Context: an optimization exercise on an open-source flow, tuned for small area and a short achievable clock period. The choices shown serve that exercise and are no tape-out recipe. Where RTL was checked, it was by simulation tests only, not by an equivalence proof against the original. Not every run is shown, and edits may drop behaviour that the tests do not exercise. Only the layout flow was run in runs 8 to 13; the RTL was not checked for function there. Power is estimated from default activity; no workload was simulated.

File: design/flow/design.v
module ROM_shift
(
	input [4:0] addr,
	output reg [23:0] q
);
	reg [23:0] rom[31:0];
	initial 
	begin
		$readmemb("ROM_shift_init.mem", rom);
	end
	always @ (addr)
	begin
		q <= rom[addr];
	end
endmodule
module IEEE754_AdderSubtract
(
	input clock,
	input resetn,
	input [31:0] a,
	input [31:0] b,
	output reg [31:0] y
);
	wire mode, sign;
	wire [7:0]  exp_g;
	wire [23:0] mnts_g;
	wire [47:0] mnts_shift; 
	ControlLogic _ControlLogic (a, b, mode, sign, exp_g, mnts_g, mnts_shift);
	wire [30:0] adder_result;
	Adder _Adder (exp_g, mnts_g, mnts_shift[47:23], adder_result);
	wire [30:0] subtract_result;
	Subtract _Subtract (exp_g, mnts_g, mnts_shift[47:23], subtract_result);
	wire [30:0] result;
	assign result = mode ? adder_result : subtract_result;
	reg [31:0] y1;
	always @(posedge clock) 
	begin
		if (!resetn) begin
			y1 <= 32'h00000000;
			y  <= 32'h00000000;
		end else begin
			y1 <= {sign, result};
			y  <= y1;
		end
	end
endmodule
module ControlLogic
(
	input  [31:0] a,
	input  [31:0] b,
	output mode,
	output sign,
	output [7:0]  exp_g,
	output [23:0] mnts_g,
	output [47:0] mnts_shift
);
	wire sign_a, sign_b;
	wire [7:0]  exp_a, exp_b;
	wire [7:0]  exp_l;
	wire [22:0] mnts_a, mnts_b;
	wire [23:0] mnts_l;
	assign sign_a = a[31];
	assign sign_b = b[31];
	assign exp_a = a[30:23];
	assign exp_b = b[30:23];
	assign mnts_a = a[22:0];
	assign mnts_b = b[22:0];
	wire greater_exp;
	assign greater_exp  = (exp_b >= exp_a) ? 1'b1 : 1'b0;
	assign exp_g = greater_exp ? exp_b : exp_a;
	assign exp_l = greater_exp ? exp_a : exp_b;
	assign mnts_g = greater_exp ? {1'b1, mnts_b} : {1'b1, mnts_a};
	assign mnts_l = greater_exp ? {1'b1, mnts_a} : {1'b1, mnts_b};
	wire [7:0] shift;
	assign shift = exp_g - exp_l;
	wire [23:0] shift_mult_, shift_mult;
	ROM_shift ROM_shift_(shift[4:0], shift_mult_);
	assign shift_mult = shift < 32 ? shift_mult_ : 24'b000000000000000000000001;
	assign mnts_shift = mnts_l * shift_mult;
	assign mode = (sign_a == sign_b) ? 1'b1 : 1'b0;
	wire greater;
	assign greater = (a[30:0] >= b[30:0]) ? sign_a : sign_b;
	assign sign = mode ? sign_a : greater;
endmodule
module Adder
(
	input  [7:0]  exp_g,
	input  [23:0] mnts_g, 
	input  [24:0] mnts_shift,
	output [30:0] result
);
	wire signed [24:0] mnts;
	assign mnts = mnts_shift + mnts_g;
	wire nrm_bit = mnts[24];
	wire [7:0] exp;
	assign exp = exp_g + nrm_bit;
	wire [22:0] mnts_res;
	assign mnts_res = nrm_bit ? mnts[23:1] : mnts[22:0];
	assign result = {exp, mnts_res};
endmodule
module Subtract
(
	input  [7:0]  exp_g,
	input  [23:0] mnts_g, 
	input  [24:0] mnts_shift,
	output [30:0] result
);
	wire [23:0] mnts;
	assign mnts = (mnts_g >= mnts_shift) ? mnts_g - mnts_shift : mnts_shift - mnts_g;
	wire [4:0] shift_left;
	CLZ_24bits _CLZ_24bits(mnts, shift_left);
	wire [23:0] mnts_norm;
	assign mnts_norm = mnts << shift_left;
	wire [7:0] exp_norm;
	assign exp_norm = exp_g - shift_left;
	assign result = {exp_norm, mnts_norm[22:0]};
endmodule
module CLZ_24bits
(
	input [23:0] X,
	output unsigned [4:0] Y
);
	wire unsigned [11:0] p;
	wire unsigned [5:0]  v_clz4b;
	wire unsigned [2:0]  y_bne;
	wire unsigned [1:0]  y_mux;
	wire unsigned Q;
	priority_encoder_4b pe8(X[3:0],   p[11:10], v_clz4b[5]);  
	priority_encoder_4b pe7(X[7:4],   p[9:8],   v_clz4b[4]);  
	priority_encoder_4b pe6(X[11:8],  p[7:6],   v_clz4b[3]);  
	priority_encoder_4b pe5(X[15:12], p[5:4],   v_clz4b[2]);  
	priority_encoder_4b pe4(X[19:16], p[3:2],   v_clz4b[1]);  
	priority_encoder_4b pe3(X[23:20], p[1:0],   v_clz4b[0]);  
	BNE BNE_(v_clz4b, y_bne, Q);
	mux_282 mux_282_(y_bne, p, y_mux);
	assign Y = {y_bne, y_mux};
endmodule
module priority_encoder_4b
(
	input [3:0] X,
	output[1:0] Y,
	output v
);
	wire unsigned [1:0]Out_;
	wire unsigned v_;
	reg unsigned [1:0] Out;
	reg unsigned v_reg;
	assign Out_[0] = X[3] || (~X[2] && X[1]);
	assign Out_[1] = X[3] || X[2];
	assign v_ = X[3] || X[2] || X[0] || X[1];
	assign Y = ~Out_;
	assign v = ~v_;
endmodule
module BNE
(
	input unsigned [5:0] a,
	output unsigned[2:0] y,
	output unsigned Q
);
	assign Q = a[0] && a[1] && a[2] && a[3] &&
				  a[4] && a[5]; 
	assign y[0] = (a[0] && (~a[1] || (a[2] && ~a[3]))) || 
					  (a[0] && a[2] && a[4]);
	assign y[1] = a[0] && a[1] && (~a[2] || ~a[3] || (a[4] && a[5]));
	assign y[2] = a[0] && a[1] && a[2] && a[3];
endmodule
module mux_282
(
	input  unsigned [2:0]  S,
	input  unsigned [11:0] X,
	output reg unsigned [1:0]  Y	
);
	wire unsigned[1:0] Y_;
	always @(*) begin
		case(S)
			3'b000:  Y <= X[1:0];
			3'b001:  Y <= X[3:2];
			3'b010:  Y <= X[5:4];
			3'b011:  Y <= X[7:6];
			3'b100:  Y <= X[9:8];
			3'b101:  Y <= X[11:10];
			default: Y <= 2'b00;
		endcase
	end
endmodule
File: design/flow/ROM_shift_init.mem
100000000000000000000000
010000000000000000000000
001000000000000000000000
000100000000000000000000
000010000000000000000000
000001000000000000000000
000000100000000000000000
000000010000000000000000
000000001000000000000000
000000000100000000000000
000000000010000000000000
000000000001000000000000
000000000000100000000000
000000000000010000000000
000000000000001000000000
000000000000000100000000
000000000000000010000000
000000000000000001000000
000000000000000000100000
000000000000000000010000
000000000000000000001000
000000000000000000000100
000000000000000000000010
000000000000000000000001
000000000000000000000000
000000000000000000000000
000000000000000000000000
000000000000000000000000
000000000000000000000000
000000000000000000000000
000000000000000000000000
000000000000000000000000
File: design/flow/run.sh
#!/bin/bash
# synth_recipe.tcl (not shown) runs the flow's synth.tcl, then flattens the netlist and writes it again
# the make line also repeats each setting of config.mk as NAME=value (left out here)
make -C /OpenROAD-flow-scripts/flow DESIGN_CONFIG=/design/flow/config.mk WORK_HOME=/design/flow/orfs CLKGATE_MAP_FILE= SYNTH_SCRIPT=/design/flow/synth_recipe.tcl finish
File: design/flow/config.mk
export PLATFORM = sky130hd
export DESIGN_NAME = IEEE754_AdderSubtract
export DESIGN_NICKNAME = IEEE754_AdderSubtract
export VERILOG_FILES = /design/flow/design.v
export SDC_FILE = /design/flow/constraint.sdc
export NUM_CORES = 4
export LEC_CHECK = 0
export CAP_MARGIN = 20
export CORE_MARGIN = 2
export CORE_UTILIZATION = 40
export SLEW_MARGIN = 20
File: design/flow/constraint.sdc
create_clock -name core_clock -period 22.0 [get_ports {clock}]
set_input_delay 4.4000 -clock core_clock [delete_from_list [all_inputs] [get_ports {clock}]]
set_output_delay 4.4000 -clock core_clock [all_outputs]
set_load 0.01 [all_outputs]
### The metal 3 layer, run 1

Drawn at 1.5 px/µm. Cells faint in the background.
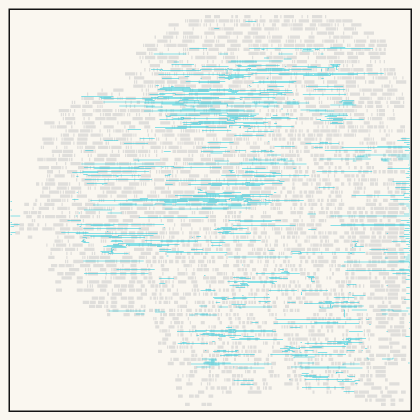
longest straight run = 110 µm
nets with wire on the layer = 410
main direction = horizontal
share of all routed wire = 9.0%
wire length on this layer = 8250 µm

### Signal wires on met4, run 1

Drawn at 2 px/µm. Cells faint in the background.
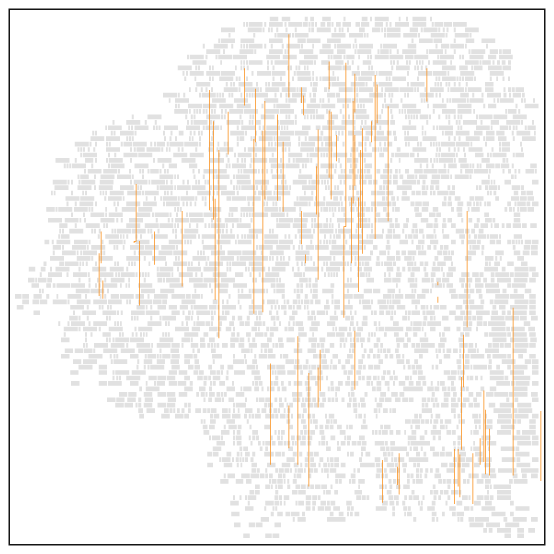
longest straight run = 93.8 µm
nets with wire on the layer = 60
main direction = vertical
wire length on this layer = 2390 µm
share of all routed wire = 2.6%

### Top view of the die, run 1

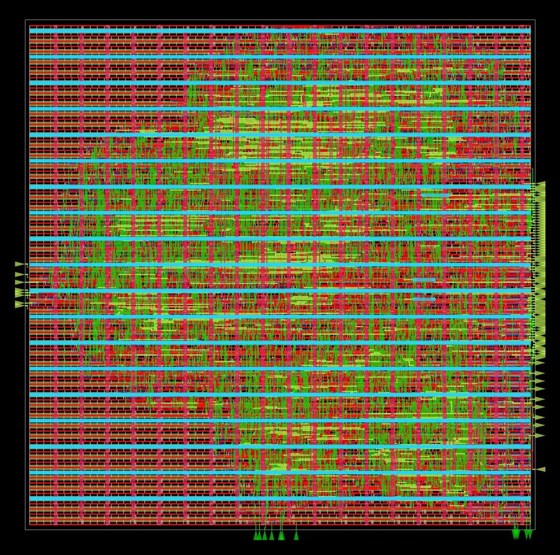
filler-free cell count of the finished design: 4395
Ports: 98
fin util: 44.5%
design area: 30500 µm²

### M2 wires, run 1

Drawn at 2 px/µm.
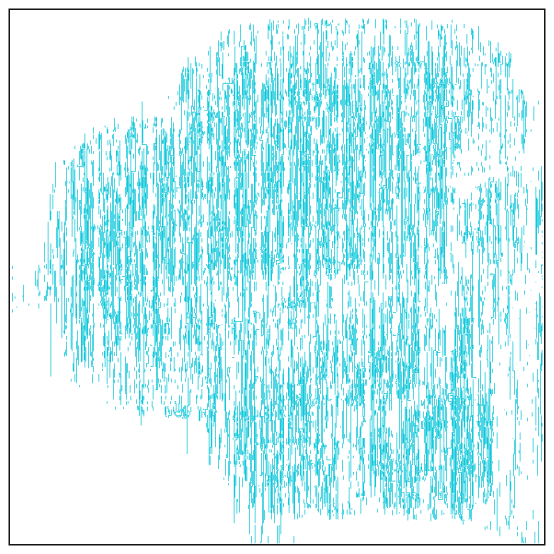
nets with wire on the layer = 3589
wire length on this layer = 40.9 mm
longest straight run = 89.1 µm
share of all routed wire = 44%

==> results.cfg, run 1 <==
[cts]
clock_path_buffers = 2
cts_root_buffer = clkbuf_16
clk_latency_ps = 310

[hold_path]
whs_endpoint = y[13]

[critical_path]
worst_r2r_endpoint = y[25]
cp-start-kind = input pin
r2r_slack_ps = 21450
r2r_cells = 1
cp-end-kind = flip-flop
crit_path_max_fanout = 22
cp_num_buf_inv = 14
r2r-start = y1[25]

[synthesis]
syn_area_um2 = 27700
synth_area_leaders = fa_1, ha_1, inv_1
synth-seq-cells = 64
synth.distinct_cells = 95
synth_nets = 4275
synthCells = 3437
synth_top_area_cell = fa_1

[sta]
hold_viol = 0
whs_ps = 427
period_minus_slack_ps = 21030
max_freq_mhz = 47.5
finClkSkew_ps = 2.20
relSlewSlack_pct = 35.5
drv_slew = 0

[global_routing]
grt_pass1_vias = 23600
grt_max_degree = 85

[detailed_routing]
num_vias = 24000
vias_per_cell = 5.46
dr.pass1.iters = 5
drt-total-wl_um = 92100
antenna_left = 0

[power_and_ir_drop]
power.density_nw_per_um2 = 37.1

[cells_and_area]
mostFrequentLayoutCells = inv_1, fa_1, nand2_1
final_nets = 4348
synthToLayoutAreaGrowth_pct = 10.2

[run_status]
status = complete, no violations

[placement]
port_buffers = 97

[die]
initial_core_util_pct = 40.4
die_w_um = 267
core_area_um2 = 68500
dieArea_um2 = 71300
run 1: synth_stat cells (24+ instances only):
library cell / number
nand2_1: 403
nor2_1: 378
a211oi_1: 26
mux2i_1: 36
dfxtp_1: 64
nor2b_1: 29
nand3_1: 41
and2_1: 73
o21ai_0: 80
mux2_2: 35
inv_1: 671
ha_1: 287
a21oi_1: 156
clkbuf_1: 118
o211ai_1: 31
a21o_1: 64
xnor2_1: 54
nand2b_1: 24
nor3_1: 36
fa_1: 485
run 1: worst max-delay path by stage:
stage | depth (start not counted) | to | slack, ps | from
floorplan | 81 | y1[30] | 960 | a[24]
CTS | 80 | y1[30] | 340 | a[24]
detailed placement | 80 | y1[30] | 100 | a[24]
global route | 81 | y1[30] | -1 | a[24]
finish | 81 | y1[30] | 970 | a[24]
global placement | 79 | y1[30] | 350 | a[24]
run 1: cell families after synthesis:
family | count (synthesis) | synth area share (%)
xor+xnor | 68 | 2.21
buf+inv | 829 | 11.5
simple gates | 1081 | 17.4
compound gates | 551 | 13.5
flops | 64 | 4.63
fa+ha+maj | 773 | 48.1
mux | 71 | 2.73
run 1: power by group:
part           internal, mW  switching [mW]  leakage [nW]
Sequential            0.143         0.00506         0.529
Combinational         0.316           0.549          14.8
Clock                0.0735          0.0438         0.119
run 1: stage by stage:
step	worst slack, ps	area, µm²	std cells
floorplan	959	27700	3437
global placement	347	30000	4377
detailed placement	97.0	30000	4377
CTS	343	30300	4390
global route	-1.27	30500	4394
finish	969	30500	4395
run 1: timing repair:
item	CTS	global route
gates resized for setup	0	44
hold buffers	0	0
setup endpoints to repair	0	10
buffers inserted	0	4
run 1: layout make-up:
class | count | area [µm²]
antenna | 1 | 2.50
clock buffer | 9 | 225
clock inverter | 4 | 25.0
fill | 6914 | 38000
inverter | 674 | 2540
multi-input combinational | 2544 | 23400
sequential | 64 | 1280
tap | 882 | 1100
timing repair buffer | 217 | 1900
run 1: sequential cells by signal, summed over array words and instances (netlist names):
name,count
y1,32
y,32
run 1: layer usage:
layer	share of wire (%)	track usage, %
met5	0.036	0
met4	2.6	6.10
met3	9.0	4.30
met2	44	41.2
met1	44	36.5
==> run 2: changes to the inputs <==
==> design/flow/design.v (replaced) <==
module IEEE754_AdderSubtract
(
	input clock,
	input resetn,
	input [31:0] a,
	input [31:0] b,
	output reg [31:0] y
);
	reg [31:0] a_r, b_r;
	reg        v_r;
	wire [31:0] f;
	fp_addsub_core core (a_r, b_r, f);
	always @(posedge clock) begin
		a_r <= a;
		b_r <= b;
		v_r <= resetn;
		if (!resetn || !v_r)
			y <= 32'h00000000;
		else
			y <= f;
	end
endmodule
module fp_addsub_core
(
	input  [31:0] a,
	input  [31:0] b,
	output [31:0] y
);
	wire        agb = a[30:0] >= b[30:0];
	wire [30:0] x   = agb ? a[30:0] : b[30:0];
	wire [30:0] w   = agb ? b[30:0] : a[30:0];
	wire        s   = agb ? a[31] : b[31];
	wire        sub = a[31] ^ b[31];
	wire [7:0]  sh  = x[30:23] - w[30:23];
	wire [23:0] mw  = {1'b1, w[22:0]};
	wire [23:0] sm  = (|sh[7:5]) ? 24'd1 : (mw >> sh[4:0]);
	wire [23:0] mx  = {1'b1, x[22:0]};
	wire [24:0] r   = sub ? ({1'b0, mx} - {1'b0, sm}) : ({1'b0, mx} + {1'b0, sm});
	wire        z4  = ~|r[24:9];
	wire [24:0] n1  = z4 ? {r[8:0], 16'b0} : r;
	wire        z3  = ~|n1[24:17];
	wire [24:0] n2  = z3 ? {n1[16:0], 8'b0} : n1;
	wire        z2  = ~|n2[24:21];
	wire [24:0] n3  = z2 ? {n2[20:0], 4'b0} : n2;
	wire        z1  = ~|n3[24:23];
	wire [24:0] n4  = z1 ? {n3[22:0], 2'b0} : n3;
	wire        z0  = ~n4[24];
	wire [24:0] n5  = z0 ? {n4[23:0], 1'b0} : n4;
	wire [4:0]  lz  = {z4, z3, z2, z1 & n5[24], z0};
	wire [7:0]  e   = x[30:23] + 8'd1 - {3'b0, lz};
	assign y = {s, e, n5[23:1]};
endmodule
--- a/design/flow/config.mk
+++ b/design/flow/config.mk
@@ -5,6 +5,7 @@
 export SDC_FILE = /design/flow/constraint.sdc
 export NUM_CORES = 4
 export LEC_CHECK = 0
+export ABC_AREA = 1
 export CAP_MARGIN = 20
 export CORE_MARGIN = 2
 export CORE_UTILIZATION = 40
removed: design/flow/ROM_shift_init.mem
### Routing congestion, run 2

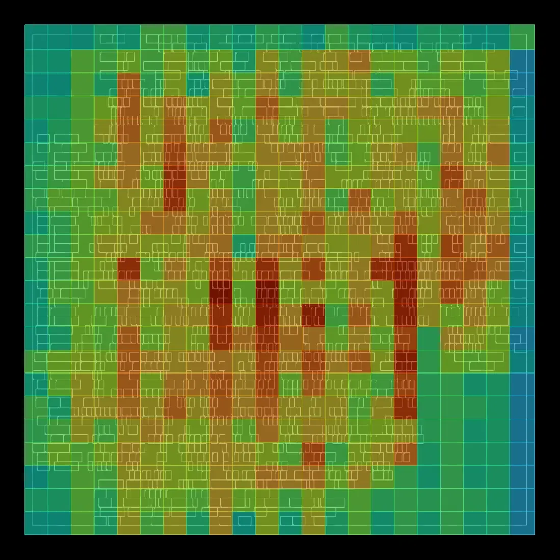
routed len/inst: 13.1 µm
Tot GR Track Use: 20.4%
met2 Usage GRT: 35.1%

### M2 wires, run 2

Drawn at 3 px/µm.
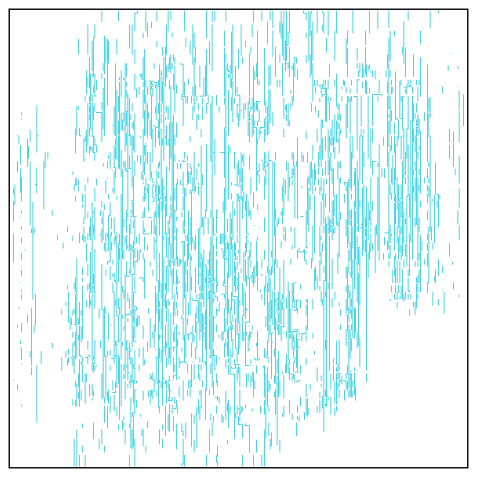
share of all routed wire = 47%
main direction = vertical
nets with wire on the layer = 1265

==> results.cfg, run 2 <==
[run_status]
status = complete, no violations

[synthesis]
synthCells = 1465
synth_top_area_share_pct = 22.1
syn_area_um2 = 8800
synth_area_leaders = dfxtp_1, nand2_1, ha_1
synthTopCellsByCount = nand2_1, nand3_1, nor2_1
synth_most_common_cell = nand2_1
syn_area_per_cell_um2 = 6.01
synth-seq-cells = 97
yosysWarnings = 1
synth_top_area_cell = dfxtp_1
synth.distinct_cells = 40
ys_dominant_reg_cell = dfxtp_1
async_flop_share_pct = 0
synth_nets = 1600
synth_edf_count = 0

[power_and_ir_drop]
power.density_nw_per_um2 = 103
ir_worst_vdd_uv = 47.0
leakage_nw = 5.30

[sta]
rsz0062_at_grt = false
finClkSkew_ps = 11.5
final-setup-viol-count = 0
hold_viol = 0
max_freq_mhz = 79.5
fin_setup_tns_ps = 0
relSlewSlack_pct = 41.7
worst_pin_slew_ps = 875
fin_crit_sh_pct = 57.2
drv_slew = 0
period_minus_slack_ps = 12580

[cts]
cts_setup_buffers = 0
clock_path_buffers = 2
cts_tree = done
clk_latency_ps = 360
numCtsBuffers = 9
cts_sinks = 97
cts_resized = 0
cts.clk_slew.worst_paths_ps = 70
cts_root_buffer = clkbuf_16
postCtsHoldBufs = 0
ctsHtreeMaxLevel = 3

[flow_run]
cap_violations = 0

[detailed_routing]
drt_iter0_markers = 585
drc = 0
drt-total-wl_um = 23600
num_vias = 8931
vias_per_cell = 4.95
dr.pass1.iters = 5
antenna_left = 0

[cells_and_area]
reg_top3 = a_r (32), b_r (32), y (32)
synthToLayoutAreaGrowth_pct = 14.9
final_common_cell = nand2_1
mostFrequentLayoutCells = nand2_1, nand3_1, nor2_1
drive_gt1_share_pct = 5.18
n_antenna_cell = 0
fillerInstances = 2340
fin_util_pct = 46.6
final_nets = 1656

[critical_path]
cp_num_buf_inv = 12
worstPathArrival_ps = 12830
cp-end-kind = flip-flop
crit_family = simple AND/OR/NAND/NOR gates
worstPathRequired_ps = 22250
path_common_cell = nand2_1
critPathKind = flip-flop to flip-flop
worst_path_max_delay_cell = ha_1
slowest_delay_ps = 840
r2r_slack_ps = 9420
crit_path_max_fanout = 86
cp-start-kind = flip-flop

[die]
dieArea_um2 = 23200
initial_core_util_pct = 40.6
core.rowCount = 54
die_w_um = 152
io_pins = 98
core_area_um2 = 21700
die_h_um = 152

[global_routing]
grt_pass1_vias = 8117
grt_max_degree = 87
overflow = 0
grt_pass1_wl_um = 39300
antenna_found_initial = 0

[placement]
place.gp.congestion = 0.916
port_buffers = 97
dp.final_hpwl_um = 19300

[hold_path]
hold_class = flip-flop to flip-flop
run 2: cell count changes after synthesis, moves of 107 or more:
cell / previous run / this run
ha_1: 287 / 67
fa_1: 485 / 2
inv_1: 671 / 140
nand2_1: 403 / 510
a21oi_1: 156 / 45
nor2_1: 378 / 144
nand3_1: 41 / 159
run 2: power by group:
part	internal, mW	total [mW]	leakage (nW)	switching, mW
Combinational	0.237	0.666	4.33	0.429
Sequential	0.201	0.209	0.812	0.00845
Clock	0.0906	0.167	0.154	0.0763
run 2: final cells by class:
type / count / area [µm²] / area share, %
Clock buffer: 9 / 225 / 2.23
Clock inverter: 7 / 87.6 / 0.866
Inverter: 156 / 588 / 5.82
Multi-Input combinational cell: 1160 / 5950 / 58.8
Sequential cell: 97 / 1940 / 19.2
Tap cell: 280 / 350 / 3.46
Timing Repair Buffer: 97 / 971 / 9.60
run 2: path summary, 6_finish.rpt:
kind	from	end	cells after the start
worst max-delay path	b_r[23]	y[30]	74
worst min-delay path	b_r[31]	y[31]	2
worst max register to register	b_r[23]	y[30]	74
worst min register to register	b_r[31]	y[31]	2
run 2: through the flow:
stage	worst slack [ps]	area, µm²	power, mW	instances	hold WS (ps)
after floorplan	12830	8800	0.727	1465	442
after global placement	9840	9800	0.878	1790	473
after detailed placement	9470	9800	0.877	1790	484
after CTS	9430	10100	1.05	1806	495
after global routing	7910	10100	1.15	1806	552
final	9420	10100	1.04	1806	490
run 2: routing by layer:
metal / vias to the layer above / global-route usage (%) / routed length (µm)
li1: 4778 / - / -
met1: 3921 / 27.0 / 11400
met2: 203 / 35.1 / 11100
met3: 29 / 2.42 / 844
met4: 0 / 5.47 / 361
met5: - / 0 / 0
run 2: kinds of logic (layout without fill, tap and decap cells):
group | after synthesis | in the layout | synth area share (%)
adder cells (fa/ha/maj) | 69 | 69 | 9.98
buffers and inverters | 208 | 269 | 10.3
AND/OR/NAND/NOR | 904 | 904 | 44.5
XOR/XNOR | 43 | 43 | 4.28
flip-flops | 97 | 97 | 22.1
AO/OA/AOI/OAI | 144 | 144 | 8.80
run 2: worst min-delay path: cells and delay by family, from the launching register on:
| family | cells | cell delay [ps] |
|---|---|---|
| flip-flops | 1 | 300 |
| buffers and inverters | 1 | 70 |
| AO/OA/AOI/OAI | 1 | 70 |
==> run 3: changes to the inputs <==
==> design/flow/design.v (replaced) <==
module IEEE754_AdderSubtract
(
	input clock,
	input resetn,
	input [31:0] a,
	input [31:0] b,
	output reg [31:0] y
);
	wire [7:0]  ea = a[30:23];
	wire [7:0]  eb = b[30:23];
	wire [7:0]  dba, dab;
	wire        ge;                              
	bk_add #(8) u_dba (eb, ~ea, 1'b1, dba, ge);
	bk_add #(8) u_dab (ea, ~eb, 1'b1, dab, );
	wire [7:0]  sh = ge ? dba : dab;
	reg         v1, sg1, sub1, big1;
	reg  [7:0]  eg1;
	reg  [4:0]  sh1;
	reg  [22:0] mg1, mw1;
	always @(posedge clock) begin
		v1   <= resetn;
		sg1  <= ge ? b[31] : a[31];
		sub1 <= a[31] ^ b[31];
		eg1  <= ge ? eb : ea;
		big1 <= |sh[7:5];
		sh1  <= sh[4:0];
		mg1  <= ge ? b[22:0] : a[22:0];
		mw1  <= ge ? a[22:0] : b[22:0];
	end
	wire [23:0] sm = big1 ? 24'd1 : ({1'b1, mw1} >> sh1);
	wire [24:0] A = {2'b01, mg1};
	wire [24:0] B = {1'b0, sm} ^ {25{sub1}};
	wire [24:0] p = A ^ B;
	wire [24:0] gc;                              
	wire [24:0] pc;                              
	wire        co;
	bk_prefix #(25, 16) u_pre (A & B, p, gc, pc, co);
	wire        neg = sub1 & ~co;
	wire [24:0] r = p ^ (gc | (pc & {25{co}})) ^ {25{neg}};
	wire        s = sg1 ^ neg;
	wire        z4 = ~|r[24:9];
	wire [24:0] n1 = z4 ? {r[8:0], 16'b0} : r;
	wire        z3 = ~|n1[24:17];
	wire [24:0] n2 = z3 ? {n1[16:0], 8'b0} : n1;
	wire        z2 = ~|n2[24:21];
	wire [24:0] n3 = z2 ? {n2[20:0], 4'b0} : n2;
	wire        z1 = ~|n3[24:23];
	wire [24:0] n4 = z1 ? {n3[22:0], 2'b0} : n3;
	wire        z0 = ~n4[24];
	wire [24:0] n5 = z0 ? {n4[23:0], 1'b0} : n4;
	wire [4:0]  lz = {z4, z3, z2, z1 & n5[24], z0};
	wire [7:0]  egp, e;
	bk_add #(8) u_inc (eg1, 8'd0, 1'b1, egp, );
	bk_add #(8) u_exp (egp, {3'b111, ~lz}, 1'b1, e, );
	always @(posedge clock) begin
		if (!resetn || !v1)
			y <= 32'h00000000;
		else
			y <= {s, e, n5[23:1]};
	end
endmodule
module bk_prefix #(parameter N = 8, parameter TOPD = 4)
(
	input  [N-1:0] g,
	input  [N-1:0] p,
	output [N-1:0] gc,
	output [N-1:0] pc,
	output         co
);
	reg [N-1:0] G, P, Gn, Pn;
	integer i, d;
	always @(*) begin
		G = g;
		P = p;
		for (d = 1; d < N; d = d * 2) begin
			Gn = G; Pn = P;
			for (i = 2*d-1; i < N; i = i + 2*d) begin
				Gn[i] = G[i] | (P[i] & G[i-d]);
				Pn[i] = P[i] & P[i-d];
			end
			G = Gn; P = Pn;
		end
		for (d = TOPD; d >= 1; d = d / 2) begin
			Gn = G; Pn = P;
			for (i = 3*d-1; i < N; i = i + 2*d) begin
				Gn[i] = G[i] | (P[i] & G[i-d]);
				Pn[i] = P[i] & P[i-d];
			end
			G = Gn; P = Pn;
		end
	end
	assign gc = {G[N-2:0], 1'b0};
	assign pc = {P[N-2:0], 1'b1};
	assign co = G[N-1];
endmodule
module bk_add #(parameter N = 8, parameter TOPD = 4)
(
	input  [N-1:0] x,
	input  [N-1:0] y,
	input          ci,
	output [N-1:0] s,
	output         co
);
	wire [N-1:0] p = x ^ y;
	wire [N-1:0] gc, pc;
	wire         c;
	bk_prefix #(N, TOPD) u_pre (x & y, p, gc, pc, c);
	assign s  = p ^ (gc | (pc & {N{ci}}));
	assign co = c | (&p & ci);
endmodule
==> design/flow/flow/run.sh (new file) <==
#!/bin/bash
# The standard layout, with the smallest plain buffer (buf_1) as the port
# buffer on every input and output instead of the default choice.
set -euo pipefail
bash standard.sh finish "BUFFER_PORTS_ARGS=-buffer_cell sky130_fd_sc_hd__buf_1" > standard_flow.log 2>&1
==> design/flow/standard.sh (new file) <==
#!/bin/bash
# synth_recipe.tcl (not shown) runs the flow's synth.tcl, then flattens the netlist and writes it again
# the make line also repeats each setting of config.mk as NAME=value (left out here)
make -C /OpenROAD-flow-scripts/flow DESIGN_CONFIG=/design/flow/config.mk WORK_HOME=/design/flow/orfs CLKGATE_MAP_FILE= SYNTH_SCRIPT=/design/flow/synth_recipe.tcl "${@:-finish}"
--- a/design/flow/config.mk
+++ b/design/flow/config.mk
@@ -9,4 +9,5 @@
 export CAP_MARGIN = 20
 export CORE_MARGIN = 2
 export CORE_UTILIZATION = 40
+export GPL_TIMING_DRIVEN = 0
 export SLEW_MARGIN = 20
removed: design/flow/run.sh
### Routing congestion, run 3

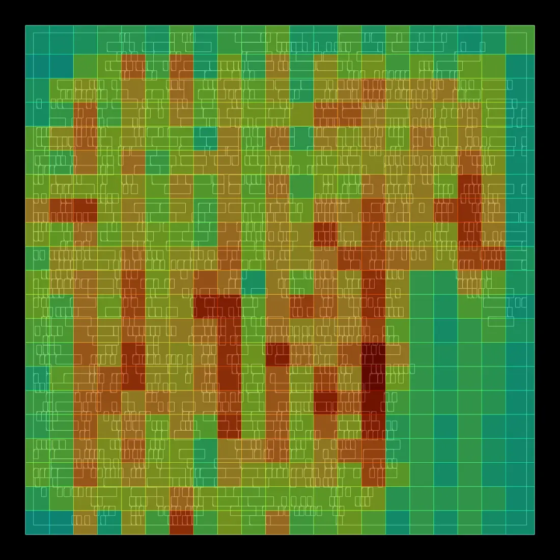
Top Usage Layer GRT: met2
met3 GRT Util: 2.94%
met2 Usage GRT: 38.4%
fin util: 45.4%

### Met1 routing, run 3

Drawn at 2 px/µm. Cells faint in the background.
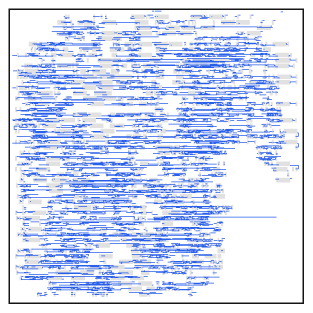
longest straight run = 56.6 µm
nets with wire on the layer = 1445
wire length on this layer = 10600 µm
share of all routed wire = 47%
main direction = horizontal

==> results.cfg, run 3 <==
[run_status]
status = complete, no violations

[cells_and_area]
largest_register_ff_count = 32
regMostFlops = y
mostFrequentLayoutCells = nand2_1, inv_1, nor2_1

[synthesis]
syn_area_per_cell_um2 = 6.00
synth_top_area_cell = dfxtp_1
synthCells = 1350
synth_nets = 1465
ys_dominant_reg_cell = dfxtp_1
synth_compound_area_share_pct = 13.0
synth_top_family_by_area = simple AND/OR/NAND/NOR gates

[detailed_routing]
drc = 0
num_vias = 8308
antenna_left = 0
drt-total-wl_um = 22800
wire_per_inst_um = 13.2

[cts]
postCtsHoldBufs = 0
cts_sinks = 95
cts.clk_slew.worst_paths_ps = 70
clk_latency_ps = 360
numCtsBuffers = 9
cts_root_buffer = clkbuf_16
clock_path_buffers = 2
ctsHtreeMaxLevel = 3

[critical_path]
path_common_cell = nand2_1
cp-end-kind = flip-flop
worst_path_max_delay_cell = xor2_1
crit_path_max_fanout = 10
worstPathRequired_ps = 22250
r2r_cells = 57

[die]
core_area_um2 = 20000
die_h_um = 146
initial_core_util_pct = 40.4

[power_and_ir_drop]
power_switching_uw = 508
ir_worst_vdd_uv = 52.5
combPwrFrac_pct = 62.3

[sta]
fin_crit_sh_pct = 37.6
fin_setup_tns_ps = 0
whs_ps = 525
period_minus_slack_ps = 8270
final-setup-viol-count = 0
finClkSkew_ps = 7.08

[flow_run]
cap_violations = 0

[hold_path]
holdPathStages = 2

[global_routing]
grt_max_degree = 20

[placement]
dp.final_hpwl_um = 19000
run 3: cell count changes after synthesis, sizes merged, moves of 6 or more:
| cell | change |
|---|---|
| nand3b | -22 |
| a21boi | -6 |
| nand3 | -74 |
| buf | -9 |
| ha | -20 |
| o21ai | +49 |
| nand2 | -50 |
| xnor2 | -9 |
| clkbuf | +14 |
| xor2 | +18 |
| nor2 | -17 |
| nor3 | -9 |
| o21bai | +8 |
run 3: power groups by stage:
stage          logic (mW)  registers (mW)  clock network, mW
2_1_floorplan       0.464           0.228                  0
3_3_place_gp        0.618           0.223                  0
3_5_place_dp        0.619           0.223                  0
4_1_cts             0.622           0.219              0.164
5_1_grt             0.711           0.222              0.170
6_report            0.624           0.219              0.159
run 3: path summary, 6_finish.rpt:
path          start    end  slack, ps
min             sg1  y[31]        530
min reg2reg     sg1  y[31]        530
max          sh1[0]  y[30]      13730
max reg2reg  sh1[0]  y[30]      13730
run 3: critical path, delay by kind of cell, from the launching register on:
kind / cells / cell delay [ps]
AND/OR/NAND/NOR: 33 / 4010
buffers and inverters: 12 / 1380
AO/OA/AOI/OAI: 8 / 1270
adder cells (fa/ha/maj): 2 / 620
XOR/XNOR: 2 / 540
flip-flops: 1 / 300
run 3: through the flow:
step	total power, mW	cell area, µm²	setup slack (ps)
2_1_floorplan	0.691	8100	15180
3_3_place_gp	0.841	8800	13790
3_5_place_dp	0.842	8800	13730
4_1_cts	1.00	9090	13690
5_1_grt	1.10	9090	12800
6_report	1.00	9090	13730
run 3: cells by family (layout without fill, tap and decap cells):
logic type | after synthesis | in the layout
AOI/OAI and AO/OA | 197 | 197
xor gates and xnor gates | 52 | 52
adders and majority gates | 49 | 49
buffers and inverters | 218 | 331
DFF | 95 | 95
muxes | 4 | 4
and+or+nand+nor | 735 | 735
run 3: area by class of cell:
cell class	instances	area, µm²
Sequential cell	95	1900
Inverter	161	608
Timing Repair Buffer	97	364
Fill cell	2244	10900
Multi-Input combinational cell	1037	5280
Tap cell	270	338
Clock buffer	9	225
Buffer	57	304
Clock inverter	7	72.6
run 3: layer usage:
layer | vias up | wire length (µm) | GRT usage (%)
li1 | 4452 | - | -
met1 | 3643 | 10600 | 27.7
met2 | 183 | 10900 | 38.4
met3 | 30 | 786 | 2.94
met4 | 0 | 534 | 6.99
met5 | - | 0 | 0
==> run 4: changes to the inputs <==
==> design/flow/run.sh (new file) <==
#!/bin/bash
# synth_recipe.tcl (not shown) runs the flow's synth.tcl, then flattens the netlist and writes it again
# the make line also repeats each setting of config.mk as NAME=value (left out here)
make -C /OpenROAD-flow-scripts/flow DESIGN_CONFIG=/design/flow/config.mk WORK_HOME=/design/flow/orfs CLKGATE_MAP_FILE= SYNTH_SCRIPT=/design/flow/synth_recipe.tcl finish
removed: design/flow/flow/run.sh
removed: design/flow/standard.sh
### Top view of the die, run 4

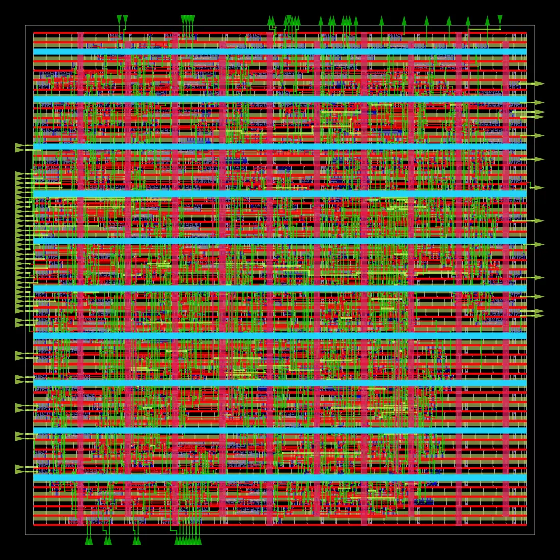
num rows: 52
fin util: 48.4%
Chip Height: 146 µm
filler-free cell count of the finished design: 1733

### M2 wires, run 4

Drawn at 3 px/µm.
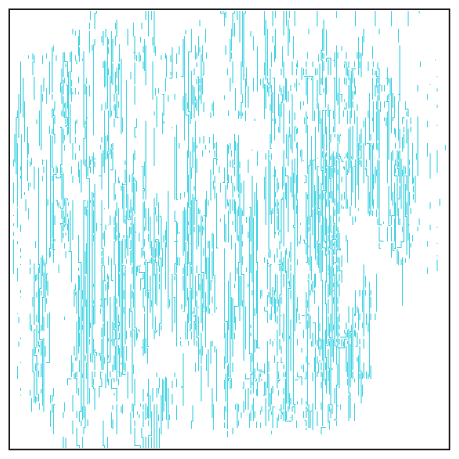
main direction = vertical
nets with wire on the layer = 1185
wire length on this layer = 11200 µm

==> results.cfg, run 4 <==
[synthesis]
synth_top_area_cell = dfxtp_1
syn_area_um2 = 8100
synthCells = 1350
synthTopCellsByCount = nand2_1, inv_1, nor2_1
ys_dominant_reg_cell = dfxtp_1
synth_top_area_share_pct = 23.5
synth_edf_count = 0
synth_area_leaders = dfxtp_1, nand2_1, ha_1
synth_nets = 1465
syn_area_per_cell_um2 = 6.00
synth-seq-cells = 95
yosysWarnings = 3
synth.distinct_cells = 47
synth_most_common_cell = nand2_1

[global_routing]
antenna_found_initial = 0
grt_pass1_vias = 7937
grt_pass1_wl_um = 38500
grt_max_degree = 21

[power_and_ir_drop]
p_int_uw = 521
ir_worst_vdd_uv = 44.4
leakage_nw = 4.91
combPwrFrac_pct = 63.2
power_mw = 1.03
pwr-share-seq_pct = 21.2
p_clk_share_pct = 15.6

[sta]
layout_setup_ws_ps = 13680
finClkSkew_ps = 7.12
fin_crit_sh_pct = 37.8
fin_setup_tns_ps = 0
worst_pin_slew_ps = 694
relSlewSlack_pct = 53.7
drv_slew = 0
hold_viol = 0
rsz0062_at_grt = false
period_minus_slack_ps = 8320

[critical_path]
r2r_slack_ps = 13680
worstPathRequired_ps = 22250
crit_path_max_fanout = 10
cp_num_buf_inv = 13
path_common_cell = nand2_1
cp-end-kind = flip-flop
critPathKind = flip-flop to flip-flop
crit_family = simple AND/OR/NAND/NOR gates
slowest_delay_ps = 360
worstPathArrival_ps = 8570
cp-start-kind = flip-flop
worst_path_max_delay_cell = ha_1

[hold_path]
hold_class = flip-flop to flip-flop

[placement]
place.gp.congestion = 0.935
dp_cells = 1717
post-place-ws_ps = 13750
port_buffers = 97
dp.final_hpwl_um = 19400

[cells_and_area]
synthToLayoutAreaGrowth_pct = 19.9
largest_register_ff_count = 32
final_nets = 1573
fillerInstances = 2161
regArea_um2 = 1900
drive_gt1_share_pct = 6.77
reg_top3 = y (32), mg1 (23), mw1 (23)
final_common_cell = nand2_1
mostFrequentLayoutCells = nand2_1, inv_1, nor2_1
multiInputGateArea_um2 = 5280
n_antenna_cell = 0

[cts]
cts_setup_buffers = 0
postCtsHoldBufs = 0
cts_root_buffer = clkbuf_16
cts.clk_slew.worst_paths_ps = 80
cts_tree = done
ctsHtreeMaxLevel = 3
cts_sinks = 95
clock_path_buffers = 2
numCtsBuffers = 9
clk_latency_ps = 360

[detailed_routing]
drc = 0
num_vias = 8413
drt_iter0_markers = 531
vias_per_cell = 4.85
antenna_left = 0
drt-total-wl_um = 23400

[die]
initial_core_util_pct = 40.4
io_pins = 98
core_area_um2 = 20000
dieArea_um2 = 21400

[run_status]
status = complete, no violations
==> run 4: cell counts after synthesis <==
Identical to the previous run, type by type.
==> run 4: area by class of cell <==
type | count | area share [%]
timing repair buffer | 97 | 10.0
multi-input combinational | 1037 | 54.4
sequential | 95 | 19.6
clock inverter | 7 | 0.761
clock buffer | 9 | 2.32
tap | 270 | 3.48
inverter | 161 | 6.27
buffer | 57 | 3.13
==> run 4: power groups by stage <==
stage / clock network [mW] / logic (mW) / registers [mW]
final: 0.161 / 0.654 / 0.219
after global routing: 0.172 / 0.741 / 0.223
after CTS: 0.165 / 0.652 / 0.219
after detailed placement: 0 / 0.649 / 0.223
after global placement: 0 / 0.648 / 0.223
after floorplan: 0 / 0.464 / 0.228
==> run 4: final timing paths <==
check | from | to | cells past startpoint
hold / removal | sg1 | y[31] | 2
setup / recovery | sh1[0] | y[30] | 58
setup reg to reg | sh1[0] | y[30] | 58
hold reg to reg | sg1 | y[31] | 2
==> run 4: layer usage <==
layer	global-route usage [%]	up-vias	wire, µm	share of wire [%]
met1	27.9	3749	10900	47
li1	-	4455	-	-
met3	2.75	27	800	3.4
met4	6.65	0	454	1.9
met2	39.3	182	11200	48
met5	0	-	0	0
==> run 4: tightest hold or removal path: stages, from the launching register on <==
cell and delay, ps:
dfxtp_1 330, xor2_1 90, nor2_1 70
==> run 4: through the flow <==
stage | hold slack [ps] | area [µm²]
2_1_floorplan | 458 | 8100
3_3_place_gp | 510 | 9400
3_5_place_dp | 520 | 9400
4_1_cts | 539 | 9700
5_1_grt | 566 | 9700
6_report | 526 | 9700
==> run 4: kinds of logic after synthesis <==
group	count (synthesis)	share of synthesized area, %
simple gates	735	38.3
buf+inv	218	11.3
compound gates	197	13.0
flops	95	23.5
xor+xnor	52	5.72
fa+ha+maj	49	7.76
mux	4	0.495
==> run 5: changes to the inputs <==
--- a/design/flow/config.mk
+++ b/design/flow/config.mk
@@ -9,5 +9,4 @@
 export CAP_MARGIN = 20
 export CORE_MARGIN = 2
 export CORE_UTILIZATION = 40
-export GPL_TIMING_DRIVEN = 0
 export SLEW_MARGIN = 20
### The metal 3 layer, run 5

Drawn at 2 px/µm. Cells faint in the background.
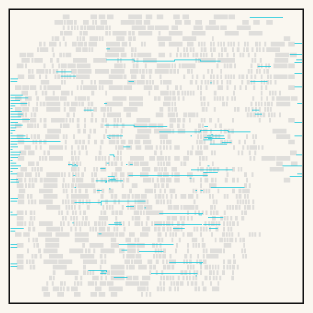
share of all routed wire = 3.8%
longest straight run = 39.3 µm
wire length on this layer = 840 µm
main direction = horizontal
nets with wire on the layer = 108

### M2 wires, run 5

Drawn at 3 px/µm.
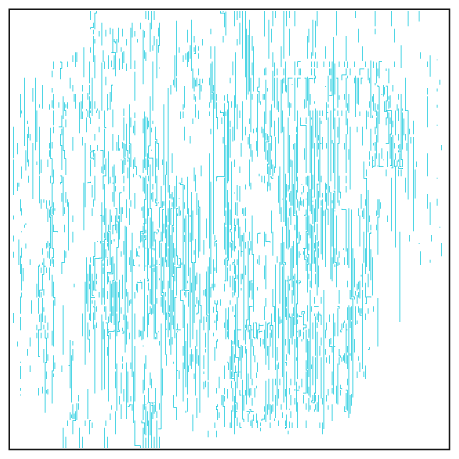
nets with wire on the layer = 1133
main direction = vertical
longest straight run = 47.9 µm
share of all routed wire = 46%
wire length on this layer = 9980 µm

==> results.cfg, run 5 <==
[critical_path]
crit_path_max_fanout = 25
slowest_delay_ps = 890
worstPathArrival_ps = 9600
worst_path_max_delay_cell = dfxtp_1
cp-start-kind = flip-flop
worstPathRequired_ps = 22240
path_common_cell = nand2_1
cp-end-kind = flip-flop
critPathKind = flip-flop to flip-flop

[power_and_ir_drop]
power_uw = 1000
power_switching_uw = 494
power_switching_share_pct = 49.4
combPwrFrac_pct = 61.5
leakage_nw = 4.77
power.density_nw_per_um2 = 106
ir_worst_vdd_uv = 44.5
pwr-share-seq_pct = 22.9
p_int_uw = 505
p_clk_share_pct = 15.7

[detailed_routing]
drt-total-wl_um = 21900
antenna_left = 0
wl_met2_um = 9980
num_vias = 8098
wire_per_inst_um = 13.0
drt_iter0_markers = 489
vias_per_cell = 4.82
wl_met3_um = 839
top_layer_used = met4
dr.pass1.iters = 7
wl_met1_um = 10600
drc = 0

[synthesis]
synthTopCellsByCount = nand2_1, inv_1, nor2_1
synth_most_common_cell = nand2_1
synth.distinct_cells = 47
synth-seq-cells = 95
synth_top_area_share_pct = 23.5
synth_area_leaders = dfxtp_1, nand2_1, ha_1
ys_dominant_reg_cell = dfxtp_1
synth_nets = 1465
async_flop_share_pct = 0
syn_area_um2 = 8100
syn_area_per_cell_um2 = 6.00
synth_top_area_cell = dfxtp_1
yosysWarnings = 3
synth_edf_count = 0

[cts]
cts_root_buffer = clkbuf_16
numCtsBuffers = 9
cts_setup_buffers = 0
clock_path_buffers = 2
cts_sinks = 95
cts_resized = 0
cts.clk_slew.worst_paths_ps = 70
ctsHtreeMaxLevel = 3
clk_latency_ps = 360
postCtsHoldBufs = 0

[sta]
whs_ps = 557
final-setup-viol-count = 0
rsz0062_at_grt = false
fin_crit_sh_pct = 42.5
layout_setup_ws_ps = 12640
drv_slew = 0
period_minus_slack_ps = 9360
finClkSkew_ps = 16.5
hold_viol = 0
worst_pin_slew_ps = 1020

[flow_run]
cap_violations = 0

[cells_and_area]
finalNonFillerCells = 1679
n_antenna_cell = 0
synthToLayoutAreaGrowth_pct = 16.4
final_nets = 1519
final_common_cell = nand2_1
regMostFlops = y
stdcell_area_um2 = 9420
fin_util_pct = 47.0
reg_top3 = y (32), mg1 (23), mw1 (23)
drive_gt1_share_pct = 5.54

[placement]
placed_cell_area_um2 = 9130
dp_cells = 1663
port_buffers = 97
post-place-ws_ps = 12670
place.gp.congestion = 0.945
dp.final_hpwl_um = 17800

[hold_path]
hold_class = flip-flop to flip-flop

[die]
io_pins = 98
core.rowCount = 52
initial_core_util_pct = 40.4
die_w_um = 146
die_h_um = 146
dieArea_um2 = 21400

[global_routing]
grt_pass1_vias = 7377
grt_usage_pct = 20.6
overflow = 0
grt_pass1_wl_um = 36000
grt_max_degree = 70

[run_status]
status = complete, no violations
-- run 5: cell counts after synthesis --
Identical to the previous run, type by type.
-- run 5: worst paths after layout --
| kind | startpoint | end | slack, ps | cells after the start |
|---|---|---|---|---|
| max | sh1[0] | y[30] | 12640 | 56 |
| min | eg1[7] | y[30] | 560 | 2 |
| max reg2reg | sh1[0] | y[30] | 12640 | 56 |
| min reg2reg | eg1[7] | y[30] | 560 | 2 |
-- run 5: power by group through the flow --
| stage | combinational (mW) | clock [mW] | sequential [mW] |
|---|---|---|---|
| global placement | 0.618 | 0 | 0.233 |
| CTS | 0.614 | 0.160 | 0.229 |
| finish | 0.615 | 0.157 | 0.229 |
| global route | 0.702 | 0.166 | 0.233 |
| detailed placement | 0.611 | 0 | 0.233 |
| floorplan | 0.464 | 0 | 0.228 |
-- run 5: worst max-delay path: cells and delay by family, from the launching register on --
family | cells | cell delay [ps]
AND/OR/NAND/NOR | 36 | 4500
XOR/XNOR | 2 | 500
AO/OA/AOI/OAI | 8 | 1340
adder cells (fa/ha/maj) | 2 | 560
flip-flops | 1 | 890
buffers and inverters | 8 | 1400
-- run 5: area by class of cell --
type	count	area, µm²
Sequential cell	95	1900
Tap cell	270	338
Clock buffer	12	256
Fill cell	2232	10600
Timing Repair Buffer	100	993
Clock inverter	4	35.0
Inverter	161	608
Multi-Input combinational cell	1037	5290
-- run 5: metal layers --
metal / up-vias / track usage [%]
li1: 4343 / -
met1: 3531 / 27.2
met2: 188 / 34.8
met3: 36 / 3.19
met4: 0 / 6.17
met5: - / 0
-- run 5: cell families (layout without fill, tap and decap cells) --
family,after synthesis,in the layout,synth area share [%]
AOI/OAI and AO/OA,197,197,13.0
xor gates and xnor gates,52,52,5.72
adders and majority gates,49,49,7.76
buffers and inverters,218,277,11.3
DFF,95,95,23.5
muxes,4,4,0.495
and+or+nand+nor,735,735,38.3
==> run 6: changes to the inputs <==
==> design/flow/flow/run.sh (new file) <==
#!/bin/bash
# The standard layout, with two changes to how it is made:
#  - the smallest plain buffer (buf_1) as the port buffer on every input and output;
#  - repair_timing aims for 14 ns of setup slack (the clock and constraints are unchanged).
set -euo pipefail
bash standard.sh finish "BUFFER_PORTS_ARGS=-buffer_cell sky130_fd_sc_hd__buf_1" SETUP_SLACK_MARGIN=14 > standard_flow.log 2>&1
==> design/flow/standard.sh (new file) <==
#!/bin/bash
# synth_recipe.tcl (not shown) runs the flow's synth.tcl, then flattens the netlist and writes it again
# the make line also repeats each setting of config.mk as NAME=value (left out here)
make -C /OpenROAD-flow-scripts/flow DESIGN_CONFIG=/design/flow/config.mk WORK_HOME=/design/flow/orfs CLKGATE_MAP_FILE= SYNTH_SCRIPT=/design/flow/synth_recipe.tcl "${@:-finish}"
--- a/design/flow/config.mk
+++ b/design/flow/config.mk
@@ -9,4 +9,5 @@
 export CAP_MARGIN = 20
 export CORE_MARGIN = 2
 export CORE_UTILIZATION = 40
+export GPL_TIMING_DRIVEN = 0
 export SLEW_MARGIN = 20
removed: design/flow/run.sh
### The metal 3 layer, run 6

Drawn at 2 px/µm. Cells faint in the background.
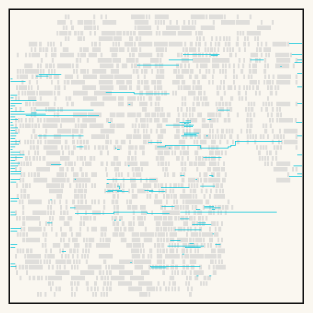
wire length on this layer = 860 µm
nets with wire on the layer = 116
share of all routed wire = 3.7%

### Top view of the die, run 6

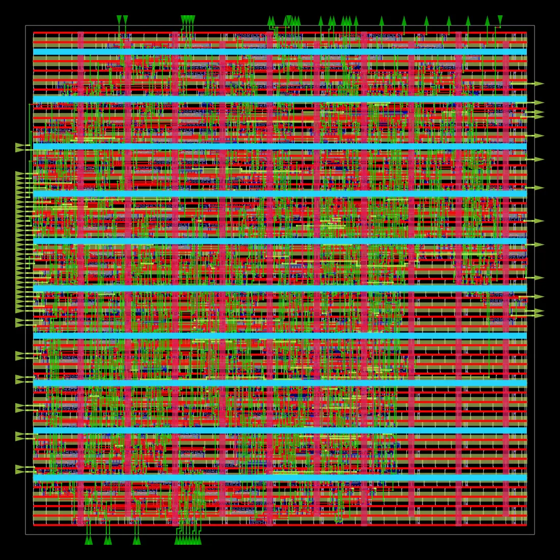
Die ar.: 21400 µm²
fin util: 48.5%
Die X-Extent: 146 µm
design area: 9720 µm²
final wirelength: 23500 µm

==> results.cfg, run 6 <==
[run_status]
status = complete, no violations

[cells_and_area]
regMostFlops = y
reg_top3 = y (32), mg1 (23), mw1 (23)
synthToLayoutAreaGrowth_pct = 20.0
drive_gt1_share_pct = 14.4
finalNonFillerCells = 1766
final_common_cell = nand2_1
n_antenna_cell = 0

[cts]
cts_tree = done
numCtsBuffers = 9
cts_root_buffer = clkbuf_16
ctsHtreeMaxLevel = 3
clock_path_buffers = 2
cts_sinks = 95
clk_latency_ps = 360

[die]
initial_core_util_pct = 40.4
core_area_um2 = 20000
core.rowCount = 52

[synthesis]
synth_top_area_cell = dfxtp_1
yosysWarnings = 3
synth_area_leaders = dfxtp_1, nand2_1, ha_1
synthCells = 1350
syn_area_per_cell_um2 = 6.00
synth_top_area_share_pct = 23.5
synth_most_common_cell = nand2_1
ys_dominant_reg_cell = dfxtp_1
syn_area_um2 = 8100
synth_edf_count = 0
async_flop_share_pct = 0

[critical_path]
crit_family = simple AND/OR/NAND/NOR gates
cp-end-kind = flip-flop
crit_path_max_fanout = 10
cp.depth = 60
worstPathArrival_ps = 7630
r2r_cells = 60
worstPathRequired_ps = 22250

[detailed_routing]
antenna_left = 0
num_vias = 8509
vias_per_cell = 4.82
dr.pass1.iters = 5
drc = 0

[placement]
dp_cells = 1717
place.gp.congestion = 0.959
dp.final_hpwl_um = 19000

[sta]
fin_crit_sh_pct = 33.6
drv_slew = 0
fin_setup_tns_ps = 0
period_minus_slack_ps = 7380
whs_ps = 526
final-setup-viol-count = 0

[global_routing]
antenna_found_initial = 0
grt_usage_pct = 21.9
overflow = 0
grt_pass1_wl_um = 38200

[power_and_ir_drop]
power.density_nw_per_um2 = 110
ir_worst_vdd_uv = 52.7
leakage_nw = 4.90
## run 6: cell type report
type                       instances  area, µm²  share of cell area, %
multi-input combinational       1039       5580                   57.4
tap                              270        338                   3.48
timing repair buffer             128        618                   6.36
clock buffer                       9        225                   2.32
buffer                            57        367                   3.77
sequential                        95       1900                   19.6
clock inverter                     7       72.6                  0.747
inverter                         161        613                   6.31
## run 6: repair_timing
action / in CTS / in global routing
setup buffers: 0 / 30
setup endpoints to repair: 2 / 4
resized for setup: 13 / 141
gates cloned: 0 / 3
pin swaps: 0 / 48
## run 6: kinds of logic (layout without fill, tap and decap cells)
group	after synthesis	after routing	share of synthesized area, %
AOI/OAI and AO/OA	197	197	13.0
buffers and inverters	218	362	11.3
muxes	4	4	0.495
xor gates and xnor gates	52	52	5.72
DFF	95	95	23.5
and+or+nand+nor	735	737	38.3
adders and majority gates	49	49	7.76
## run 6: routing by layer
layer  global-route usage (%)  part of all wire, %  vias up
li1                         -                    -     4530
met1                     27.8                   46     3754
met2                     38.4                   48      186
met3                     2.94                  3.7       39
met4                     6.99                  2.4        0
met5                        0                    0        -
## run 6: stage by stage
stage	instance area, µm²	total power [mW]	setup WS (ps)
final	9720	1.07	14620
after floorplan	8100	0.691	15180
after detailed placement	8800	0.842	13730
after global placement	8800	0.841	13790
after CTS	9120	1.01	14000
after global routing	9720	1.17	13940
## run 6: where the power goes
| group | switching, mW | internal [mW] | total, mW |
|---|---|---|---|
| sequential | 0.0146 | 0.205 | 0.219 |
| combinational | 0.447 | 0.244 | 0.691 |
| clock | 0.0785 | 0.0809 | 0.159 |
## run 6: worst paths after layout
check / to / from / slack, ps
max: y[30] / sh1[0] / 14620
min: y[31] / sg1 / 530
max reg2reg: y[30] / sh1[0] / 14620
min reg2reg: y[31] / sg1 / 530
## run 6: worst register-to-register path: cells and delay by family (launching register included)
kind            cells  cell delay, ps
compound gates      7             940
flops               1             330
simple gates       38            4210
buf+inv            12            1020
fa+ha+maj           2             660
xor+xnor            1             100
==> run 7: changes to the inputs <==
==> design/flow/flow/run.sh (replaced) <==
#!/bin/bash
# The standard layout, with two changes to how it is made:
#  - the smallest plain buffer (buf_1) as the port buffer on every input and output;
#  - repair_timing aims for 16 ns of setup slack (the clock and constraints are unchanged).
set -euo pipefail
bash standard.sh finish "BUFFER_PORTS_ARGS=-buffer_cell sky130_fd_sc_hd__buf_1" SETUP_SLACK_MARGIN=16 > standard_flow.log 2>&1
### Met1 routing, run 7

Drawn at 2 px/µm. Cells faint in the background.
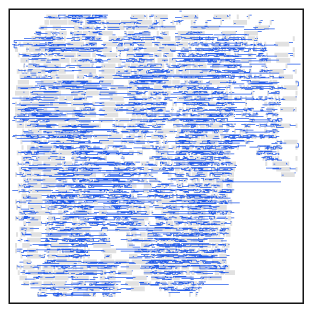
wire length on this layer = 11800 µm
nets with wire on the layer = 1619
share of all routed wire = 41%
main direction = horizontal

### Signal wires on met4, run 7

Drawn at 3 px/µm. Cells faint in the background.
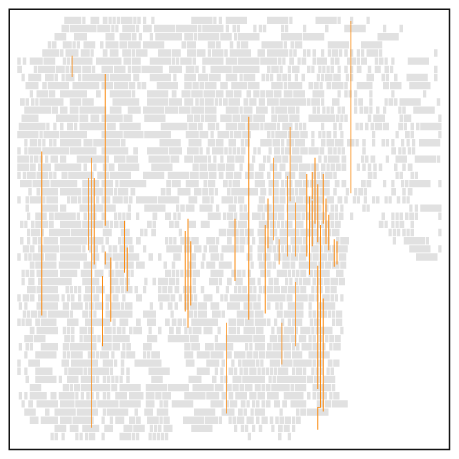
share of all routed wire = 3.8%
main direction = vertical
wire length on this layer = 1100 µm

==> results.cfg, run 7 <==
[cells_and_area]
mostFrequentLayoutCells = nand2_1, buf_4, inv_1
regMostFlops = y
reg_top3 = y (32), mg1 (23), mw1 (23)
drive_gt1_share_pct = 36.1
final_common_cell = nand2_1
synthToLayoutAreaGrowth_pct = 56.5
largest_register_ff_count = 32
final_nets = 1743
n_antenna_cell = 0

[cts]
numCtsBuffers = 9
cts_tree = done
cts_sinks = 95
ctsHtreeMaxLevel = 3
clock_path_buffers = 2
cts_root_buffer = clkbuf_16
postCtsHoldBufs = 0
cts.clk_slew.worst_paths_ps = 80
clk_latency_ps = 360

[sta]
worst_pin_slew_ps = 688
final-setup-viol-count = 0
period_minus_slack_ps = 7180
layout_setup_ws_ps = 14820
fin_crit_sh_pct = 32.6
rsz0062_at_grt = true
relSlewSlack_pct = 54.1
max_freq_mhz = 139
finClkSkew_ps = 11.5
fin_setup_tns_ps = 0

[power_and_ir_drop]
power_switching_uw = 647
ir_worst_vdd_uv = 48.8
combPwrFrac_pct = 72.1
power_switching_share_pct = 47.9
pwr-share-seq_pct = 16.4
p_int_uw = 704
leakage_nw = 6.20
power.density_nw_per_um2 = 107

[global_routing]
grt_pass1_wl_um = 44200
grt_usage_pct = 25.6
grt_pass1_vias = 8982
antenna_found_initial = 0
grt_max_degree = 17

[detailed_routing]
num_vias = 9559
antenna_left = 0
drt-total-wl_um = 29000
wire_per_inst_um = 15.2
drt_iter0_markers = 532
vias_per_cell = 5.03
drc = 0
dr.pass1.iters = 5

[placement]
post-place-ws_ps = 14060
place.gp.congestion = 0.963
port_buffers = 97
dp.final_hpwl_um = 19000

[die]
core.rowCount = 52
die_w_um = 146
dieArea_um2 = 21400
die_h_um = 146
core_area_um2 = 20000
initial_core_util_pct = 40.4
io_pins = 98

[critical_path]
crit_family = simple AND/OR/NAND/NOR gates
crit_path_max_fanout = 7
r2r-start = sh1[0]
worst_r2r_endpoint = y[30]
critPathKind = flip-flop to flip-flop
cp-end-kind = flip-flop
r2r_slack_ps = 14820
cp_num_buf_inv = 14
worst_path_max_delay_cell = ha_1
worstPathArrival_ps = 7420
cp-start-kind = flip-flop
slowest_delay_ps = 380
worstPathRequired_ps = 22250
r2r_cells = 64

[synthesis]
synthTopCellsByCount = nand2_1, inv_1, nor2_1
synth.distinct_cells = 47
synth_seq_area_share_pct = 23.5
synth-seq-cells = 95
synth_edf_count = 0
synth_nets = 1465
async_flop_share_pct = 0
synth_top_area_cell = dfxtp_1
synth_most_common_cell = nand2_1
synth_area_leaders = dfxtp_1, nand2_1, ha_1
yosysWarnings = 3
synth_top_area_share_pct = 23.5
syn_area_um2 = 8100
ys_dominant_reg_cell = dfxtp_1
syn_area_per_cell_um2 = 6.00

[run_status]
status = complete, no violations

[hold_path]
worstHoldStart = sg1
holdPathStages = 2
whs_endpoint = y[31]

[flow_run]
cap_violations = 0
[run 7: final cells by class]
cell class | count | area [µm²]
Sequential cell | 95 | 1910
Fill cell | 1781 | 7370
Timing Repair inverter | 1 | 30.0
Multi-Input combinational cell | 1039 | 6770
Buffer | 57 | 646
Inverter | 161 | 653
Timing Repair Buffer | 264 | 2040
Tap cell | 270 | 338
Clock inverter | 5 | 46.3
Clock buffer | 10 | 239
[run 7: stage by stage]
step / instance area [µm²] / instances / utilization [%] / power, mW / hold slack [ps]
6_report: 12700 / 1902 / 63.2 / 1.35 / 532
5_1_grt: 12700 / 1902 / 63.2 / 1.45 / 590
4_1_cts: 11800 / 1867 / 58.8 / 1.24 / 544
3_5_place_dp: 9030 / 1717 / 45.1 / 0.859 / 521
3_3_place_gp: 9030 / 1717 / 45.1 / 0.857 / 502
2_1_floorplan: 8330 / 1350 / - / 0.707 / 458
[run 7: worst min-delay path: cells and delay by family (launching register included)]
family	cells	cell delay [ps]
xor gates and xnor gates	1	90
DFF	1	340
and+or+nand+nor	1	80
[run 7: timing repair]
item                                    in CTS  in global routing
cloned                                      19                  2
endpoints found under the setup margin      91                 91
pin swaps                                  141                 70
setup buffers                              116                 33
gates resized for setup                    344                164
[run 7: cell families after synthesis]
| group | Yosys count | share of synthesized area [%] |
|---|---|---|
| AOI/OAI and AO/OA | 197 | 13.0 |
| muxes | 4 | 0.495 |
| buffers and inverters | 218 | 11.3 |
| DFF | 95 | 23.5 |
| xor gates and xnor gates | 52 | 5.72 |
| adders and majority gates | 49 | 7.76 |
| and+or+nand+nor | 735 | 38.3 |
[run 7: power by group through the flow]
stage / logic (mW) / clock network [mW] / registers (mW)
floorplan: 0.480 / 0 / 0.228
CTS: 0.861 / 0.155 / 0.220
global route: 1.06 / 0.163 / 0.225
global placement: 0.634 / 0 / 0.223
detailed placement: 0.635 / 0 / 0.223
finish: 0.973 / 0.155 / 0.222
[run 7: worst max-delay path by stage]
stage | startpoint | end | slack (ps) | depth (start not counted)
4_1_cts | sh1[0] | y[30] | 15160 | 61
6_report | sh1[0] | y[30] | 14820 | 64
5_1_grt | sh1[0] | y[30] | 14410 | 64
3_3_place_gp | sh1[1] | y[30] | 14110 | 53
2_1_floorplan | sh1[0] | y[30] | 15490 | 60
3_5_place_dp | sh1[1] | y[30] | 14060 | 53
[run 7: layer usage]
metal	GRT usage [%]	vias up	share of wire (%)	wire length, µm
li1	-	4813	-	-
met3	3.41	89	4.1	1170
met1	30.1	4365	41	11800
met4	10.0	0	3.8	1100
met5	0	-	0	0
met2	46.9	292	51	14900
==> run 8: changes to the inputs <==
--- a/design/flow/design.v
+++ b/design/flow/design.v
@@ -38,20 +38,18 @@
 	wire        neg = sub1 & ~co;
 	wire [24:0] r = p ^ (gc | (pc & {25{co}})) ^ {25{neg}};
 	wire        s = sg1 ^ neg;
-	wire        z4 = ~|r[24:9];
-	wire [24:0] n1 = z4 ? {r[8:0], 16'b0} : r;
-	wire        z3 = ~|n1[24:17];
-	wire [24:0] n2 = z3 ? {n1[16:0], 8'b0} : n1;
-	wire        z2 = ~|n2[24:21];
-	wire [24:0] n3 = z2 ? {n2[20:0], 4'b0} : n2;
-	wire        z1 = ~|n3[24:23];
-	wire [24:0] n4 = z1 ? {n3[22:0], 2'b0} : n3;
-	wire        z0 = ~n4[24];
-	wire [24:0] n5 = z0 ? {n4[23:0], 1'b0} : n4;
-	wire [4:0]  lz = {z4, z3, z2, z1 & n5[24], z0};
+	wire [4:0]  c;                               
+	wire        nz;                              
+	lzc32 u_lzc ({r, 7'b0}, c, nz);
+	wire [24:0] n1 = c[4] ? {r[8:0], 16'b0} : r;
+	wire [24:0] n2 = c[3] ? {n1[16:0], 8'b0} : n1;
+	wire [24:0] n3 = c[2] ? {n2[20:0], 4'b0} : n2;
+	wire [4:0]  lz = {c[4:2], c[1] & nz, c[0]};
 	wire [7:0]  egp, e;
 	bk_add #(8) u_inc (eg1, 8'd0, 1'b1, egp, );
 	bk_add #(8) u_exp (egp, {3'b111, ~lz}, 1'b1, e, );
+	wire [24:0] n4 = c[1] ? {n3[22:0], 2'b0} : n3;
+	wire [24:0] n5 = c[0] ? {n4[23:0], 1'b0} : n4;
 	always @(posedge clock) begin
 		if (!resetn || !v1)
 			y <= 32'h00000000;
@@ -108,3 +106,52 @@
 	assign s  = p ^ (gc | (pc & {N{ci}}));
 	assign co = c | (&p & ci);
 endmodule
+module lzc32
+(
+	input  [31:0] x,
+	output [4:0]  c,
+	output        v
+);
+	wire [3:0] ch, cl;
+	wire       vh, vl;
+	lzc16 u_h (x[31:16], ch, vh);
+	lzc16 u_l (x[15:0],  cl, vl);
+	assign v = vh | vl;
+	assign c = vh ? {1'b0, ch} : {1'b1, cl};
+endmodule
+module lzc16
+(
+	input  [15:0] x,
+	output [3:0]  c,
+	output        v
+);
+	wire [2:0] ch, cl;
+	wire       vh, vl;
+	lzc8 u_h (x[15:8], ch, vh);
+	lzc8 u_l (x[7:0],  cl, vl);
+	assign v = vh | vl;
+	assign c = vh ? {1'b0, ch} : {1'b1, cl};
+endmodule
+module lzc8
+(
+	input  [7:0] x,
+	output [2:0] c,
+	output       v
+);
+	wire [1:0] ch, cl;
+	wire       vh, vl;
+	lzc4 u_h (x[7:4], ch, vh);
+	lzc4 u_l (x[3:0], cl, vl);
+	assign v = vh | vl;
+	assign c = vh ? {1'b0, ch} : {1'b1, cl};
+endmodule
+module lzc4
+(
+	input  [3:0] x,
+	output [1:0] c,
+	output       v
+);
+	assign v = |x;
+	assign c[1] = ~(x[3] | x[2]);
+	assign c[0] = ~(x[3] | (~x[2] & x[1]));
+endmodule
==> design/flow/flow/run.sh (replaced) <==
#!/bin/bash
# The standard layout, with two changes to how it is made:
#  - the smallest plain buffer (buf_1) as the port buffer on every input and output;
#  - repair_timing aims for 15 ns of setup slack (the clock and constraints are unchanged).
set -euo pipefail
bash standard.sh finish "BUFFER_PORTS_ARGS=-buffer_cell sky130_fd_sc_hd__buf_1" SETUP_SLACK_MARGIN=15 > standard_flow.log 2>&1
### Met1 routing, run 8

Drawn at 2 px/µm. Cells faint in the background.
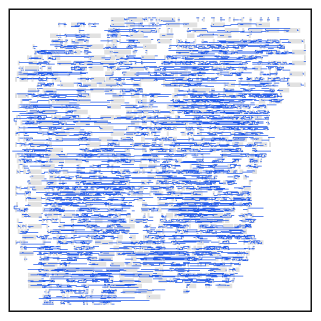
share of all routed wire = 46%
longest straight run = 56.6 µm
wire length on this layer = 12300 µm
nets with wire on the layer = 1569

### Top view of the die, run 8

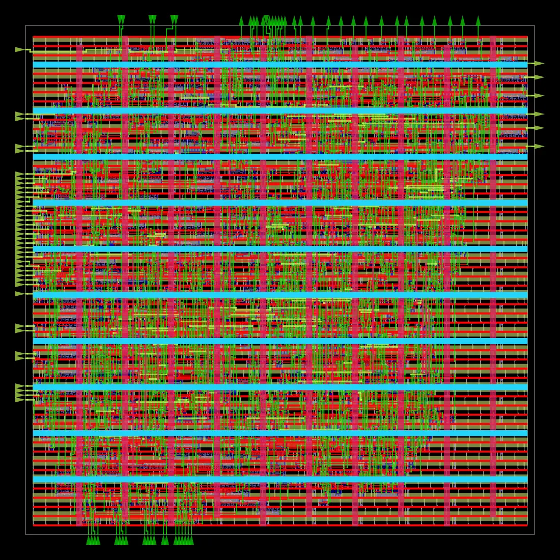
fin util: 48.5%
num rows: 53
Chip Height: 150 µm
final wirelength: 26600 µm
filler-free cell count of the finished design: 1850

==> results.cfg, run 8 <==
[cells_and_area]
multiInputGateArea_um2 = 5890
regArea_um2 = 1900
drive_gt1_share_pct = 15.7
reg_top3 = y (32), mg1 (23), mw1 (23)
fillerInstances = 2248
regMostFlops = y
synthToLayoutAreaGrowth_pct = 19.1
n_antenna_cell = 0
mostFrequentLayoutCells = nand2_1, nand3_1, inv_1
largest_register_ff_count = 32
final_common_cell = nand2_1

[synthesis]
ys_dominant_reg_cell = dfxtp_1
synth_area_leaders = dfxtp_1, nand2_1, nand3_1
synth_compound_area_share_pct = 12.0
yosys.area_share.xor_xnor_pct = 3.87
synthCells = 1426
synthMuxAreaShare_pct = 0.468
syn_area_per_cell_um2 = 6.00
synth_top_area_share_pct = 22.2
syn_area_um2 = 8560
synth-seq-cells = 95
synth_most_common_cell = nand2_1
synth-simple-area-share_pct = 42.3
yosysWarnings = 3
synth_top_family_by_area = simple AND/OR/NAND/NOR gates
synth.distinct_cells = 47
synth_edf_count = 0
synthTopCellsByCount = nand2_1, nand3_1, inv_1
synth_seq_area_share_pct = 22.2
async_flop_share_pct = 0
synth_nets = 1541

[cts]
ctsHtreeMaxLevel = 3
cts_root_buffer = clkbuf_16
numCtsBuffers = 9
clock_path_buffers = 2
cts_sinks = 95
clk_latency_ps = 360
cts.clk_slew.worst_paths_ps = 70
cts_tree = done

[global_routing]
grt_max_degree = 19
grt_pass1_vias = 8514
antenna_found_initial = 0
grtUsageMet3_pct = 3.03
met1_usage_pct = 30.2
grt_pass1_wl_um = 41400
grt_util_met2_pct = 38.8
grt_usage_pct = 23.2

[sta]
hold_viol = 0
relSlewSlack_pct = 53.9
finClkSkew_ps = 10.6
rsz0062_at_grt = true
max_freq_mhz = 150
fin_crit_sh_pct = 30.4
period_minus_slack_ps = 6680
drv_slew = 0
worst_pin_slew_ps = 692
final-setup-viol-count = 0
fin_setup_tns_ps = 0

[power_and_ir_drop]
power_mw = 1.05
ir_worst_vdd_uv = 42.0
power.density_nw_per_um2 = 103

[detailed_routing]
antenna_left = 0
drt_iter0_markers = 624
wire_per_inst_um = 14.4
vias_per_cell = 5.06
drc = 0
dr.pass1.iters = 6
num_vias = 9354

[critical_path]
worstPathRequired_ps = 22250
cp-start-kind = flip-flop
cp-end-kind = flip-flop
critPathKind = flip-flop to flip-flop
worstPathArrival_ps = 6930
crit_path_max_fanout = 10
path_common_cell = nand2_1
r2r-start = sh1[0]
slowest_delay_ps = 360
worst_path_max_delay_cell = ha_1

[hold_path]
worstHoldStart = sg1
hold_class = flip-flop to flip-flop

[die]
core_area_um2 = 21000
dieArea_um2 = 22600
die_w_um = 150
io_pins = 98
initial_core_util_pct = 40.7

[placement]
dp_cells = 1798
dp.final_hpwl_um = 21300
place.gp.congestion = 0.899
port_buffers = 97

[flow_run]
cap_violations = 0

[run_status]
status = complete, no violations
==> run 8: changes by cell type after synthesis, moves of 5 or more <==
cell,delta
inv_1,+17
nand3_2,+5
o211ai_1,+8
nand2_2,+7
nor2_1,-38
xnor2_1,-5
xor2_1,-10
o21ai_0,-6
o21ai_1,-10
nand3_1,+96
nor2_2,+6
==> run 8: kinds of logic (layout without fill, tap and decap cells) <==
kind of cell             count (synthesis)  in the layout
AND/OR/NAND/NOR                        818            818
adder cells (fa/ha/maj)                 49             49
multiplexers                             4              4
AO/OA/AOI/OAI                          188            188
buffers and inverters                  235            384
XOR/XNOR                                37             37
flip-flops                              95             95
==> run 8: final cells by class <==
type | count | share of cell area, %
Buffer | 63 | 4.43
Inverter | 172 | 6.43
Multi-Input combinational cell | 1096 | 57.8
Clock inverter | 6 | 0.626
Timing Repair Buffer | 133 | 6.37
Sequential cell | 95 | 18.7
Tap cell | 275 | 3.38
Clock buffer | 10 | 2.25
==> run 8: path summary, 6_finish.rpt <==
check / to / slack [ps] / cells past startpoint
worst min-delay path: y[31] / 510 / 2
worst max register to register: y[30] / 15320 / 56
worst min register to register: y[31] / 510 / 2
worst max-delay path: y[30] / 15320 / 56
==> run 8: power by group <==
| part | switching, mW | internal, mW | total, mW | leakage (nW) |
|---|---|---|---|---|
| Clock | 0.0761 | 0.0799 | 0.156 | 0.140 |
| Sequential | 0.0155 | 0.206 | 0.222 | 0.794 |
| Combinational | 0.444 | 0.230 | 0.674 | 4.20 |
==> run 8: through the flow <==
step	setup slack, ps	area [µm²]	util, %	hold slack [ps]
after floorplan	15370	8560	-	458
after global placement	14480	9270	44.1	505
after detailed placement	14430	9270	44.1	506
after CTS	14930	9620	45.7	524
after global routing	14870	10200	48.5	560
final	15320	10200	48.5	509
==> run 8: layer usage <==
layer / vias up / part of all wire [%]
li1: 4840 / -
met1: 4228 / 46
met2: 234 / 47
met3: 52 / 4.1
met4: 0 / 3.1
met5: - / 0
==> run 8: worst max-delay path, delay by kind of cell (launching register included) <==
kind / cells / cell delay (ps)
simple gates: 28 / 2830
buf+inv: 15 / 1280
xor+xnor: 1 / 170
flops: 1 / 310
fa+ha+maj: 2 / 680
compound gates: 10 / 1270
==> run 8: what timing repair did <==
action,in CTS,in global routing
setup buffers,1,33
cloned,0,2
endpoints found under the hold margin,0,0
hold buffers,0,0
pin swaps,2,40
setup endpoints to repair,59,62
resized for setup,24,149
==> run 9: changes to the inputs <==
--- a/design/flow/design.v
+++ b/design/flow/design.v
@@ -4,7 +4,7 @@
 	input resetn,
 	input [31:0] a,
 	input [31:0] b,
-	output reg [31:0] y
+	output [31:0] y
 );
 	wire [7:0]  ea = a[30:23];
 	wire [7:0]  eb = b[30:23];
@@ -48,14 +48,26 @@
 	wire [7:0]  egp, e;
 	bk_add #(8) u_inc (eg1, 8'd0, 1'b1, egp, );
 	bk_add #(8) u_exp (egp, {3'b111, ~lz}, 1'b1, e, );
-	wire [24:0] n4 = c[1] ? {n3[22:0], 2'b0} : n3;
-	wire [24:0] n5 = c[0] ? {n4[23:0], 1'b0} : n4;
+	reg         s2;
+	reg  [7:0]  e2;
+	reg  [1:0]  k2;
+	reg  [23:0] n32;
 	always @(posedge clock) begin
-		if (!resetn || !v1)
-			y <= 32'h00000000;
-		else
-			y <= {s, e, n5[23:1]};
+		if (!resetn || !v1) begin
+			s2  <= 1'b0;
+			e2  <= 8'd0;
+			k2  <= 2'd0;
+			n32 <= 24'd0;
+		end else begin
+			s2  <= s;
+			e2  <= e;
+			k2  <= c[1:0];
+			n32 <= n3[23:0];
+		end
 	end
+	wire [23:0] n4 = k2[1] ? {n32[21:0], 2'b0} : n32;
+	wire [23:0] n5 = k2[0] ? {n4[22:0], 1'b0} : n4;
+	assign y = {s2, e2, n5[23:1]};
 endmodule
 module bk_prefix #(parameter N = 8, parameter TOPD = 4)
 (
### The metal 3 layer, run 9

Drawn at 2 px/µm. Cells faint in the background.
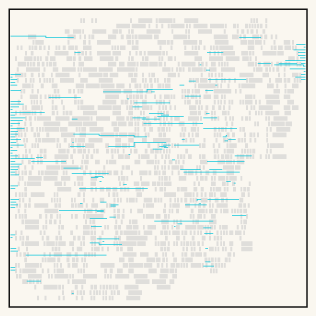
wire length on this layer = 999 µm
share of all routed wire = 4.1%
nets with wire on the layer = 126
main direction = horizontal
longest straight run = 40.0 µm

### Met1 routing, run 9

Drawn at 2 px/µm. Cells faint in the background.
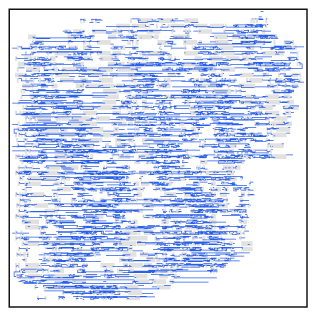
main direction = horizontal
share of all routed wire = 46%

==> results.cfg, run 9 <==
[power_and_ir_drop]
ir_worst_vdd_uv = 48.6
leakage_nw = 4.76
power.density_nw_per_um2 = 97.3

[sta]
relSlewSlack_pct = 54.7
period_minus_slack_ps = 6720
layout_setup_ws_ps = 15280
finClkSkew_ps = 10.4
whs_ps = 528
drv_slew = 0
rsz0062_at_grt = true
fin_crit_sh_pct = 30.6
hold_viol = 0
final-setup-viol-count = 0
fin_setup_tns_ps = 0
worst_pin_slew_ps = 679
max_freq_mhz = 149

[cells_and_area]
drive_gt1_share_pct = 12.8
reg_top3 = n32 (24), mg1 (23), mw1 (23)
fin_util_pct = 48.1
regMostFlops = n32
mostFrequentLayoutCells = nand2_1, inv_1, buf_1
synthToLayoutAreaGrowth_pct = 17.5
final_nets = 1577
final_common_cell = nand2_1
finalNonFillerCells = 1736
n_antenna_cell = 0
largest_register_ff_count = 24

[die]
io_pins = 98
core_area_um2 = 20300
die_w_um = 148
initial_core_util_pct = 40.9
die_h_um = 148
dieArea_um2 = 21900
core.rowCount = 52

[critical_path]
cp-start-kind = flip-flop
slowest_delay_ps = 580
r2r_cells = 49
worstPathRequired_ps = 17600
cp-end-kind = output port
crit_path_cell_trace = clkbuf_1, clkbuf_1, mux2i_1, mux2i_1, buf_1
critPathKind = flip-flop to output port
worstPathArrival_ps = 2320
startpoint = k2[1]
r2r-start = sh1[0]
crit_path_max_fanout = 10
r2r_slack_ps = 15410
worst_path_max_delay_cell = clkbuf_1

[synthesis]
synthCells = 1338
syn_area_per_cell_um2 = 6.21
synth_edf_count = 0
synth-seq-cells = 98
synthTopCellsByCount = nand2_1, inv_1, o21ai_0
synth_most_common_cell = nand2_1
synth_seq_area_share_pct = 23.6
synth.distinct_cells = 47
synth_top_area_cell = dfxtp_1
syn_area_um2 = 8300
synth_top_area_share_pct = 23.6
yosysWarnings = 3
synth_nets = 1453
ys_dominant_reg_cell = dfxtp_1
synth_area_leaders = dfxtp_1, nand2_1, o21ai_0
async_flop_share_pct = 0

[global_routing]
grt_pass1_wl_um = 39500
grt_max_degree = 18
overflow = 0
grt_pass1_vias = 7875
antenna_found_initial = 0
grt_usage_pct = 22.3

[cts]
cts.clk_slew.worst_paths_ps = 70
numCtsBuffers = 9
clk_latency_ps = 360
cts_sinks = 98
cts_root_buffer = clkbuf_16
ctsHtreeMaxLevel = 3
cts_tree = done
clock_path_buffers = 2

[placement]
post-place-ws_ps = 14390
place.gp.congestion = 0.945
port_buffers = 97
dp.final_hpwl_um = 20400
dp_cells = 1705

[detailed_routing]
dr.pass1.iters = 5
drt_iter0_markers = 490
num_vias = 8625
drc = 0
antenna_left = 0
drt-total-wl_um = 24700
vias_per_cell = 4.97
wire_per_inst_um = 14.2

[flow_run]
cap_violations = 0

[hold_path]
holdPathStages = 2
worstHoldStart = sg1
hold_class = flip-flop to flip-flop

[run_status]
status = complete, no violations
## run 9: changes by cell type in the layout (fill, tap and decap cells not counted), sizes merged, moves of 7 or more
cell   before  now
mux2i       4   34
inv       172  161
nor2      108  117
buf       172  139
o21ai     116  124
xor2       33   41
nand3     188   75
nand4       7   16
nand2     497  463
a21oi      50   57
## run 9: routing by layer
metal  share of wire, %  vias to the layer above  track usage, %
met3                4.0                       40            3.44
met1                 46                     3845            28.9
met2                 47                      216            38.4
li1                   -                     4524               -
met4                2.7                        0            6.24
met5                  0                        -               0
## run 9: worst paths after layout
kind | endpoint
min | s2
max | y[20]
min reg2reg | s2
max reg2reg | e2[7]
## run 9: timing repair
action                                  4_1_cts  5_1_grt
cloned                                        0        1
hold buffers                                  0        0
gates resized for setup                      26      135
buffers inserted                              0       15
endpoints found under the setup margin       61       63
pin swaps                                     0       21
## run 9: kinds of logic (layout without fill, tap and decap cells)
kind of cell	count (synthesis)	count (layout)	share of synthesized area, %
compound gates	210	210	13.9
xor+xnor	47	47	5.14
fa+ha+maj	49	49	7.56
buf+inv	214	342	10.4
flops	98	98	23.6
mux	34	34	4.10
simple gates	686	686	35.3
## run 9: final cells by class
class / instances / area [µm²]
Fill cell: 2250 / 10500
Multi-Input combinational cell: 1026 / 5710
Sequential cell: 98 / 1970
Inverter: 160 / 603
Timing Repair Buffer: 113 / 482
Buffer: 54 / 353
Tap cell: 270 / 338
Clock buffer: 9 / 225
Clock inverter: 6 / 73.8
## run 9: stage by stage
stage | area (µm²) | power, mW
final | 9760 | 0.949
after floorplan | 8300 | 0.603
after CTS | 9360 | 0.907
after global routing | 9760 | 1.03
after global placement | 9010 | 0.739
after detailed placement | 9010 | 0.742
## run 9: critical path: cells and delay by family, from the launching register on
family	cells	cell delay (ps)
buffers and inverters	3	1150
multiplexers	2	470
flip-flops	1	330
## run 9: power breakdown
| part | switching, mW | internal [mW] | total, mW | leakage (nW) |
|---|---|---|---|---|
| clock network | 0.0715 | 0.0890 | 0.161 | 0.140 |
| registers | 0.0196 | 0.208 | 0.227 | 0.819 |
| logic | 0.372 | 0.189 | 0.561 | 3.81 |
==> run 10: changes to the inputs <==
--- a/design/flow/config.mk
+++ b/design/flow/config.mk
@@ -8,6 +8,7 @@
 export ABC_AREA = 1
 export CAP_MARGIN = 20
 export CORE_MARGIN = 2
-export CORE_UTILIZATION = 40
+export CORE_UTILIZATION = 60
+export CTS_BUF_LIST = sky130_fd_sc_hd__clkbuf_8
 export GPL_TIMING_DRIVEN = 0
 export SLEW_MARGIN = 20
### Met1 routing, run 10

Drawn at 3 px/µm. Cells faint in the background.
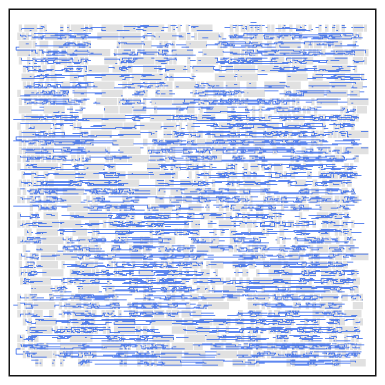
main direction = horizontal
longest straight run = 56.6 µm

### M2 wires, run 10

Drawn at 4 px/µm.
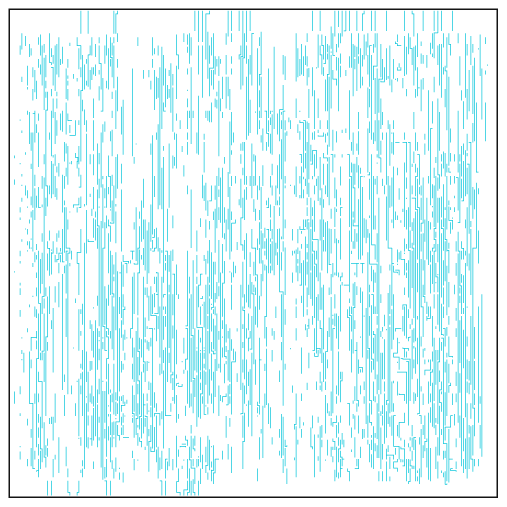
share of all routed wire = 46%
main direction = vertical
longest straight run = 61.5 µm

==> results.cfg, run 10 <==
[run_status]
status = complete, no violations

[sta]
worst_pin_slew_ps = 716
layout_setup_ws_ps = 15280
period_minus_slack_ps = 6720
hold_viol = 0
final-setup-viol-count = 0
rsz0062_at_grt = true
relSlewSlack_pct = 52.3
max_freq_mhz = 149
fin_crit_sh_pct = 30.6

[placement]
port_buffers = 97
placed_cell_area_um2 = 8890
post-place-ws_ps = 14520
dp.final_hpwl_um = 19000
place.gp.congestion = 0.976

[die]
dieArea_um2 = 14800
die_w_um = 122
core_area_um2 = 13400
core.rowCount = 42
die_h_um = 122

[critical_path]
cp_num_buf_inv = 3
crit_family = buffers and inverters
slowest_delay_ps = 580
r2r-start = sh1[0]
worst_path_max_delay_cell = clkbuf_1
r2r_cells = 48
cp-endpoint = y[16]
worstPathRequired_ps = 17600
critPathKind = flip-flop to output port
cp-start-kind = flip-flop
worstPathArrival_ps = 2320

[cells_and_area]
n_antenna_cell = 0
largest_register_ff_count = 24
fillerInstances = 1265
reg_top3 = n32 (24), mg1 (23), mw1 (23)
synthToLayoutAreaGrowth_pct = 14.5
final_common_cell = nand2_1
final_nets = 1573
regMostFlops = n32

[power_and_ir_drop]
combPwrFrac_pct = 61.3
p_int_uw = 457
power.density_nw_per_um2 = 95.9
leakage_nw = 4.70
power_switching_uw = 454
pwr-share-seq_pct = 24.9
p_clk_share_pct = 13.8

[synthesis]
async_flop_share_pct = 0
synth_top_area_share_pct = 23.6
synth.distinct_cells = 47
syn_area_um2 = 8300
synth-seq-cells = 98
synthCells = 1338
synth_nets = 1453
synth_most_common_cell = nand2_1
syn_area_per_cell_um2 = 6.21
ys_dominant_reg_cell = dfxtp_1

[flow_run]
cap_violations = 0

[hold_path]
holdPathStages = 2
hold_class = flip-flop to flip-flop

[global_routing]
grt_usage_pct = 31.5
grt_max_degree = 17
overflow = 0
grt_pass1_wl_um = 36900
grt_pass1_vias = 7741
antenna_found_initial = 0

[cts]
ctsHtreeMaxLevel = 3
cts_sinks = 98
clk_latency_ps = 380
cts_root_buffer = clkbuf_8
clock_path_buffers = 2
postCtsHoldBufs = 0
cts.clk_slew.worst_paths_ps = 90

[detailed_routing]
dr.pass1.iters = 5
drc = 0
vias_per_cell = 5.41
wire_per_inst_um = 14.2
drt-total-wl_um = 23300
num_vias = 8865
drt_iter0_markers = 660
run 10: changes by cell type in the layout (fill, tap and decap cells not counted), sizes merged:
cell | previous run | this run
clkinvlp | 2 | 3
buf | 139 | 132
inv | 161 | 158
clkbuf | 37 | 43
run 10: logic make-up after synthesis:
| kind of cell | Yosys count | share of synthesized area, % |
|---|---|---|
| AOI/OAI and AO/OA | 210 | 13.9 |
| xor gates and xnor gates | 47 | 5.14 |
| adders and majority gates | 49 | 7.56 |
| buffers and inverters | 214 | 10.4 |
| DFF | 98 | 23.6 |
| muxes | 34 | 4.10 |
| and+or+nand+nor | 686 | 35.3 |
run 10: what timing repair did:
| action | in CTS | in global routing |
|---|---|---|
| hold endpoints to repair | 0 | 0 |
| resized for setup | 16 | 135 |
| buffers inserted | 0 | 11 |
| pin swaps | 0 | 16 |
| setup endpoints to repair | 8 | 63 |
| gates cloned | 0 | 1 |
run 10: area by class of cell:
type / count / area (µm²) / share of cell area [%]
Buffer: 54 / 335 / 3.53
Clock inverter: 4 / 56.3 / 0.592
Sequential cell: 98 / 1970 / 20.7
Inverter: 160 / 607 / 6.38
Clock buffer: 12 / 165 / 1.74
Timing Repair Buffer: 109 / 452 / 4.75
Multi-Input combinational cell: 1026 / 5710 / 60.0
Tap cell: 176 / 220 / 2.32
run 10: power groups by stage:
stage          clock (mW)  combinational (mW)  sequential [mW]
5_1_grt             0.135               0.620            0.230
3_3_place_gp            0               0.499            0.230
4_1_cts             0.128               0.509            0.226
3_5_place_dp            0               0.505            0.230
6_report            0.126               0.559            0.227
2_1_floorplan           0               0.378            0.225
run 10: routing by layer:
| layer | wire length, µm | track usage (%) | up-vias |
|---|---|---|---|
| met2 | 10700 | 52.0 | 300 |
| met5 | 0 | 0 | - |
| met4 | 772 | 11.9 | 0 |
| met3 | 1340 | 5.10 | 61 |
| met1 | 10500 | 41.3 | 3986 |
| li1 | - | - | 4518 |
run 10: worst min path at each step:
stage               start  end
detailed placement    sg1   s2
finish                sg1   s2
global route          sg1   s2
CTS                   sg1   s2
global placement      sg1   s2
floorplan             sg1   s2
run 10: per-stage QoR:
stage          hold WS (ps)  utilization (%)  cells  power [mW]
2_1_floorplan           458                -   1338       0.603
3_3_place_gp            474             66.3   1611       0.729
3_5_place_dp            480             66.3   1611       0.735
4_1_cts                 502             68.2   1627       0.863
5_1_grt                 579             71.0   1639       0.985
6_report                493             71.0   1639       0.912
run 10: worst reg2reg max path, delay by kind of cell (launching register included):
family | cells | cell delay [ps]
AND/OR/NAND/NOR | 27 | 3070
AO/OA/AOI/OAI | 8 | 1120
adder cells (fa/ha/maj) | 2 | 710
XOR/XNOR | 2 | 450
buffers and inverters | 9 | 940
flip-flops | 1 | 380
==> run 11: changes to the inputs <==
--- a/design/flow/design.v
+++ b/design/flow/design.v
@@ -13,7 +13,7 @@
 	bk_add #(8) u_dba (eb, ~ea, 1'b1, dba, ge);
 	bk_add #(8) u_dab (ea, ~eb, 1'b1, dab, );
 	wire [7:0]  sh = ge ? dba : dab;
-	reg         v1, sg1, sub1, big1;
+	reg         v1, sg1, sub1;
 	reg  [7:0]  eg1;
 	reg  [4:0]  sh1;
 	reg  [22:0] mg1, mw1;
@@ -22,12 +22,11 @@
 		sg1  <= ge ? b[31] : a[31];
 		sub1 <= a[31] ^ b[31];
 		eg1  <= ge ? eb : ea;
-		big1 <= |sh[7:5];
-		sh1  <= sh[4:0];
+		sh1  <= (|sh[7:5]) ? 5'd23 : sh[4:0];
 		mg1  <= ge ? b[22:0] : a[22:0];
 		mw1  <= ge ? a[22:0] : b[22:0];
 	end
-	wire [23:0] sm = big1 ? 24'd1 : ({1'b1, mw1} >> sh1);
+	wire [23:0] sm = {1'b1, mw1} >> sh1;
 	wire [24:0] A = {2'b01, mg1};
 	wire [24:0] B = {1'b0, sm} ^ {25{sub1}};
 	wire [24:0] p = A ^ B;
@@ -52,16 +51,16 @@
 	reg  [7:0]  e2;
 	reg  [1:0]  k2;
 	reg  [23:0] n32;
+	always @(posedge clock)
+		k2 <= c[1:0];                            
 	always @(posedge clock) begin
 		if (!resetn || !v1) begin
 			s2  <= 1'b0;
 			e2  <= 8'd0;
-			k2  <= 2'd0;
 			n32 <= 24'd0;
 		end else begin
 			s2  <= s;
 			e2  <= e;
-			k2  <= c[1:0];
 			n32 <= n3[23:0];
 		end
 	end
### The metal 3 layer, run 11

Drawn at 3 px/µm. Cells faint in the background.
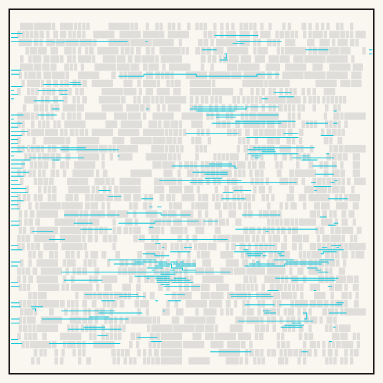
nets with wire on the layer = 189
main direction = horizontal
share of all routed wire = 7.4%

### Signal wires on met4, run 11

Drawn at 4 px/µm. Cells faint in the background.
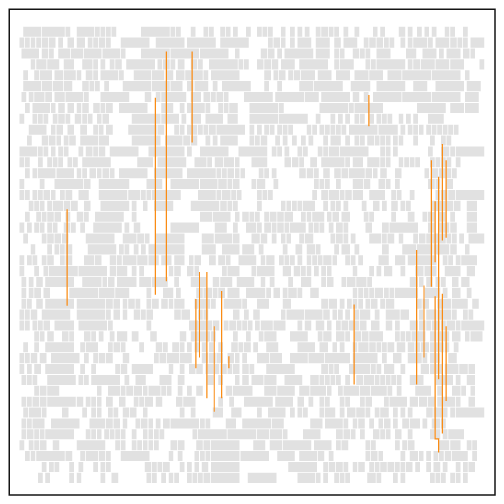
main direction = vertical
longest straight run = 57.1 µm
wire length on this layer = 582 µm

==> results.cfg, run 11 <==
[run_status]
status = complete, no violations

[power_and_ir_drop]
leakage_nw = 4.87
combPwrFrac_pct = 64.0
power_switching_uw = 469
p_int_uw = 447
power_switching_share_pct = 51.2
pwr-share-seq_pct = 24.4
ir_worst_vdd_uv = 59.6
power_uw = 916

[sta]
max_freq_mhz = 148
drv_slew = 0
fin_setup_tns_ps = 0
rsz0062_at_grt = true
fin_crit_sh_pct = 30.7
worst_pin_slew_ps = 692
relSlewSlack_pct = 53.9
finClkSkew_ps = 14.9
layout_setup_ws_ps = 15250

[die]
die_w_um = 121
io_pins = 98
core_area_um2 = 13300
die_h_um = 121
dieArea_um2 = 14700
initial_core_util_pct = 61.8
core.rowCount = 42

[synthesis]
syn_area_um2 = 8220
syn_area_per_cell_um2 = 6.21
synthCells = 1324
synth_edf_count = 0
synthTopCellsByCount = nand2_1, inv_1, o21ai_0
synth_seq_area_share_pct = 23.6
synth_most_common_cell = nand2_1
synth_top_area_share_pct = 23.6
async_flop_share_pct = 0
yosysWarnings = 3
synth.distinct_cells = 46
synth-seq-cells = 97
synth_nets = 1439
synth_top_area_cell = dfxtp_1
ys_dominant_reg_cell = dfxtp_1

[placement]
dp.final_hpwl_um = 18200
port_buffers = 97
place.gp.congestion = 0.991
post-place-ws_ps = 14300

[global_routing]
overflow = 0
grt_busiest_layer = met2
grt_util_met2_pct = 49.4
grt_pass1_vias = 7795
grt_pass1_wl_um = 36800
grtUsageMet3_pct = 5.55
antenna_found_initial = 0

[critical_path]
cp-end-kind = output port
slowest_delay_ps = 590
worstPathArrival_ps = 2350
worst_path_max_delay_cell = clkbuf_1
crit_path_cell_trace = clkbuf_1, clkbuf_1, mux2i_1, mux2i_1, buf_1
worstPathRequired_ps = 17600
r2r-start = sh1[0]
r2r_slack_ps = 15420
startpoint = k2[1]
worst_r2r_endpoint = e2[7]
crit_path_max_fanout = 10
critPathKind = flip-flop to output port
r2r_cells = 47
cp-start-kind = flip-flop

[cells_and_area]
mostFrequentLayoutCells = nand2_1, inv_1, buf_1
largest_register_ff_count = 24
final_nets = 1569
final_common_cell = nand2_1
synthToLayoutAreaGrowth_pct = 14.8
n_antenna_cell = 0
drive_gt1_share_pct = 12.1
regMostFlops = n32
fillerInstances = 1212

[detailed_routing]
drt_iter0_markers = 786
antenna_left = 0
num_vias = 8961
drt-total-wl_um = 23100
vias_per_cell = 5.48

[flow_run]
cap_violations = 0

[cts]
clk_latency_ps = 390
cts_sinks = 97
numCtsBuffers = 9
ctsHtreeMaxLevel = 3
cts_tree = done
clock_path_buffers = 2
cts_root_buffer = clkbuf_8
==> run 11: cell count changes after synthesis, sizes merged, moves of 3 or more <==
cell,delta
a21oi,-5
a221o,-3
buf,+6
nand2,-6
nand3,+15
nand4,+9
nor2,-32
o211ai,-3
o21ai,+11
xor2,-7
==> run 11: repair_timing <==
item	in CTS	in global routing
endpoints found under the setup margin	61	63
gates cloned	0	0
pin swaps	1	17
resized for setup	25	140
hold buffers	0	0
setup buffers	0	22
==> run 11: critical path, delay by kind of cell, from the launching register on <==
family                 cells  cell delay (ps)
buffers and inverters      3             1150
DFF                        1              330
muxes                      2              480
==> run 11: worst min path at each step <==
stage	startpoint	end	slack, ps	cells past startpoint
final	sg1	s2	490	2
after global routing	sg1	s2	560	2
after CTS	sg1	s2	500	2
after floorplan	sg1	s2	460	2
after global placement	sg1	s2	470	2
after detailed placement	sg1	s2	480	2
==> run 11: final cells by class <==
| type | count | area [µm²] | share of cell area [%] |
|---|---|---|---|
| buffer | 58 | 384 | 4.07 |
| clock buffer | 9 | 124 | 1.31 |
| clock inverter | 7 | 46.3 | 0.491 |
| inverter | 162 | 619 | 6.57 |
| multi-input combinational | 1007 | 5570 | 59.0 |
| sequential | 97 | 1940 | 20.6 |
| tap | 176 | 220 | 2.33 |
| timing repair buffer | 119 | 529 | 5.61 |
==> run 11: cells by family after synthesis <==
kind of cell             after synthesis  share of synthesized area, %
AND/OR/NAND/NOR                      671                          35.3
adder cells (fa/ha/maj)               49                          7.64
AO/OA/AOI/OAI                        216                          14.1
multiplexers                          33                          4.02
XOR/XNOR                              38                          4.23
flip-flops                            97                          23.6
buffers and inverters                220                          11.0
==> run 11: power by group through the flow <==
stage          Combinational [mW]  Clock [mW]  Sequential, mW
2_1_floorplan               0.401           0           0.222
3_3_place_gp                0.526           0           0.226
3_5_place_dp                0.532           0           0.227
4_1_cts                     0.537       0.107           0.223
5_1_grt                     0.652       0.115           0.226
6_report                    0.586       0.107           0.223
==> run 11: layer usage <==
layer,wire (µm),up-vias,part of all wire [%]
li1,-,4513,-
met1,10500,4019,46
met2,10300,381,44
met3,1710,48,7.4
met4,582,0,2.5
met5,0,-,0
==> run 11: stage by stage <==
step                hold slack [ps]  std cells  instance area (µm²)  util [%]
CTS                             500       1613                 9000      67.7
global placement                471       1597                 8800      66.2
floorplan                       458       1324                 8220         -
detailed placement              478       1597                 8800      66.2
global route                    562       1635                 9430      70.9
finish                          492       1635                 9430      70.9
==> run 12: changes to the inputs <==
--- a/design/flow/design.v
+++ b/design/flow/design.v
@@ -33,7 +33,7 @@
 	wire [24:0] gc;                              
 	wire [24:0] pc;                              
 	wire        co;
-	bk_prefix #(25, 16) u_pre (A & B, p, gc, pc, co);
+	sk_prefix #(25) u_pre (A & B, p, gc, pc, co);
 	wire        neg = sub1 & ~co;
 	wire [24:0] r = p ^ (gc | (pc & {25{co}})) ^ {25{neg}};
 	wire        s = sg1 ^ neg;
@@ -44,9 +44,14 @@
 	wire [24:0] n2 = c[3] ? {n1[16:0], 8'b0} : n1;
 	wire [24:0] n3 = c[2] ? {n2[20:0], 4'b0} : n2;
 	wire [4:0]  lz = {c[4:2], c[1] & nz, c[0]};
-	wire [7:0]  egp, e;
+	wire [7:0]  egp;
+	wire [2:0]  ehd;
+	wire [4:0]  elo;
+	wire        nb;                              
 	bk_add #(8) u_inc (eg1, 8'd0, 1'b1, egp, );
-	bk_add #(8) u_exp (egp, {3'b111, ~lz}, 1'b1, e, );
+	bk_add #(3, 2) u_dec (egp[7:5], 3'b111, 1'b0, ehd, );
+	bk_add #(5) u_exp (egp[4:0], ~lz, 1'b1, elo, nb);
+	wire [7:0]  e = {nb ? egp[7:5] : ehd, elo};
 	reg         s2;
 	reg  [7:0]  e2;
 	reg  [1:0]  k2;
@@ -102,6 +107,35 @@
 	assign pc = {P[N-2:0], 1'b1};
 	assign co = G[N-1];
 endmodule
+module sk_prefix #(parameter N = 8)
+(
+	input  [N-1:0] g,
+	input  [N-1:0] p,
+	output [N-1:0] gc,
+	output [N-1:0] pc,
+	output         co
+);
+	reg [N-1:0] G, P, Gn, Pn;
+	integer i, l, j;
+	always @(*) begin
+		G = g;
+		P = p;
+		for (l = 1; l < N; l = l * 2) begin
+			Gn = G; Pn = P;
+			for (i = 0; i < N; i = i + 1) begin
+				if ((i / l) % 2 == 1) begin
+					j = (i / l) * l - 1;
+					Gn[i] = G[i] | (P[i] & G[j]);
+					Pn[i] = P[i] & P[j];
+				end
+			end
+			G = Gn; P = Pn;
+		end
+	end
+	assign gc = {G[N-2:0], 1'b0};
+	assign pc = {P[N-2:0], 1'b1};
+	assign co = G[N-1];
+endmodule
 module bk_add #(parameter N = 8, parameter TOPD = 4)
 (
 	input  [N-1:0] x,
### Top view of the die, run 12

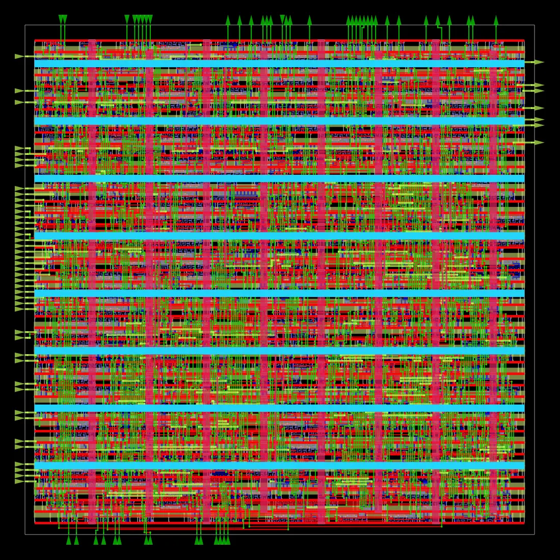
final wirelength: 22000 µm
design area: 9260 µm²
num rows: 42

### Met1 routing, run 12

Drawn at 3 px/µm. Cells faint in the background.
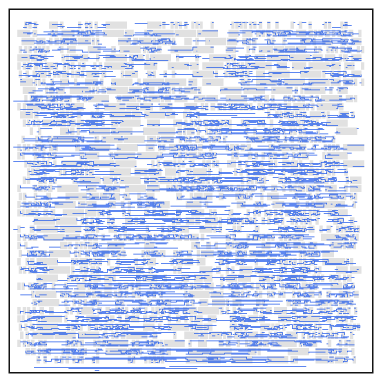
main direction = horizontal
longest straight run = 48.3 µm

==> results.cfg, run 12 <==
[run_status]
status = complete, no violations

[placement]
dp.final_hpwl_um = 17600
dp_cells = 1602
post-place-ws_ps = 14130
port_buffers = 97

[flow_run]
cap_violations = 0

[cts]
ctsHtreeMaxLevel = 3
cts_tree = done
cts_sinks = 97
clock_path_buffers = 2
cts_root_buffer = clkbuf_8
cts.clk_slew.worst_paths_ps = 100

[critical_path]
worst_r2r_endpoint = e2[7]
crit_path_max_fanout = 10
worstPathArrival_ps = 7060
cp-endpoint = mg1[18]
worst_path_max_delay_cell = o21ai_0
critPathKind = input pin to flip-flop
path_common_cell = inv_1
cp-end-kind = flip-flop
cp-start-kind = input pin
r2r_cells = 46
r2r_slack_ps = 15440
crit_path_cell_trace = buf_1, inv_1, ha_1, a21oi_1, o21ai_0, nor2_1, inv_1, a21oi_1, inv_1, a21oi_2, o21bai_1, a21oi_2, inv_2, clkbuf_1, o21ai_0
startpoint = a[26]
slowest_delay_ps = 410
r2r-start = sh1[1]

[sta]
finClkSkew_ps = 8.21
worst_pin_slew_ps = 676
layout_setup_ws_ps = 15210
rsz0062_at_grt = true
fin_setup_tns_ps = 0
hold_viol = 0
fin_crit_sh_pct = 30.9
max_freq_mhz = 147
period_minus_slack_ps = 6790

[detailed_routing]
antenna_left = 0
drc = 0
drt_iter0_markers = 637
vias_per_cell = 5.30
dr.pass1.iters = 5

[synthesis]
synthCells = 1329
ys_dominant_reg_cell = dfxtp_1
synth_most_common_cell = nand2_1
synth_area_leaders = dfxtp_1, nand2_1, o21ai_0
yosysWarnings = 5
syn_area_per_cell_um2 = 6.14
synth.distinct_cells = 49
syn_area_um2 = 8170
async_flop_share_pct = 0
synthTopCellsByCount = nand2_1, inv_1, o21ai_0
synth_nets = 1445
synth-seq-cells = 97
synth_top_area_cell = dfxtp_1

[power_and_ir_drop]
power_uw = 916

[cells_and_area]
mostFrequentLayoutCells = nand2_1, inv_1, o21ai_0
final_nets = 1566
reg_top3 = n32 (24), mg1 (23), mw1 (23)
final_common_cell = nand2_1
regMostFlops = n32
largest_register_ff_count = 24
n_antenna_cell = 0

[hold_path]
hold_class = flip-flop to flip-flop

[global_routing]
grt_max_degree = 19
grt_usage_pct = 30.6
grt_pass1_vias = 7787
antenna_found_initial = 0

[die]
die_w_um = 121
io_pins = 98
die_h_um = 121
==> run 12: worst min path at each step <==
stage | from | endpoint | slack, ps | cells past startpoint
finish | sg1 | s2 | 500 | 2
global route | sg1 | s2 | 520 | 2
CTS | sg1 | s2 | 500 | 2
detailed placement | sg1 | s2 | 480 | 2
global placement | sg1 | s2 | 490 | 2
floorplan | sg1 | s2 | 460 | 2
==> run 12: final cells by class <==
| class | instances | area [µm²] |
|---|---|---|
| tap | 176 | 220 |
| sequential | 97 | 1940 |
| timing repair buffer | 110 | 462 |
| fill | 1274 | 3980 |
| inverter | 169 | 649 |
| clock buffer | 9 | 124 |
| multi-input combinational | 1007 | 5460 |
| clock inverter | 7 | 85.1 |
| buffer | 56 | 318 |
==> run 12: report_power, final <==
part,switching (mW),total [mW],internal (mW),leakage (nW)
clock network,0.0681,0.123,0.0546,0.0999
registers,0.0152,0.222,0.207,0.810
logic,0.379,0.572,0.193,3.78
total,0.462,0.916,0.454,4.69
==> run 12: critical path, delay by kind of cell <==
kind	cells	cell delay (ps)
AOI/OAI and AO/OA	7	1400
buffers and inverters	6	760
adders and majority gates	1	350
and+or+nand+nor	1	150
==> run 12: kinds of logic (layout without fill, tap and decap cells) <==
family,Yosys count,in the layout,share of synthesized area (%)
and+or+nand+nor,651,651,33.2
DFF,97,97,23.8
buffers and inverters,225,351,11.0
muxes,30,30,3.68
AOI/OAI and AO/OA,225,225,15.0
adders and majority gates,50,50,7.85
xor gates and xnor gates,51,51,5.47
==> run 12: layer usage <==
layer	GRT usage [%]	share of wire (%)	vias up
li1	-	-	4480
met1	41.2	47	3846
met2	50.3	46	272
met3	5.00	5.1	40
met4	9.45	2.1	0
met5	0	0	-
==> run 12: through the flow <==
step	cell area, µm²	utilization [%]	hold slack, ps
finish	9260	69.9	497
global route	9260	69.9	518
detailed placement	8750	66.1	483
CTS	8990	67.9	496
global placement	8750	66.1	487
floorplan	8170	-	458
==> run 12: what timing repair did <==
| item | 4_1_cts | 5_1_grt |
|---|---|---|
| setup buffers | 0 | 12 |
| cloned | 0 | 1 |
| endpoints found under the setup margin | 42 | 62 |
| hold buffers | 0 | 0 |
| resized for setup | 17 | 96 |
| pin swaps | 1 | 9 |
==> run 13: changes to the inputs <==
--- a/design/flow/design.v
+++ b/design/flow/design.v
@@ -13,27 +13,30 @@
 	bk_add #(8) u_dba (eb, ~ea, 1'b1, dba, ge);
 	bk_add #(8) u_dab (ea, ~eb, 1'b1, dab, );
 	wire [7:0]  sh = ge ? dba : dab;
-	reg         v1, sg1, sub1;
+	reg         v1, sg1, sub1, ge1;
 	reg  [7:0]  eg1;
 	reg  [4:0]  sh1;
-	reg  [22:0] mg1, mw1;
+	reg  [22:0] ma1, mb1;
 	always @(posedge clock) begin
 		v1   <= resetn;
 		sg1  <= ge ? b[31] : a[31];
 		sub1 <= a[31] ^ b[31];
+		ge1  <= ge;
 		eg1  <= ge ? eb : ea;
 		sh1  <= (|sh[7:5]) ? 5'd23 : sh[4:0];
-		mg1  <= ge ? b[22:0] : a[22:0];
-		mw1  <= ge ? a[22:0] : b[22:0];
+		ma1  <= a[22:0];
+		mb1  <= b[22:0];
 	end
-	wire [23:0] sm = {1'b1, mw1} >> sh1;
-	wire [24:0] A = {2'b01, mg1};
+	wire [22:0] mg = ge1 ? mb1 : ma1;
+	wire [22:0] mw = ge1 ? ma1 : mb1;
+	wire [23:0] sm = {1'b1, mw} >> sh1;
+	wire [24:0] A = {2'b01, mg};
 	wire [24:0] B = {1'b0, sm} ^ {25{sub1}};
 	wire [24:0] p = A ^ B;
 	wire [24:0] gc;                              
 	wire [24:0] pc;                              
 	wire        co;
-	sk_prefix #(25) u_pre (A & B, p, gc, pc, co);
+	bk_prefix #(25, 16) u_pre (A & B, p, gc, pc, co);
 	wire        neg = sub1 & ~co;
 	wire [24:0] r = p ^ (gc | (pc & {25{co}})) ^ {25{neg}};
 	wire        s = sg1 ^ neg;
@@ -107,35 +110,6 @@
 	assign pc = {P[N-2:0], 1'b1};
 	assign co = G[N-1];
 endmodule
-module sk_prefix #(parameter N = 8)
-(
-	input  [N-1:0] g,
-	input  [N-1:0] p,
-	output [N-1:0] gc,
-	output [N-1:0] pc,
-	output         co
-);
-	reg [N-1:0] G, P, Gn, Pn;
-	integer i, l, j;
-	always @(*) begin
-		G = g;
-		P = p;
-		for (l = 1; l < N; l = l * 2) begin
-			Gn = G; Pn = P;
-			for (i = 0; i < N; i = i + 1) begin
-				if ((i / l) % 2 == 1) begin
-					j = (i / l) * l - 1;
-					Gn[i] = G[i] | (P[i] & G[j]);
-					Pn[i] = P[i] & P[j];
-				end
-			end
-			G = Gn; P = Pn;
-		end
-	end
-	assign gc = {G[N-2:0], 1'b0};
-	assign pc = {P[N-2:0], 1'b1};
-	assign co = G[N-1];
-endmodule
 module bk_add #(parameter N = 8, parameter TOPD = 4)
 (
 	input  [N-1:0] x,
### Routing congestion, run 13

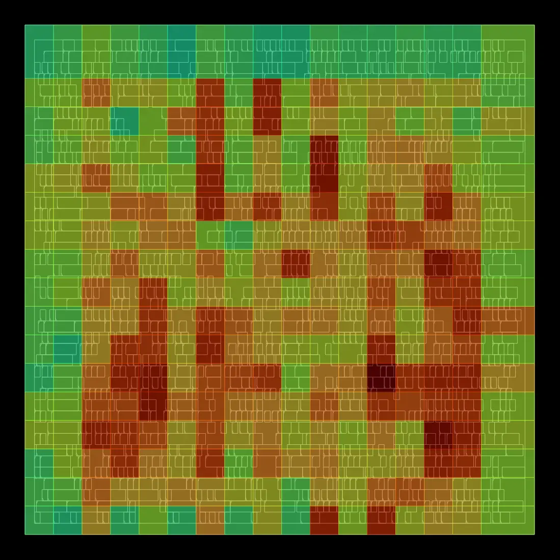
routed len/inst: 13.9 µm
fin util: 70.9%

### Top view of the die, run 13

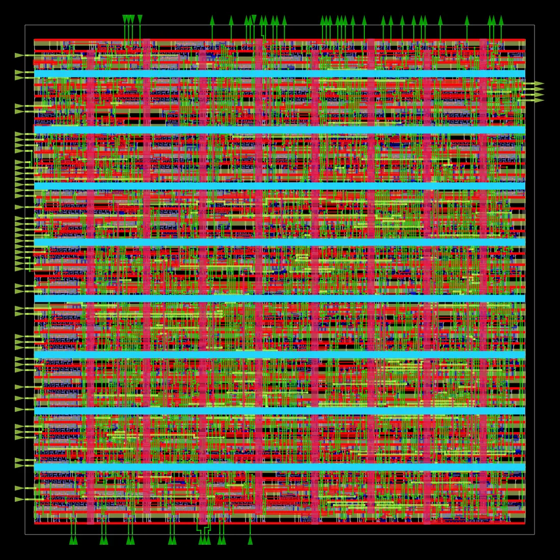
Chip Height: 123 µm
design area: 9840 µm²
filler-free cell count of the finished design: 1689
num rows: 43

==> results.cfg, run 13 <==
[run_status]
status = complete, no violations

[critical_path]
crit_path_max_fanout = 10
critPathKind = flip-flop to flip-flop
r2r_slack_ps = 15170
cp.depth = 50
worstPathRequired_ps = 22290
slowest_delay_ps = 430
cp-end-kind = flip-flop
worst_path_max_delay_cell = o21ai_0
r2r_cells = 50
cp-start-kind = flip-flop

[cells_and_area]
largest_register_ff_count = 24
n_antenna_cell = 0
regMostFlops = n32
final_common_cell = nand2_1
drive_gt1_share_pct = 14.1
synthToLayoutAreaGrowth_pct = 15.2
final_nets = 1620

[sta]
final-setup-viol-count = 0
worst_pin_slew_ps = 740
relSlewSlack_pct = 50.7
hold_viol = 0
drv_slew = 0
fin_setup_tns_ps = 0
max_freq_mhz = 146
finClkSkew_ps = 16.2
period_minus_slack_ps = 6830
fin_crit_sh_pct = 31.0

[synthesis]
synth-seq-cells = 98
yosysWarnings = 5
synth.distinct_cells = 50
synth_top_area_cell = dfxtp_1
synth_area_leaders = dfxtp_1, nand2_1, ha_1
syn_area_um2 = 8540
synth_most_common_cell = nand2_1
syn_area_per_cell_um2 = 6.24
synthCells = 1368

[cts]
cts.clk_slew.worst_paths_ps = 90
ctsHtreeMaxLevel = 3
clock_path_buffers = 2
numCtsBuffers = 9
cts_sinks = 98
cts_tree = done

[global_routing]
grt_pass1_wl_um = 36600
grt_usage_pct = 30.4
grt_pass1_vias = 7758
antenna_found_initial = 0

[power_and_ir_drop]
leakage_nw = 5.06
ir_worst_vdd_uv = 48.9
power.density_nw_per_um2 = 97.1

[flow_run]
cap_violations = 0

[placement]
dp.final_hpwl_um = 18700
placed_cell_area_um2 = 9130
place.gp.congestion = 0.954

[die]
die_w_um = 123
initial_core_util_pct = 61.5
core_area_um2 = 13900
dieArea_um2 = 15200

[detailed_routing]
num_vias = 9017
vias_per_cell = 5.34
dr.pass1.iters = 5
drt-total-wl_um = 23500
drt_iter0_markers = 691

[hold_path]
hold_class = flip-flop to flip-flop
## run 13: cell count changes in the layout (fill, tap and decap cells not counted), sizes merged, moves of 11 or more
cell and change:
nand2 +72, nand3 +31, o21ai -31, buf +22
nor2 -15, inv -14, nand4 +11, xor2 -11
## run 13: tightest hold or removal path, stage by stage (launching register included)
cell	delay, ps
dfxtp_1	340
xor2_1	60
nor2_1	70
## run 13: power by group
| group | internal (mW) | switching [mW] | leakage [nW] | total [mW] |
|---|---|---|---|---|
| clock | 0.0509 | 0.0630 | 0.0952 | 0.114 |
| sequential | 0.201 | 0.0118 | 0.818 | 0.213 |
| combinational | 0.218 | 0.411 | 4.14 | 0.628 |
## run 13: area by class of cell
| type | count | area (µm²) | area share (%) |
|---|---|---|---|
| Timing Repair Buffer | 125 | 574 | 5.84 |
| Clock buffer | 12 | 165 | 1.68 |
| Buffer | 60 | 403 | 4.10 |
| Sequential cell | 98 | 1960 | 20.0 |
| Clock inverter | 4 | 32.5 | 0.331 |
| Tap cell | 180 | 225 | 2.29 |
| Inverter | 157 | 594 | 6.04 |
| Multi-Input combinational cell | 1053 | 5880 | 59.8 |
## run 13: cells by family (layout without fill, tap and decap cells)
logic type | Yosys count | in the layout | synth area share [%]
AO/OA/AOI/OAI | 181 | 181 | 11.6
AND/OR/NAND/NOR | 751 | 751 | 39.0
flip-flops | 98 | 98 | 23.0
adder cells (fa/ha/maj) | 50 | 50 | 7.50
XOR/XNOR | 37 | 37 | 3.88
buffers and inverters | 217 | 358 | 11.0
multiplexers | 34 | 34 | 3.99
## run 13: path summary, 6_finish.rpt
path,from,to
hold reg to reg,sg1,s2
setup reg to reg,ge1,e2[7]
hold / removal,sg1,s2
setup / recovery,ge1,e2[7]
## run 13: layer usage
layer,global-route usage (%),up-vias,part of all wire [%]
met1,41.6,4019,45
li1,-,4631,-
met4,10.7,0,3.0
met2,49.3,310,45
met3,3.92,57,6.2
met5,0,-,0
## run 13: timing repair
| action | CTS | global route |
|---|---|---|
| resized for setup | 29 | 102 |
| setup buffers | 5 | 22 |
| pin swaps | 8 | 33 |
| hold endpoints to repair | 0 | 0 |
| hold buffers | 0 | 0 |
| gates cloned | 0 | 1 |
| endpoints found under the setup margin | 5 | 5 |
## run 13: metrics by stage
stage	hold slack (ps)	worst slack, ps	std cells
6_report	501	15170	1689
5_1_grt	527	14760	1689
3_5_place_dp	484	14180	1645
4_1_cts	507	15010	1666
2_1_floorplan	458	15420	1368
3_3_place_gp	478	14300	1645
==> run 14: changes to the inputs <==
--- a/design/flow/design.v
+++ b/design/flow/design.v
@@ -46,35 +46,33 @@
 	wire [24:0] n1 = c[4] ? {r[8:0], 16'b0} : r;
 	wire [24:0] n2 = c[3] ? {n1[16:0], 8'b0} : n1;
 	wire [24:0] n3 = c[2] ? {n2[20:0], 4'b0} : n2;
-	wire [4:0]  lz = {c[4:2], c[1] & nz, c[0]};
 	wire [7:0]  egp;
+	bk_add #(8) u_inc (eg1, 8'd0, 1'b1, egp, );
+	reg         s2;
+	reg  [7:0]  egp2;
+	reg  [4:0]  lz2;
+	reg  [23:0] n32;
+	always @(posedge clock) begin
+		if (!resetn || !v1) begin
+			s2   <= 1'b0;
+			egp2 <= 8'd0;
+			lz2  <= 5'd0;
+			n32  <= 24'd0;
+		end else begin
+			s2   <= s;
+			egp2 <= egp;
+			lz2  <= {c[4:2], c[1] & nz, c[0]};   
+			n32  <= n3[23:0];
+		end
+	end
+	wire [23:0] n4 = lz2[1] ? {n32[21:0], 2'b0} : n32;
+	wire [23:0] n5 = lz2[0] ? {n4[22:0], 1'b0} : n4;
 	wire [2:0]  ehd;
 	wire [4:0]  elo;
 	wire        nb;                              
-	bk_add #(8) u_inc (eg1, 8'd0, 1'b1, egp, );
-	bk_add #(3, 2) u_dec (egp[7:5], 3'b111, 1'b0, ehd, );
-	bk_add #(5) u_exp (egp[4:0], ~lz, 1'b1, elo, nb);
-	wire [7:0]  e = {nb ? egp[7:5] : ehd, elo};
-	reg         s2;
-	reg  [7:0]  e2;
-	reg  [1:0]  k2;
-	reg  [23:0] n32;
-	always @(posedge clock)
-		k2 <= c[1:0];                            
-	always @(posedge clock) begin
-		if (!resetn || !v1) begin
-			s2  <= 1'b0;
-			e2  <= 8'd0;
-			n32 <= 24'd0;
-		end else begin
-			s2  <= s;
-			e2  <= e;
-			n32 <= n3[23:0];
-		end
-	end
-	wire [23:0] n4 = k2[1] ? {n32[21:0], 2'b0} : n32;
-	wire [23:0] n5 = k2[0] ? {n4[22:0], 1'b0} : n4;
-	assign y = {s2, e2, n5[23:1]};
+	bk_add #(3, 2) u_dec (egp2[7:5], 3'b111, 1'b0, ehd, );
+	bk_add #(5) u_exp (egp2[4:0], ~lz2, 1'b1, elo, nb);
+	assign y = {s2, nb ? egp2[7:5] : ehd, elo, n5[23:1]};
 endmodule
 module bk_prefix #(parameter N = 8, parameter TOPD = 4)
 (
### Met1 routing, run 14

Drawn at 3 px/µm. Cells faint in the background.
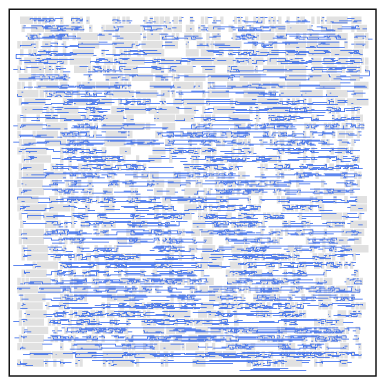
share of all routed wire = 44%
main direction = horizontal
nets with wire on the layer = 1426
wire length on this layer = 10000 µm
longest straight run = 51.1 µm

### Routing congestion, run 14

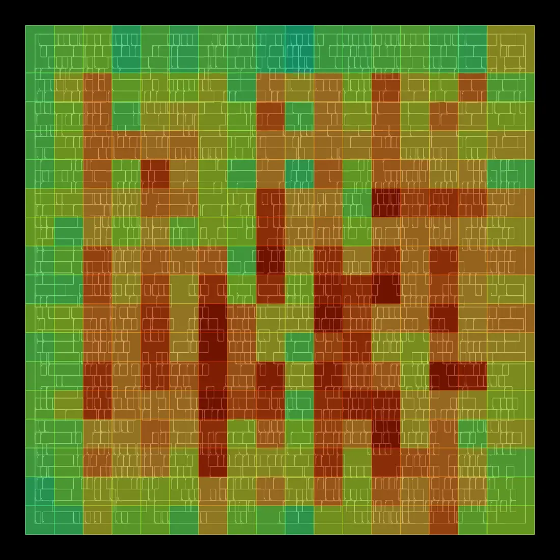
met2 Usage GRT: 54.0%
GRT met1 Usage: 39.2%
Tot GR Track Use: 31.4%
routed len/inst: 14.0 µm

==> results.cfg, run 14 <==
[run_status]
status = complete, no violations

[die]
dieArea_um2 = 14800
die_w_um = 122
die_h_um = 122
core_area_um2 = 13700

[synthesis]
synth-simple-area-share_pct = 36.4
synth_area_leaders = dfxtp_1, nand2_1, ha_1
ys_dominant_reg_cell = dfxtp_1
synth_top_area_cell = dfxtp_1
synthCells = 1337
synth_seq_area_share_pct = 24.3
synth.distinct_cells = 50
async_flop_share_pct = 0

[detailed_routing]
dr.pass1.iters = 5
vias_per_cell = 5.30

[power_and_ir_drop]
leakage_nw = 4.61
ir_worst_vdd_uv = 90.8

[cts]
cts.clk_slew.worst_paths_ps = 120
numCtsBuffers = 9
postCtsHoldBufs = 0
ctsHtreeMaxLevel = 3

[sta]
rsz0062_at_grt = false
final-setup-viol-count = 0
worst_pin_slew_ps = 692
fin_setup_tns_ps = 0
hold_viol = 0
period_minus_slack_ps = 6800

[critical_path]
worstPathArrival_ps = 2400
crit_path_cell_trace = clkbuf_8, clkbuf_8, inv_2, ha_4, a21oi_1, nand2_1, a21oi_2, o21bai_1, nand2_1, nand2_2, xor2_1, clkbuf_2
critPathKind = flip-flop to output port

[global_routing]
grt_pass1_vias = 7799
grtUsageMet3_pct = 5.38

[placement]
dp_cells = 1614
port_buffers = 97
place.gp.congestion = 0.978

[cells_and_area]
reg_top3 = n32 (24), ma1 (23), mb1 (23)
regMostFlops = n32
finalNonFillerCells = 1630
drive_gt1_share_pct = 6.21
fillerInstances = 1378
regArea_um2 = 2020

[flow_run]
cap_violations = 0
[run 14: changes by cell type after synthesis, moves of 8 or more]
cell	delta
inv_1	-8
nor2_1	+9
nand3_2	-8
nand4_1	+13
o21ai_0	-12
nand3_1	-34
nor2_2	-10
nor3_1	+10
[run 14: kinds of logic after synthesis]
group | Yosys count
buffers and inverters | 206
xor gates and xnor gates | 46
adders and majority gates | 50
AOI/OAI and AO/OA | 175
DFF | 101
muxes | 40
and+or+nand+nor | 719
[run 14: worst paths after layout]
check | cells past startpoint | from | slack (ps) | end
setup / recovery | 12 | lz2[1] | 15200 | y[28]
hold / removal | 1 | eg1[0] | 430 | egp2[0]
setup reg to reg | 33 | sh1[0] | 15930 | n32[15]
hold reg to reg | 1 | eg1[0] | 430 | egp2[0]
[run 14: area by class of cell]
class | count | area share [%]
Timing Repair Buffer | 97 | 4.03
Tap cell | 180 | 2.47
Buffer | 59 | 3.41
Clock buffer | 10 | 1.51
Clock inverter | 6 | 0.493
Inverter | 147 | 6.04
Sequential cell | 101 | 22.1
Multi-Input combinational cell | 1030 | 59.9
[run 14: metrics by stage]
stage	utilization, %	hold slack, ps	total power, mW	worst slack, ps	instance area (µm²)
after detailed placement	64.9	415	0.719	14820	8910
after CTS	66.4	429	0.834	15000	9110
final	66.6	429	0.840	15200	9140
after global routing	66.6	469	0.919	15000	9140
after global placement	64.9	414	0.714	14840	8910
after floorplan	-	399	0.591	15270	8320
[run 14: repair_timing]
action                                  CTS  global route
endpoints found under the hold margin     0             0
gates resized for setup                   7            13
setup buffers                             0             0
pin swaps                                 0             3
endpoints found under the setup margin    6             4
[run 14: critical path, delay by kind of cell, from the launching register on]
kind	cells	cell delay (ps)
AO/OA/AOI/OAI	3	340
XOR/XNOR	1	140
adder cells (fa/ha/maj)	1	270
buffers and inverters	4	550
flip-flops	1	360
AND/OR/NAND/NOR	3	310
[run 14: power by group]
part / internal, mW / leakage [nW] / switching, mW
Combinational: 0.168 / 3.67 / 0.342
Sequential: 0.204 / 0.842 / 0.0118
Clock: 0.0453 / 0.0964 / 0.0689
[run 14: metal layers]
layer,part of all wire [%],routed length [µm],vias up
met4,3.3,763,0
li1,-,-,4472
met2,47,10700,287
met3,5.8,1320,58
met5,0,0,-
met1,44,10000,3817

==> gallery <==
Routing congestion.
(a)
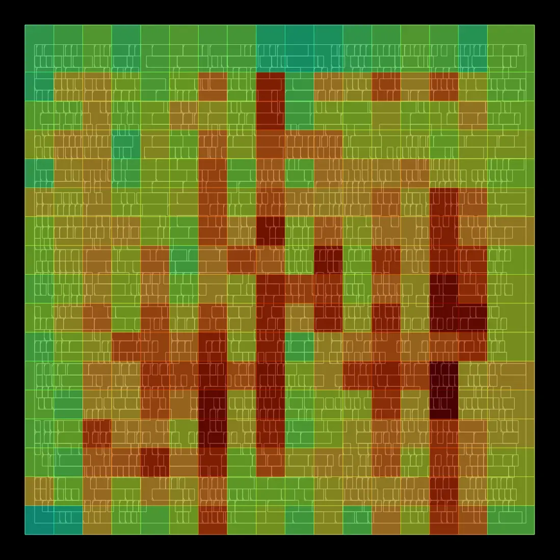
(b)
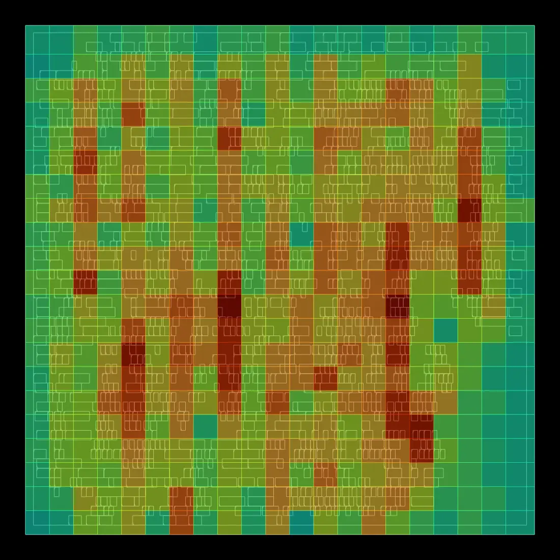
(c)
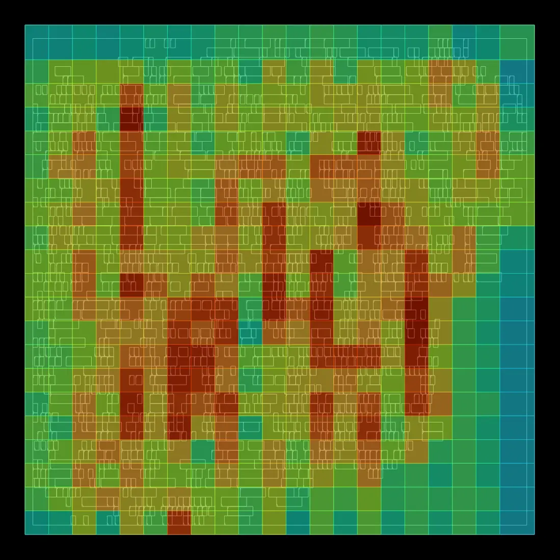
(d)
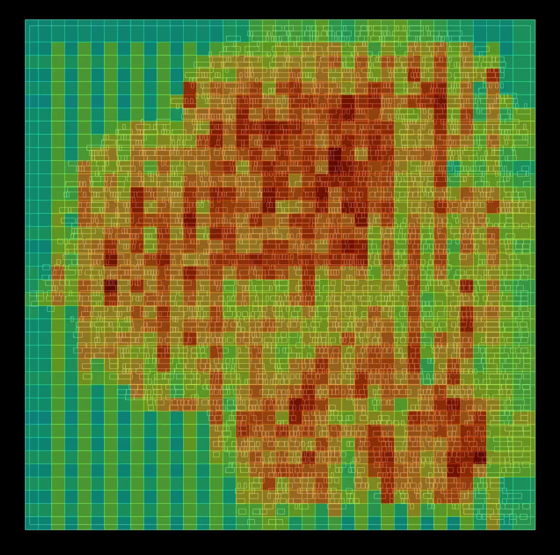
- highest track usage: (a)
- most wire per cell: (d)
(a) -> run 10
(d) -> run 1
(c) -> run 9
(b) -> run 4

[separate check: timing with driven ports]
How much do the figures lean on ideal ports? The routed layouts below were timed once more, with nothing changed but the port constraints. Step 1 assumes that a clkbuf_16 drives the clock port and a buf_2 every other input. Step 2 adds t to the input delays and takes it off the output delays; t is the mean of the earliest and latest rising clock arrival at the registers after step 1. Input paths then give back, and output paths get back, about the clock's delay inside the block. a / b / c = no drivers / after step 1 / after step 2; a / b = the first two.
run | shift t [ns] | slack for setup (ns) | worst setup path at the end | latest minus earliest clock arrival (ns) | worst data-port slew with drivers (ns)
run 1 | 0.343 | 0.969 / 0.976 / 0.633 | input to register | 0.005 / 0.006 | 0.10
run 2 | 0.401 | 9.415 / 9.415 / 9.415 | register to register | 0.012 / 0.012 | 0.04
run 3 | 0.403 | 13.733 / 13.733 / 13.733 | register to register | 0.008 / 0.007 | 0.04
run 4 | 0.400 | 13.683 / 13.683 / 13.683 | register to register | 0.007 / 0.008 | 0.04
run 5 | 0.399 | 12.639 / 12.639 / 12.639 | register to register | 0.019 / 0.018 | 0.05
run 6 | 0.400 | 14.619 / 14.619 / 14.312 | input to register | 0.007 / 0.007 | 0.04
run 7 | 0.397 | 14.822 / 14.822 / 14.822 | register to register | 0.012 / 0.012 | 0.07
run 8 | 0.408 | 15.320 / 15.320 / 14.941 | input to register | 0.011 / 0.010 | 0.03
run 9 | 0.401 | 15.278 / 15.234 / 14.894 | input to register | 0.010 / 0.010 | 0.04
run 10 | 0.417 | 15.279 / 15.239 / 14.924 | input to register | 0.011 / 0.011 | 0.04
run 11 | 0.418 | 15.249 / 15.211 / 14.961 | input to register | 0.016 / 0.016 | 0.03
run 12 | 0.434 | 15.206 / 15.223 / 14.788 | input to register | 0.009 / 0.009 | 0.04
run 13 | 0.422 | 15.170 / 15.170 / 14.931 | input to register | 0.019 / 0.019 | 0.03
run 14 | 0.426 | 15.202 / 15.164 / 14.815 | input to register | 0.037 / 0.036 | 0.03
After both steps every run listed still meets setup and hold. For run 12, which loses most, drivers alone change the setup slack by +0.017 ns; drivers and shift together by -0.418 ns.
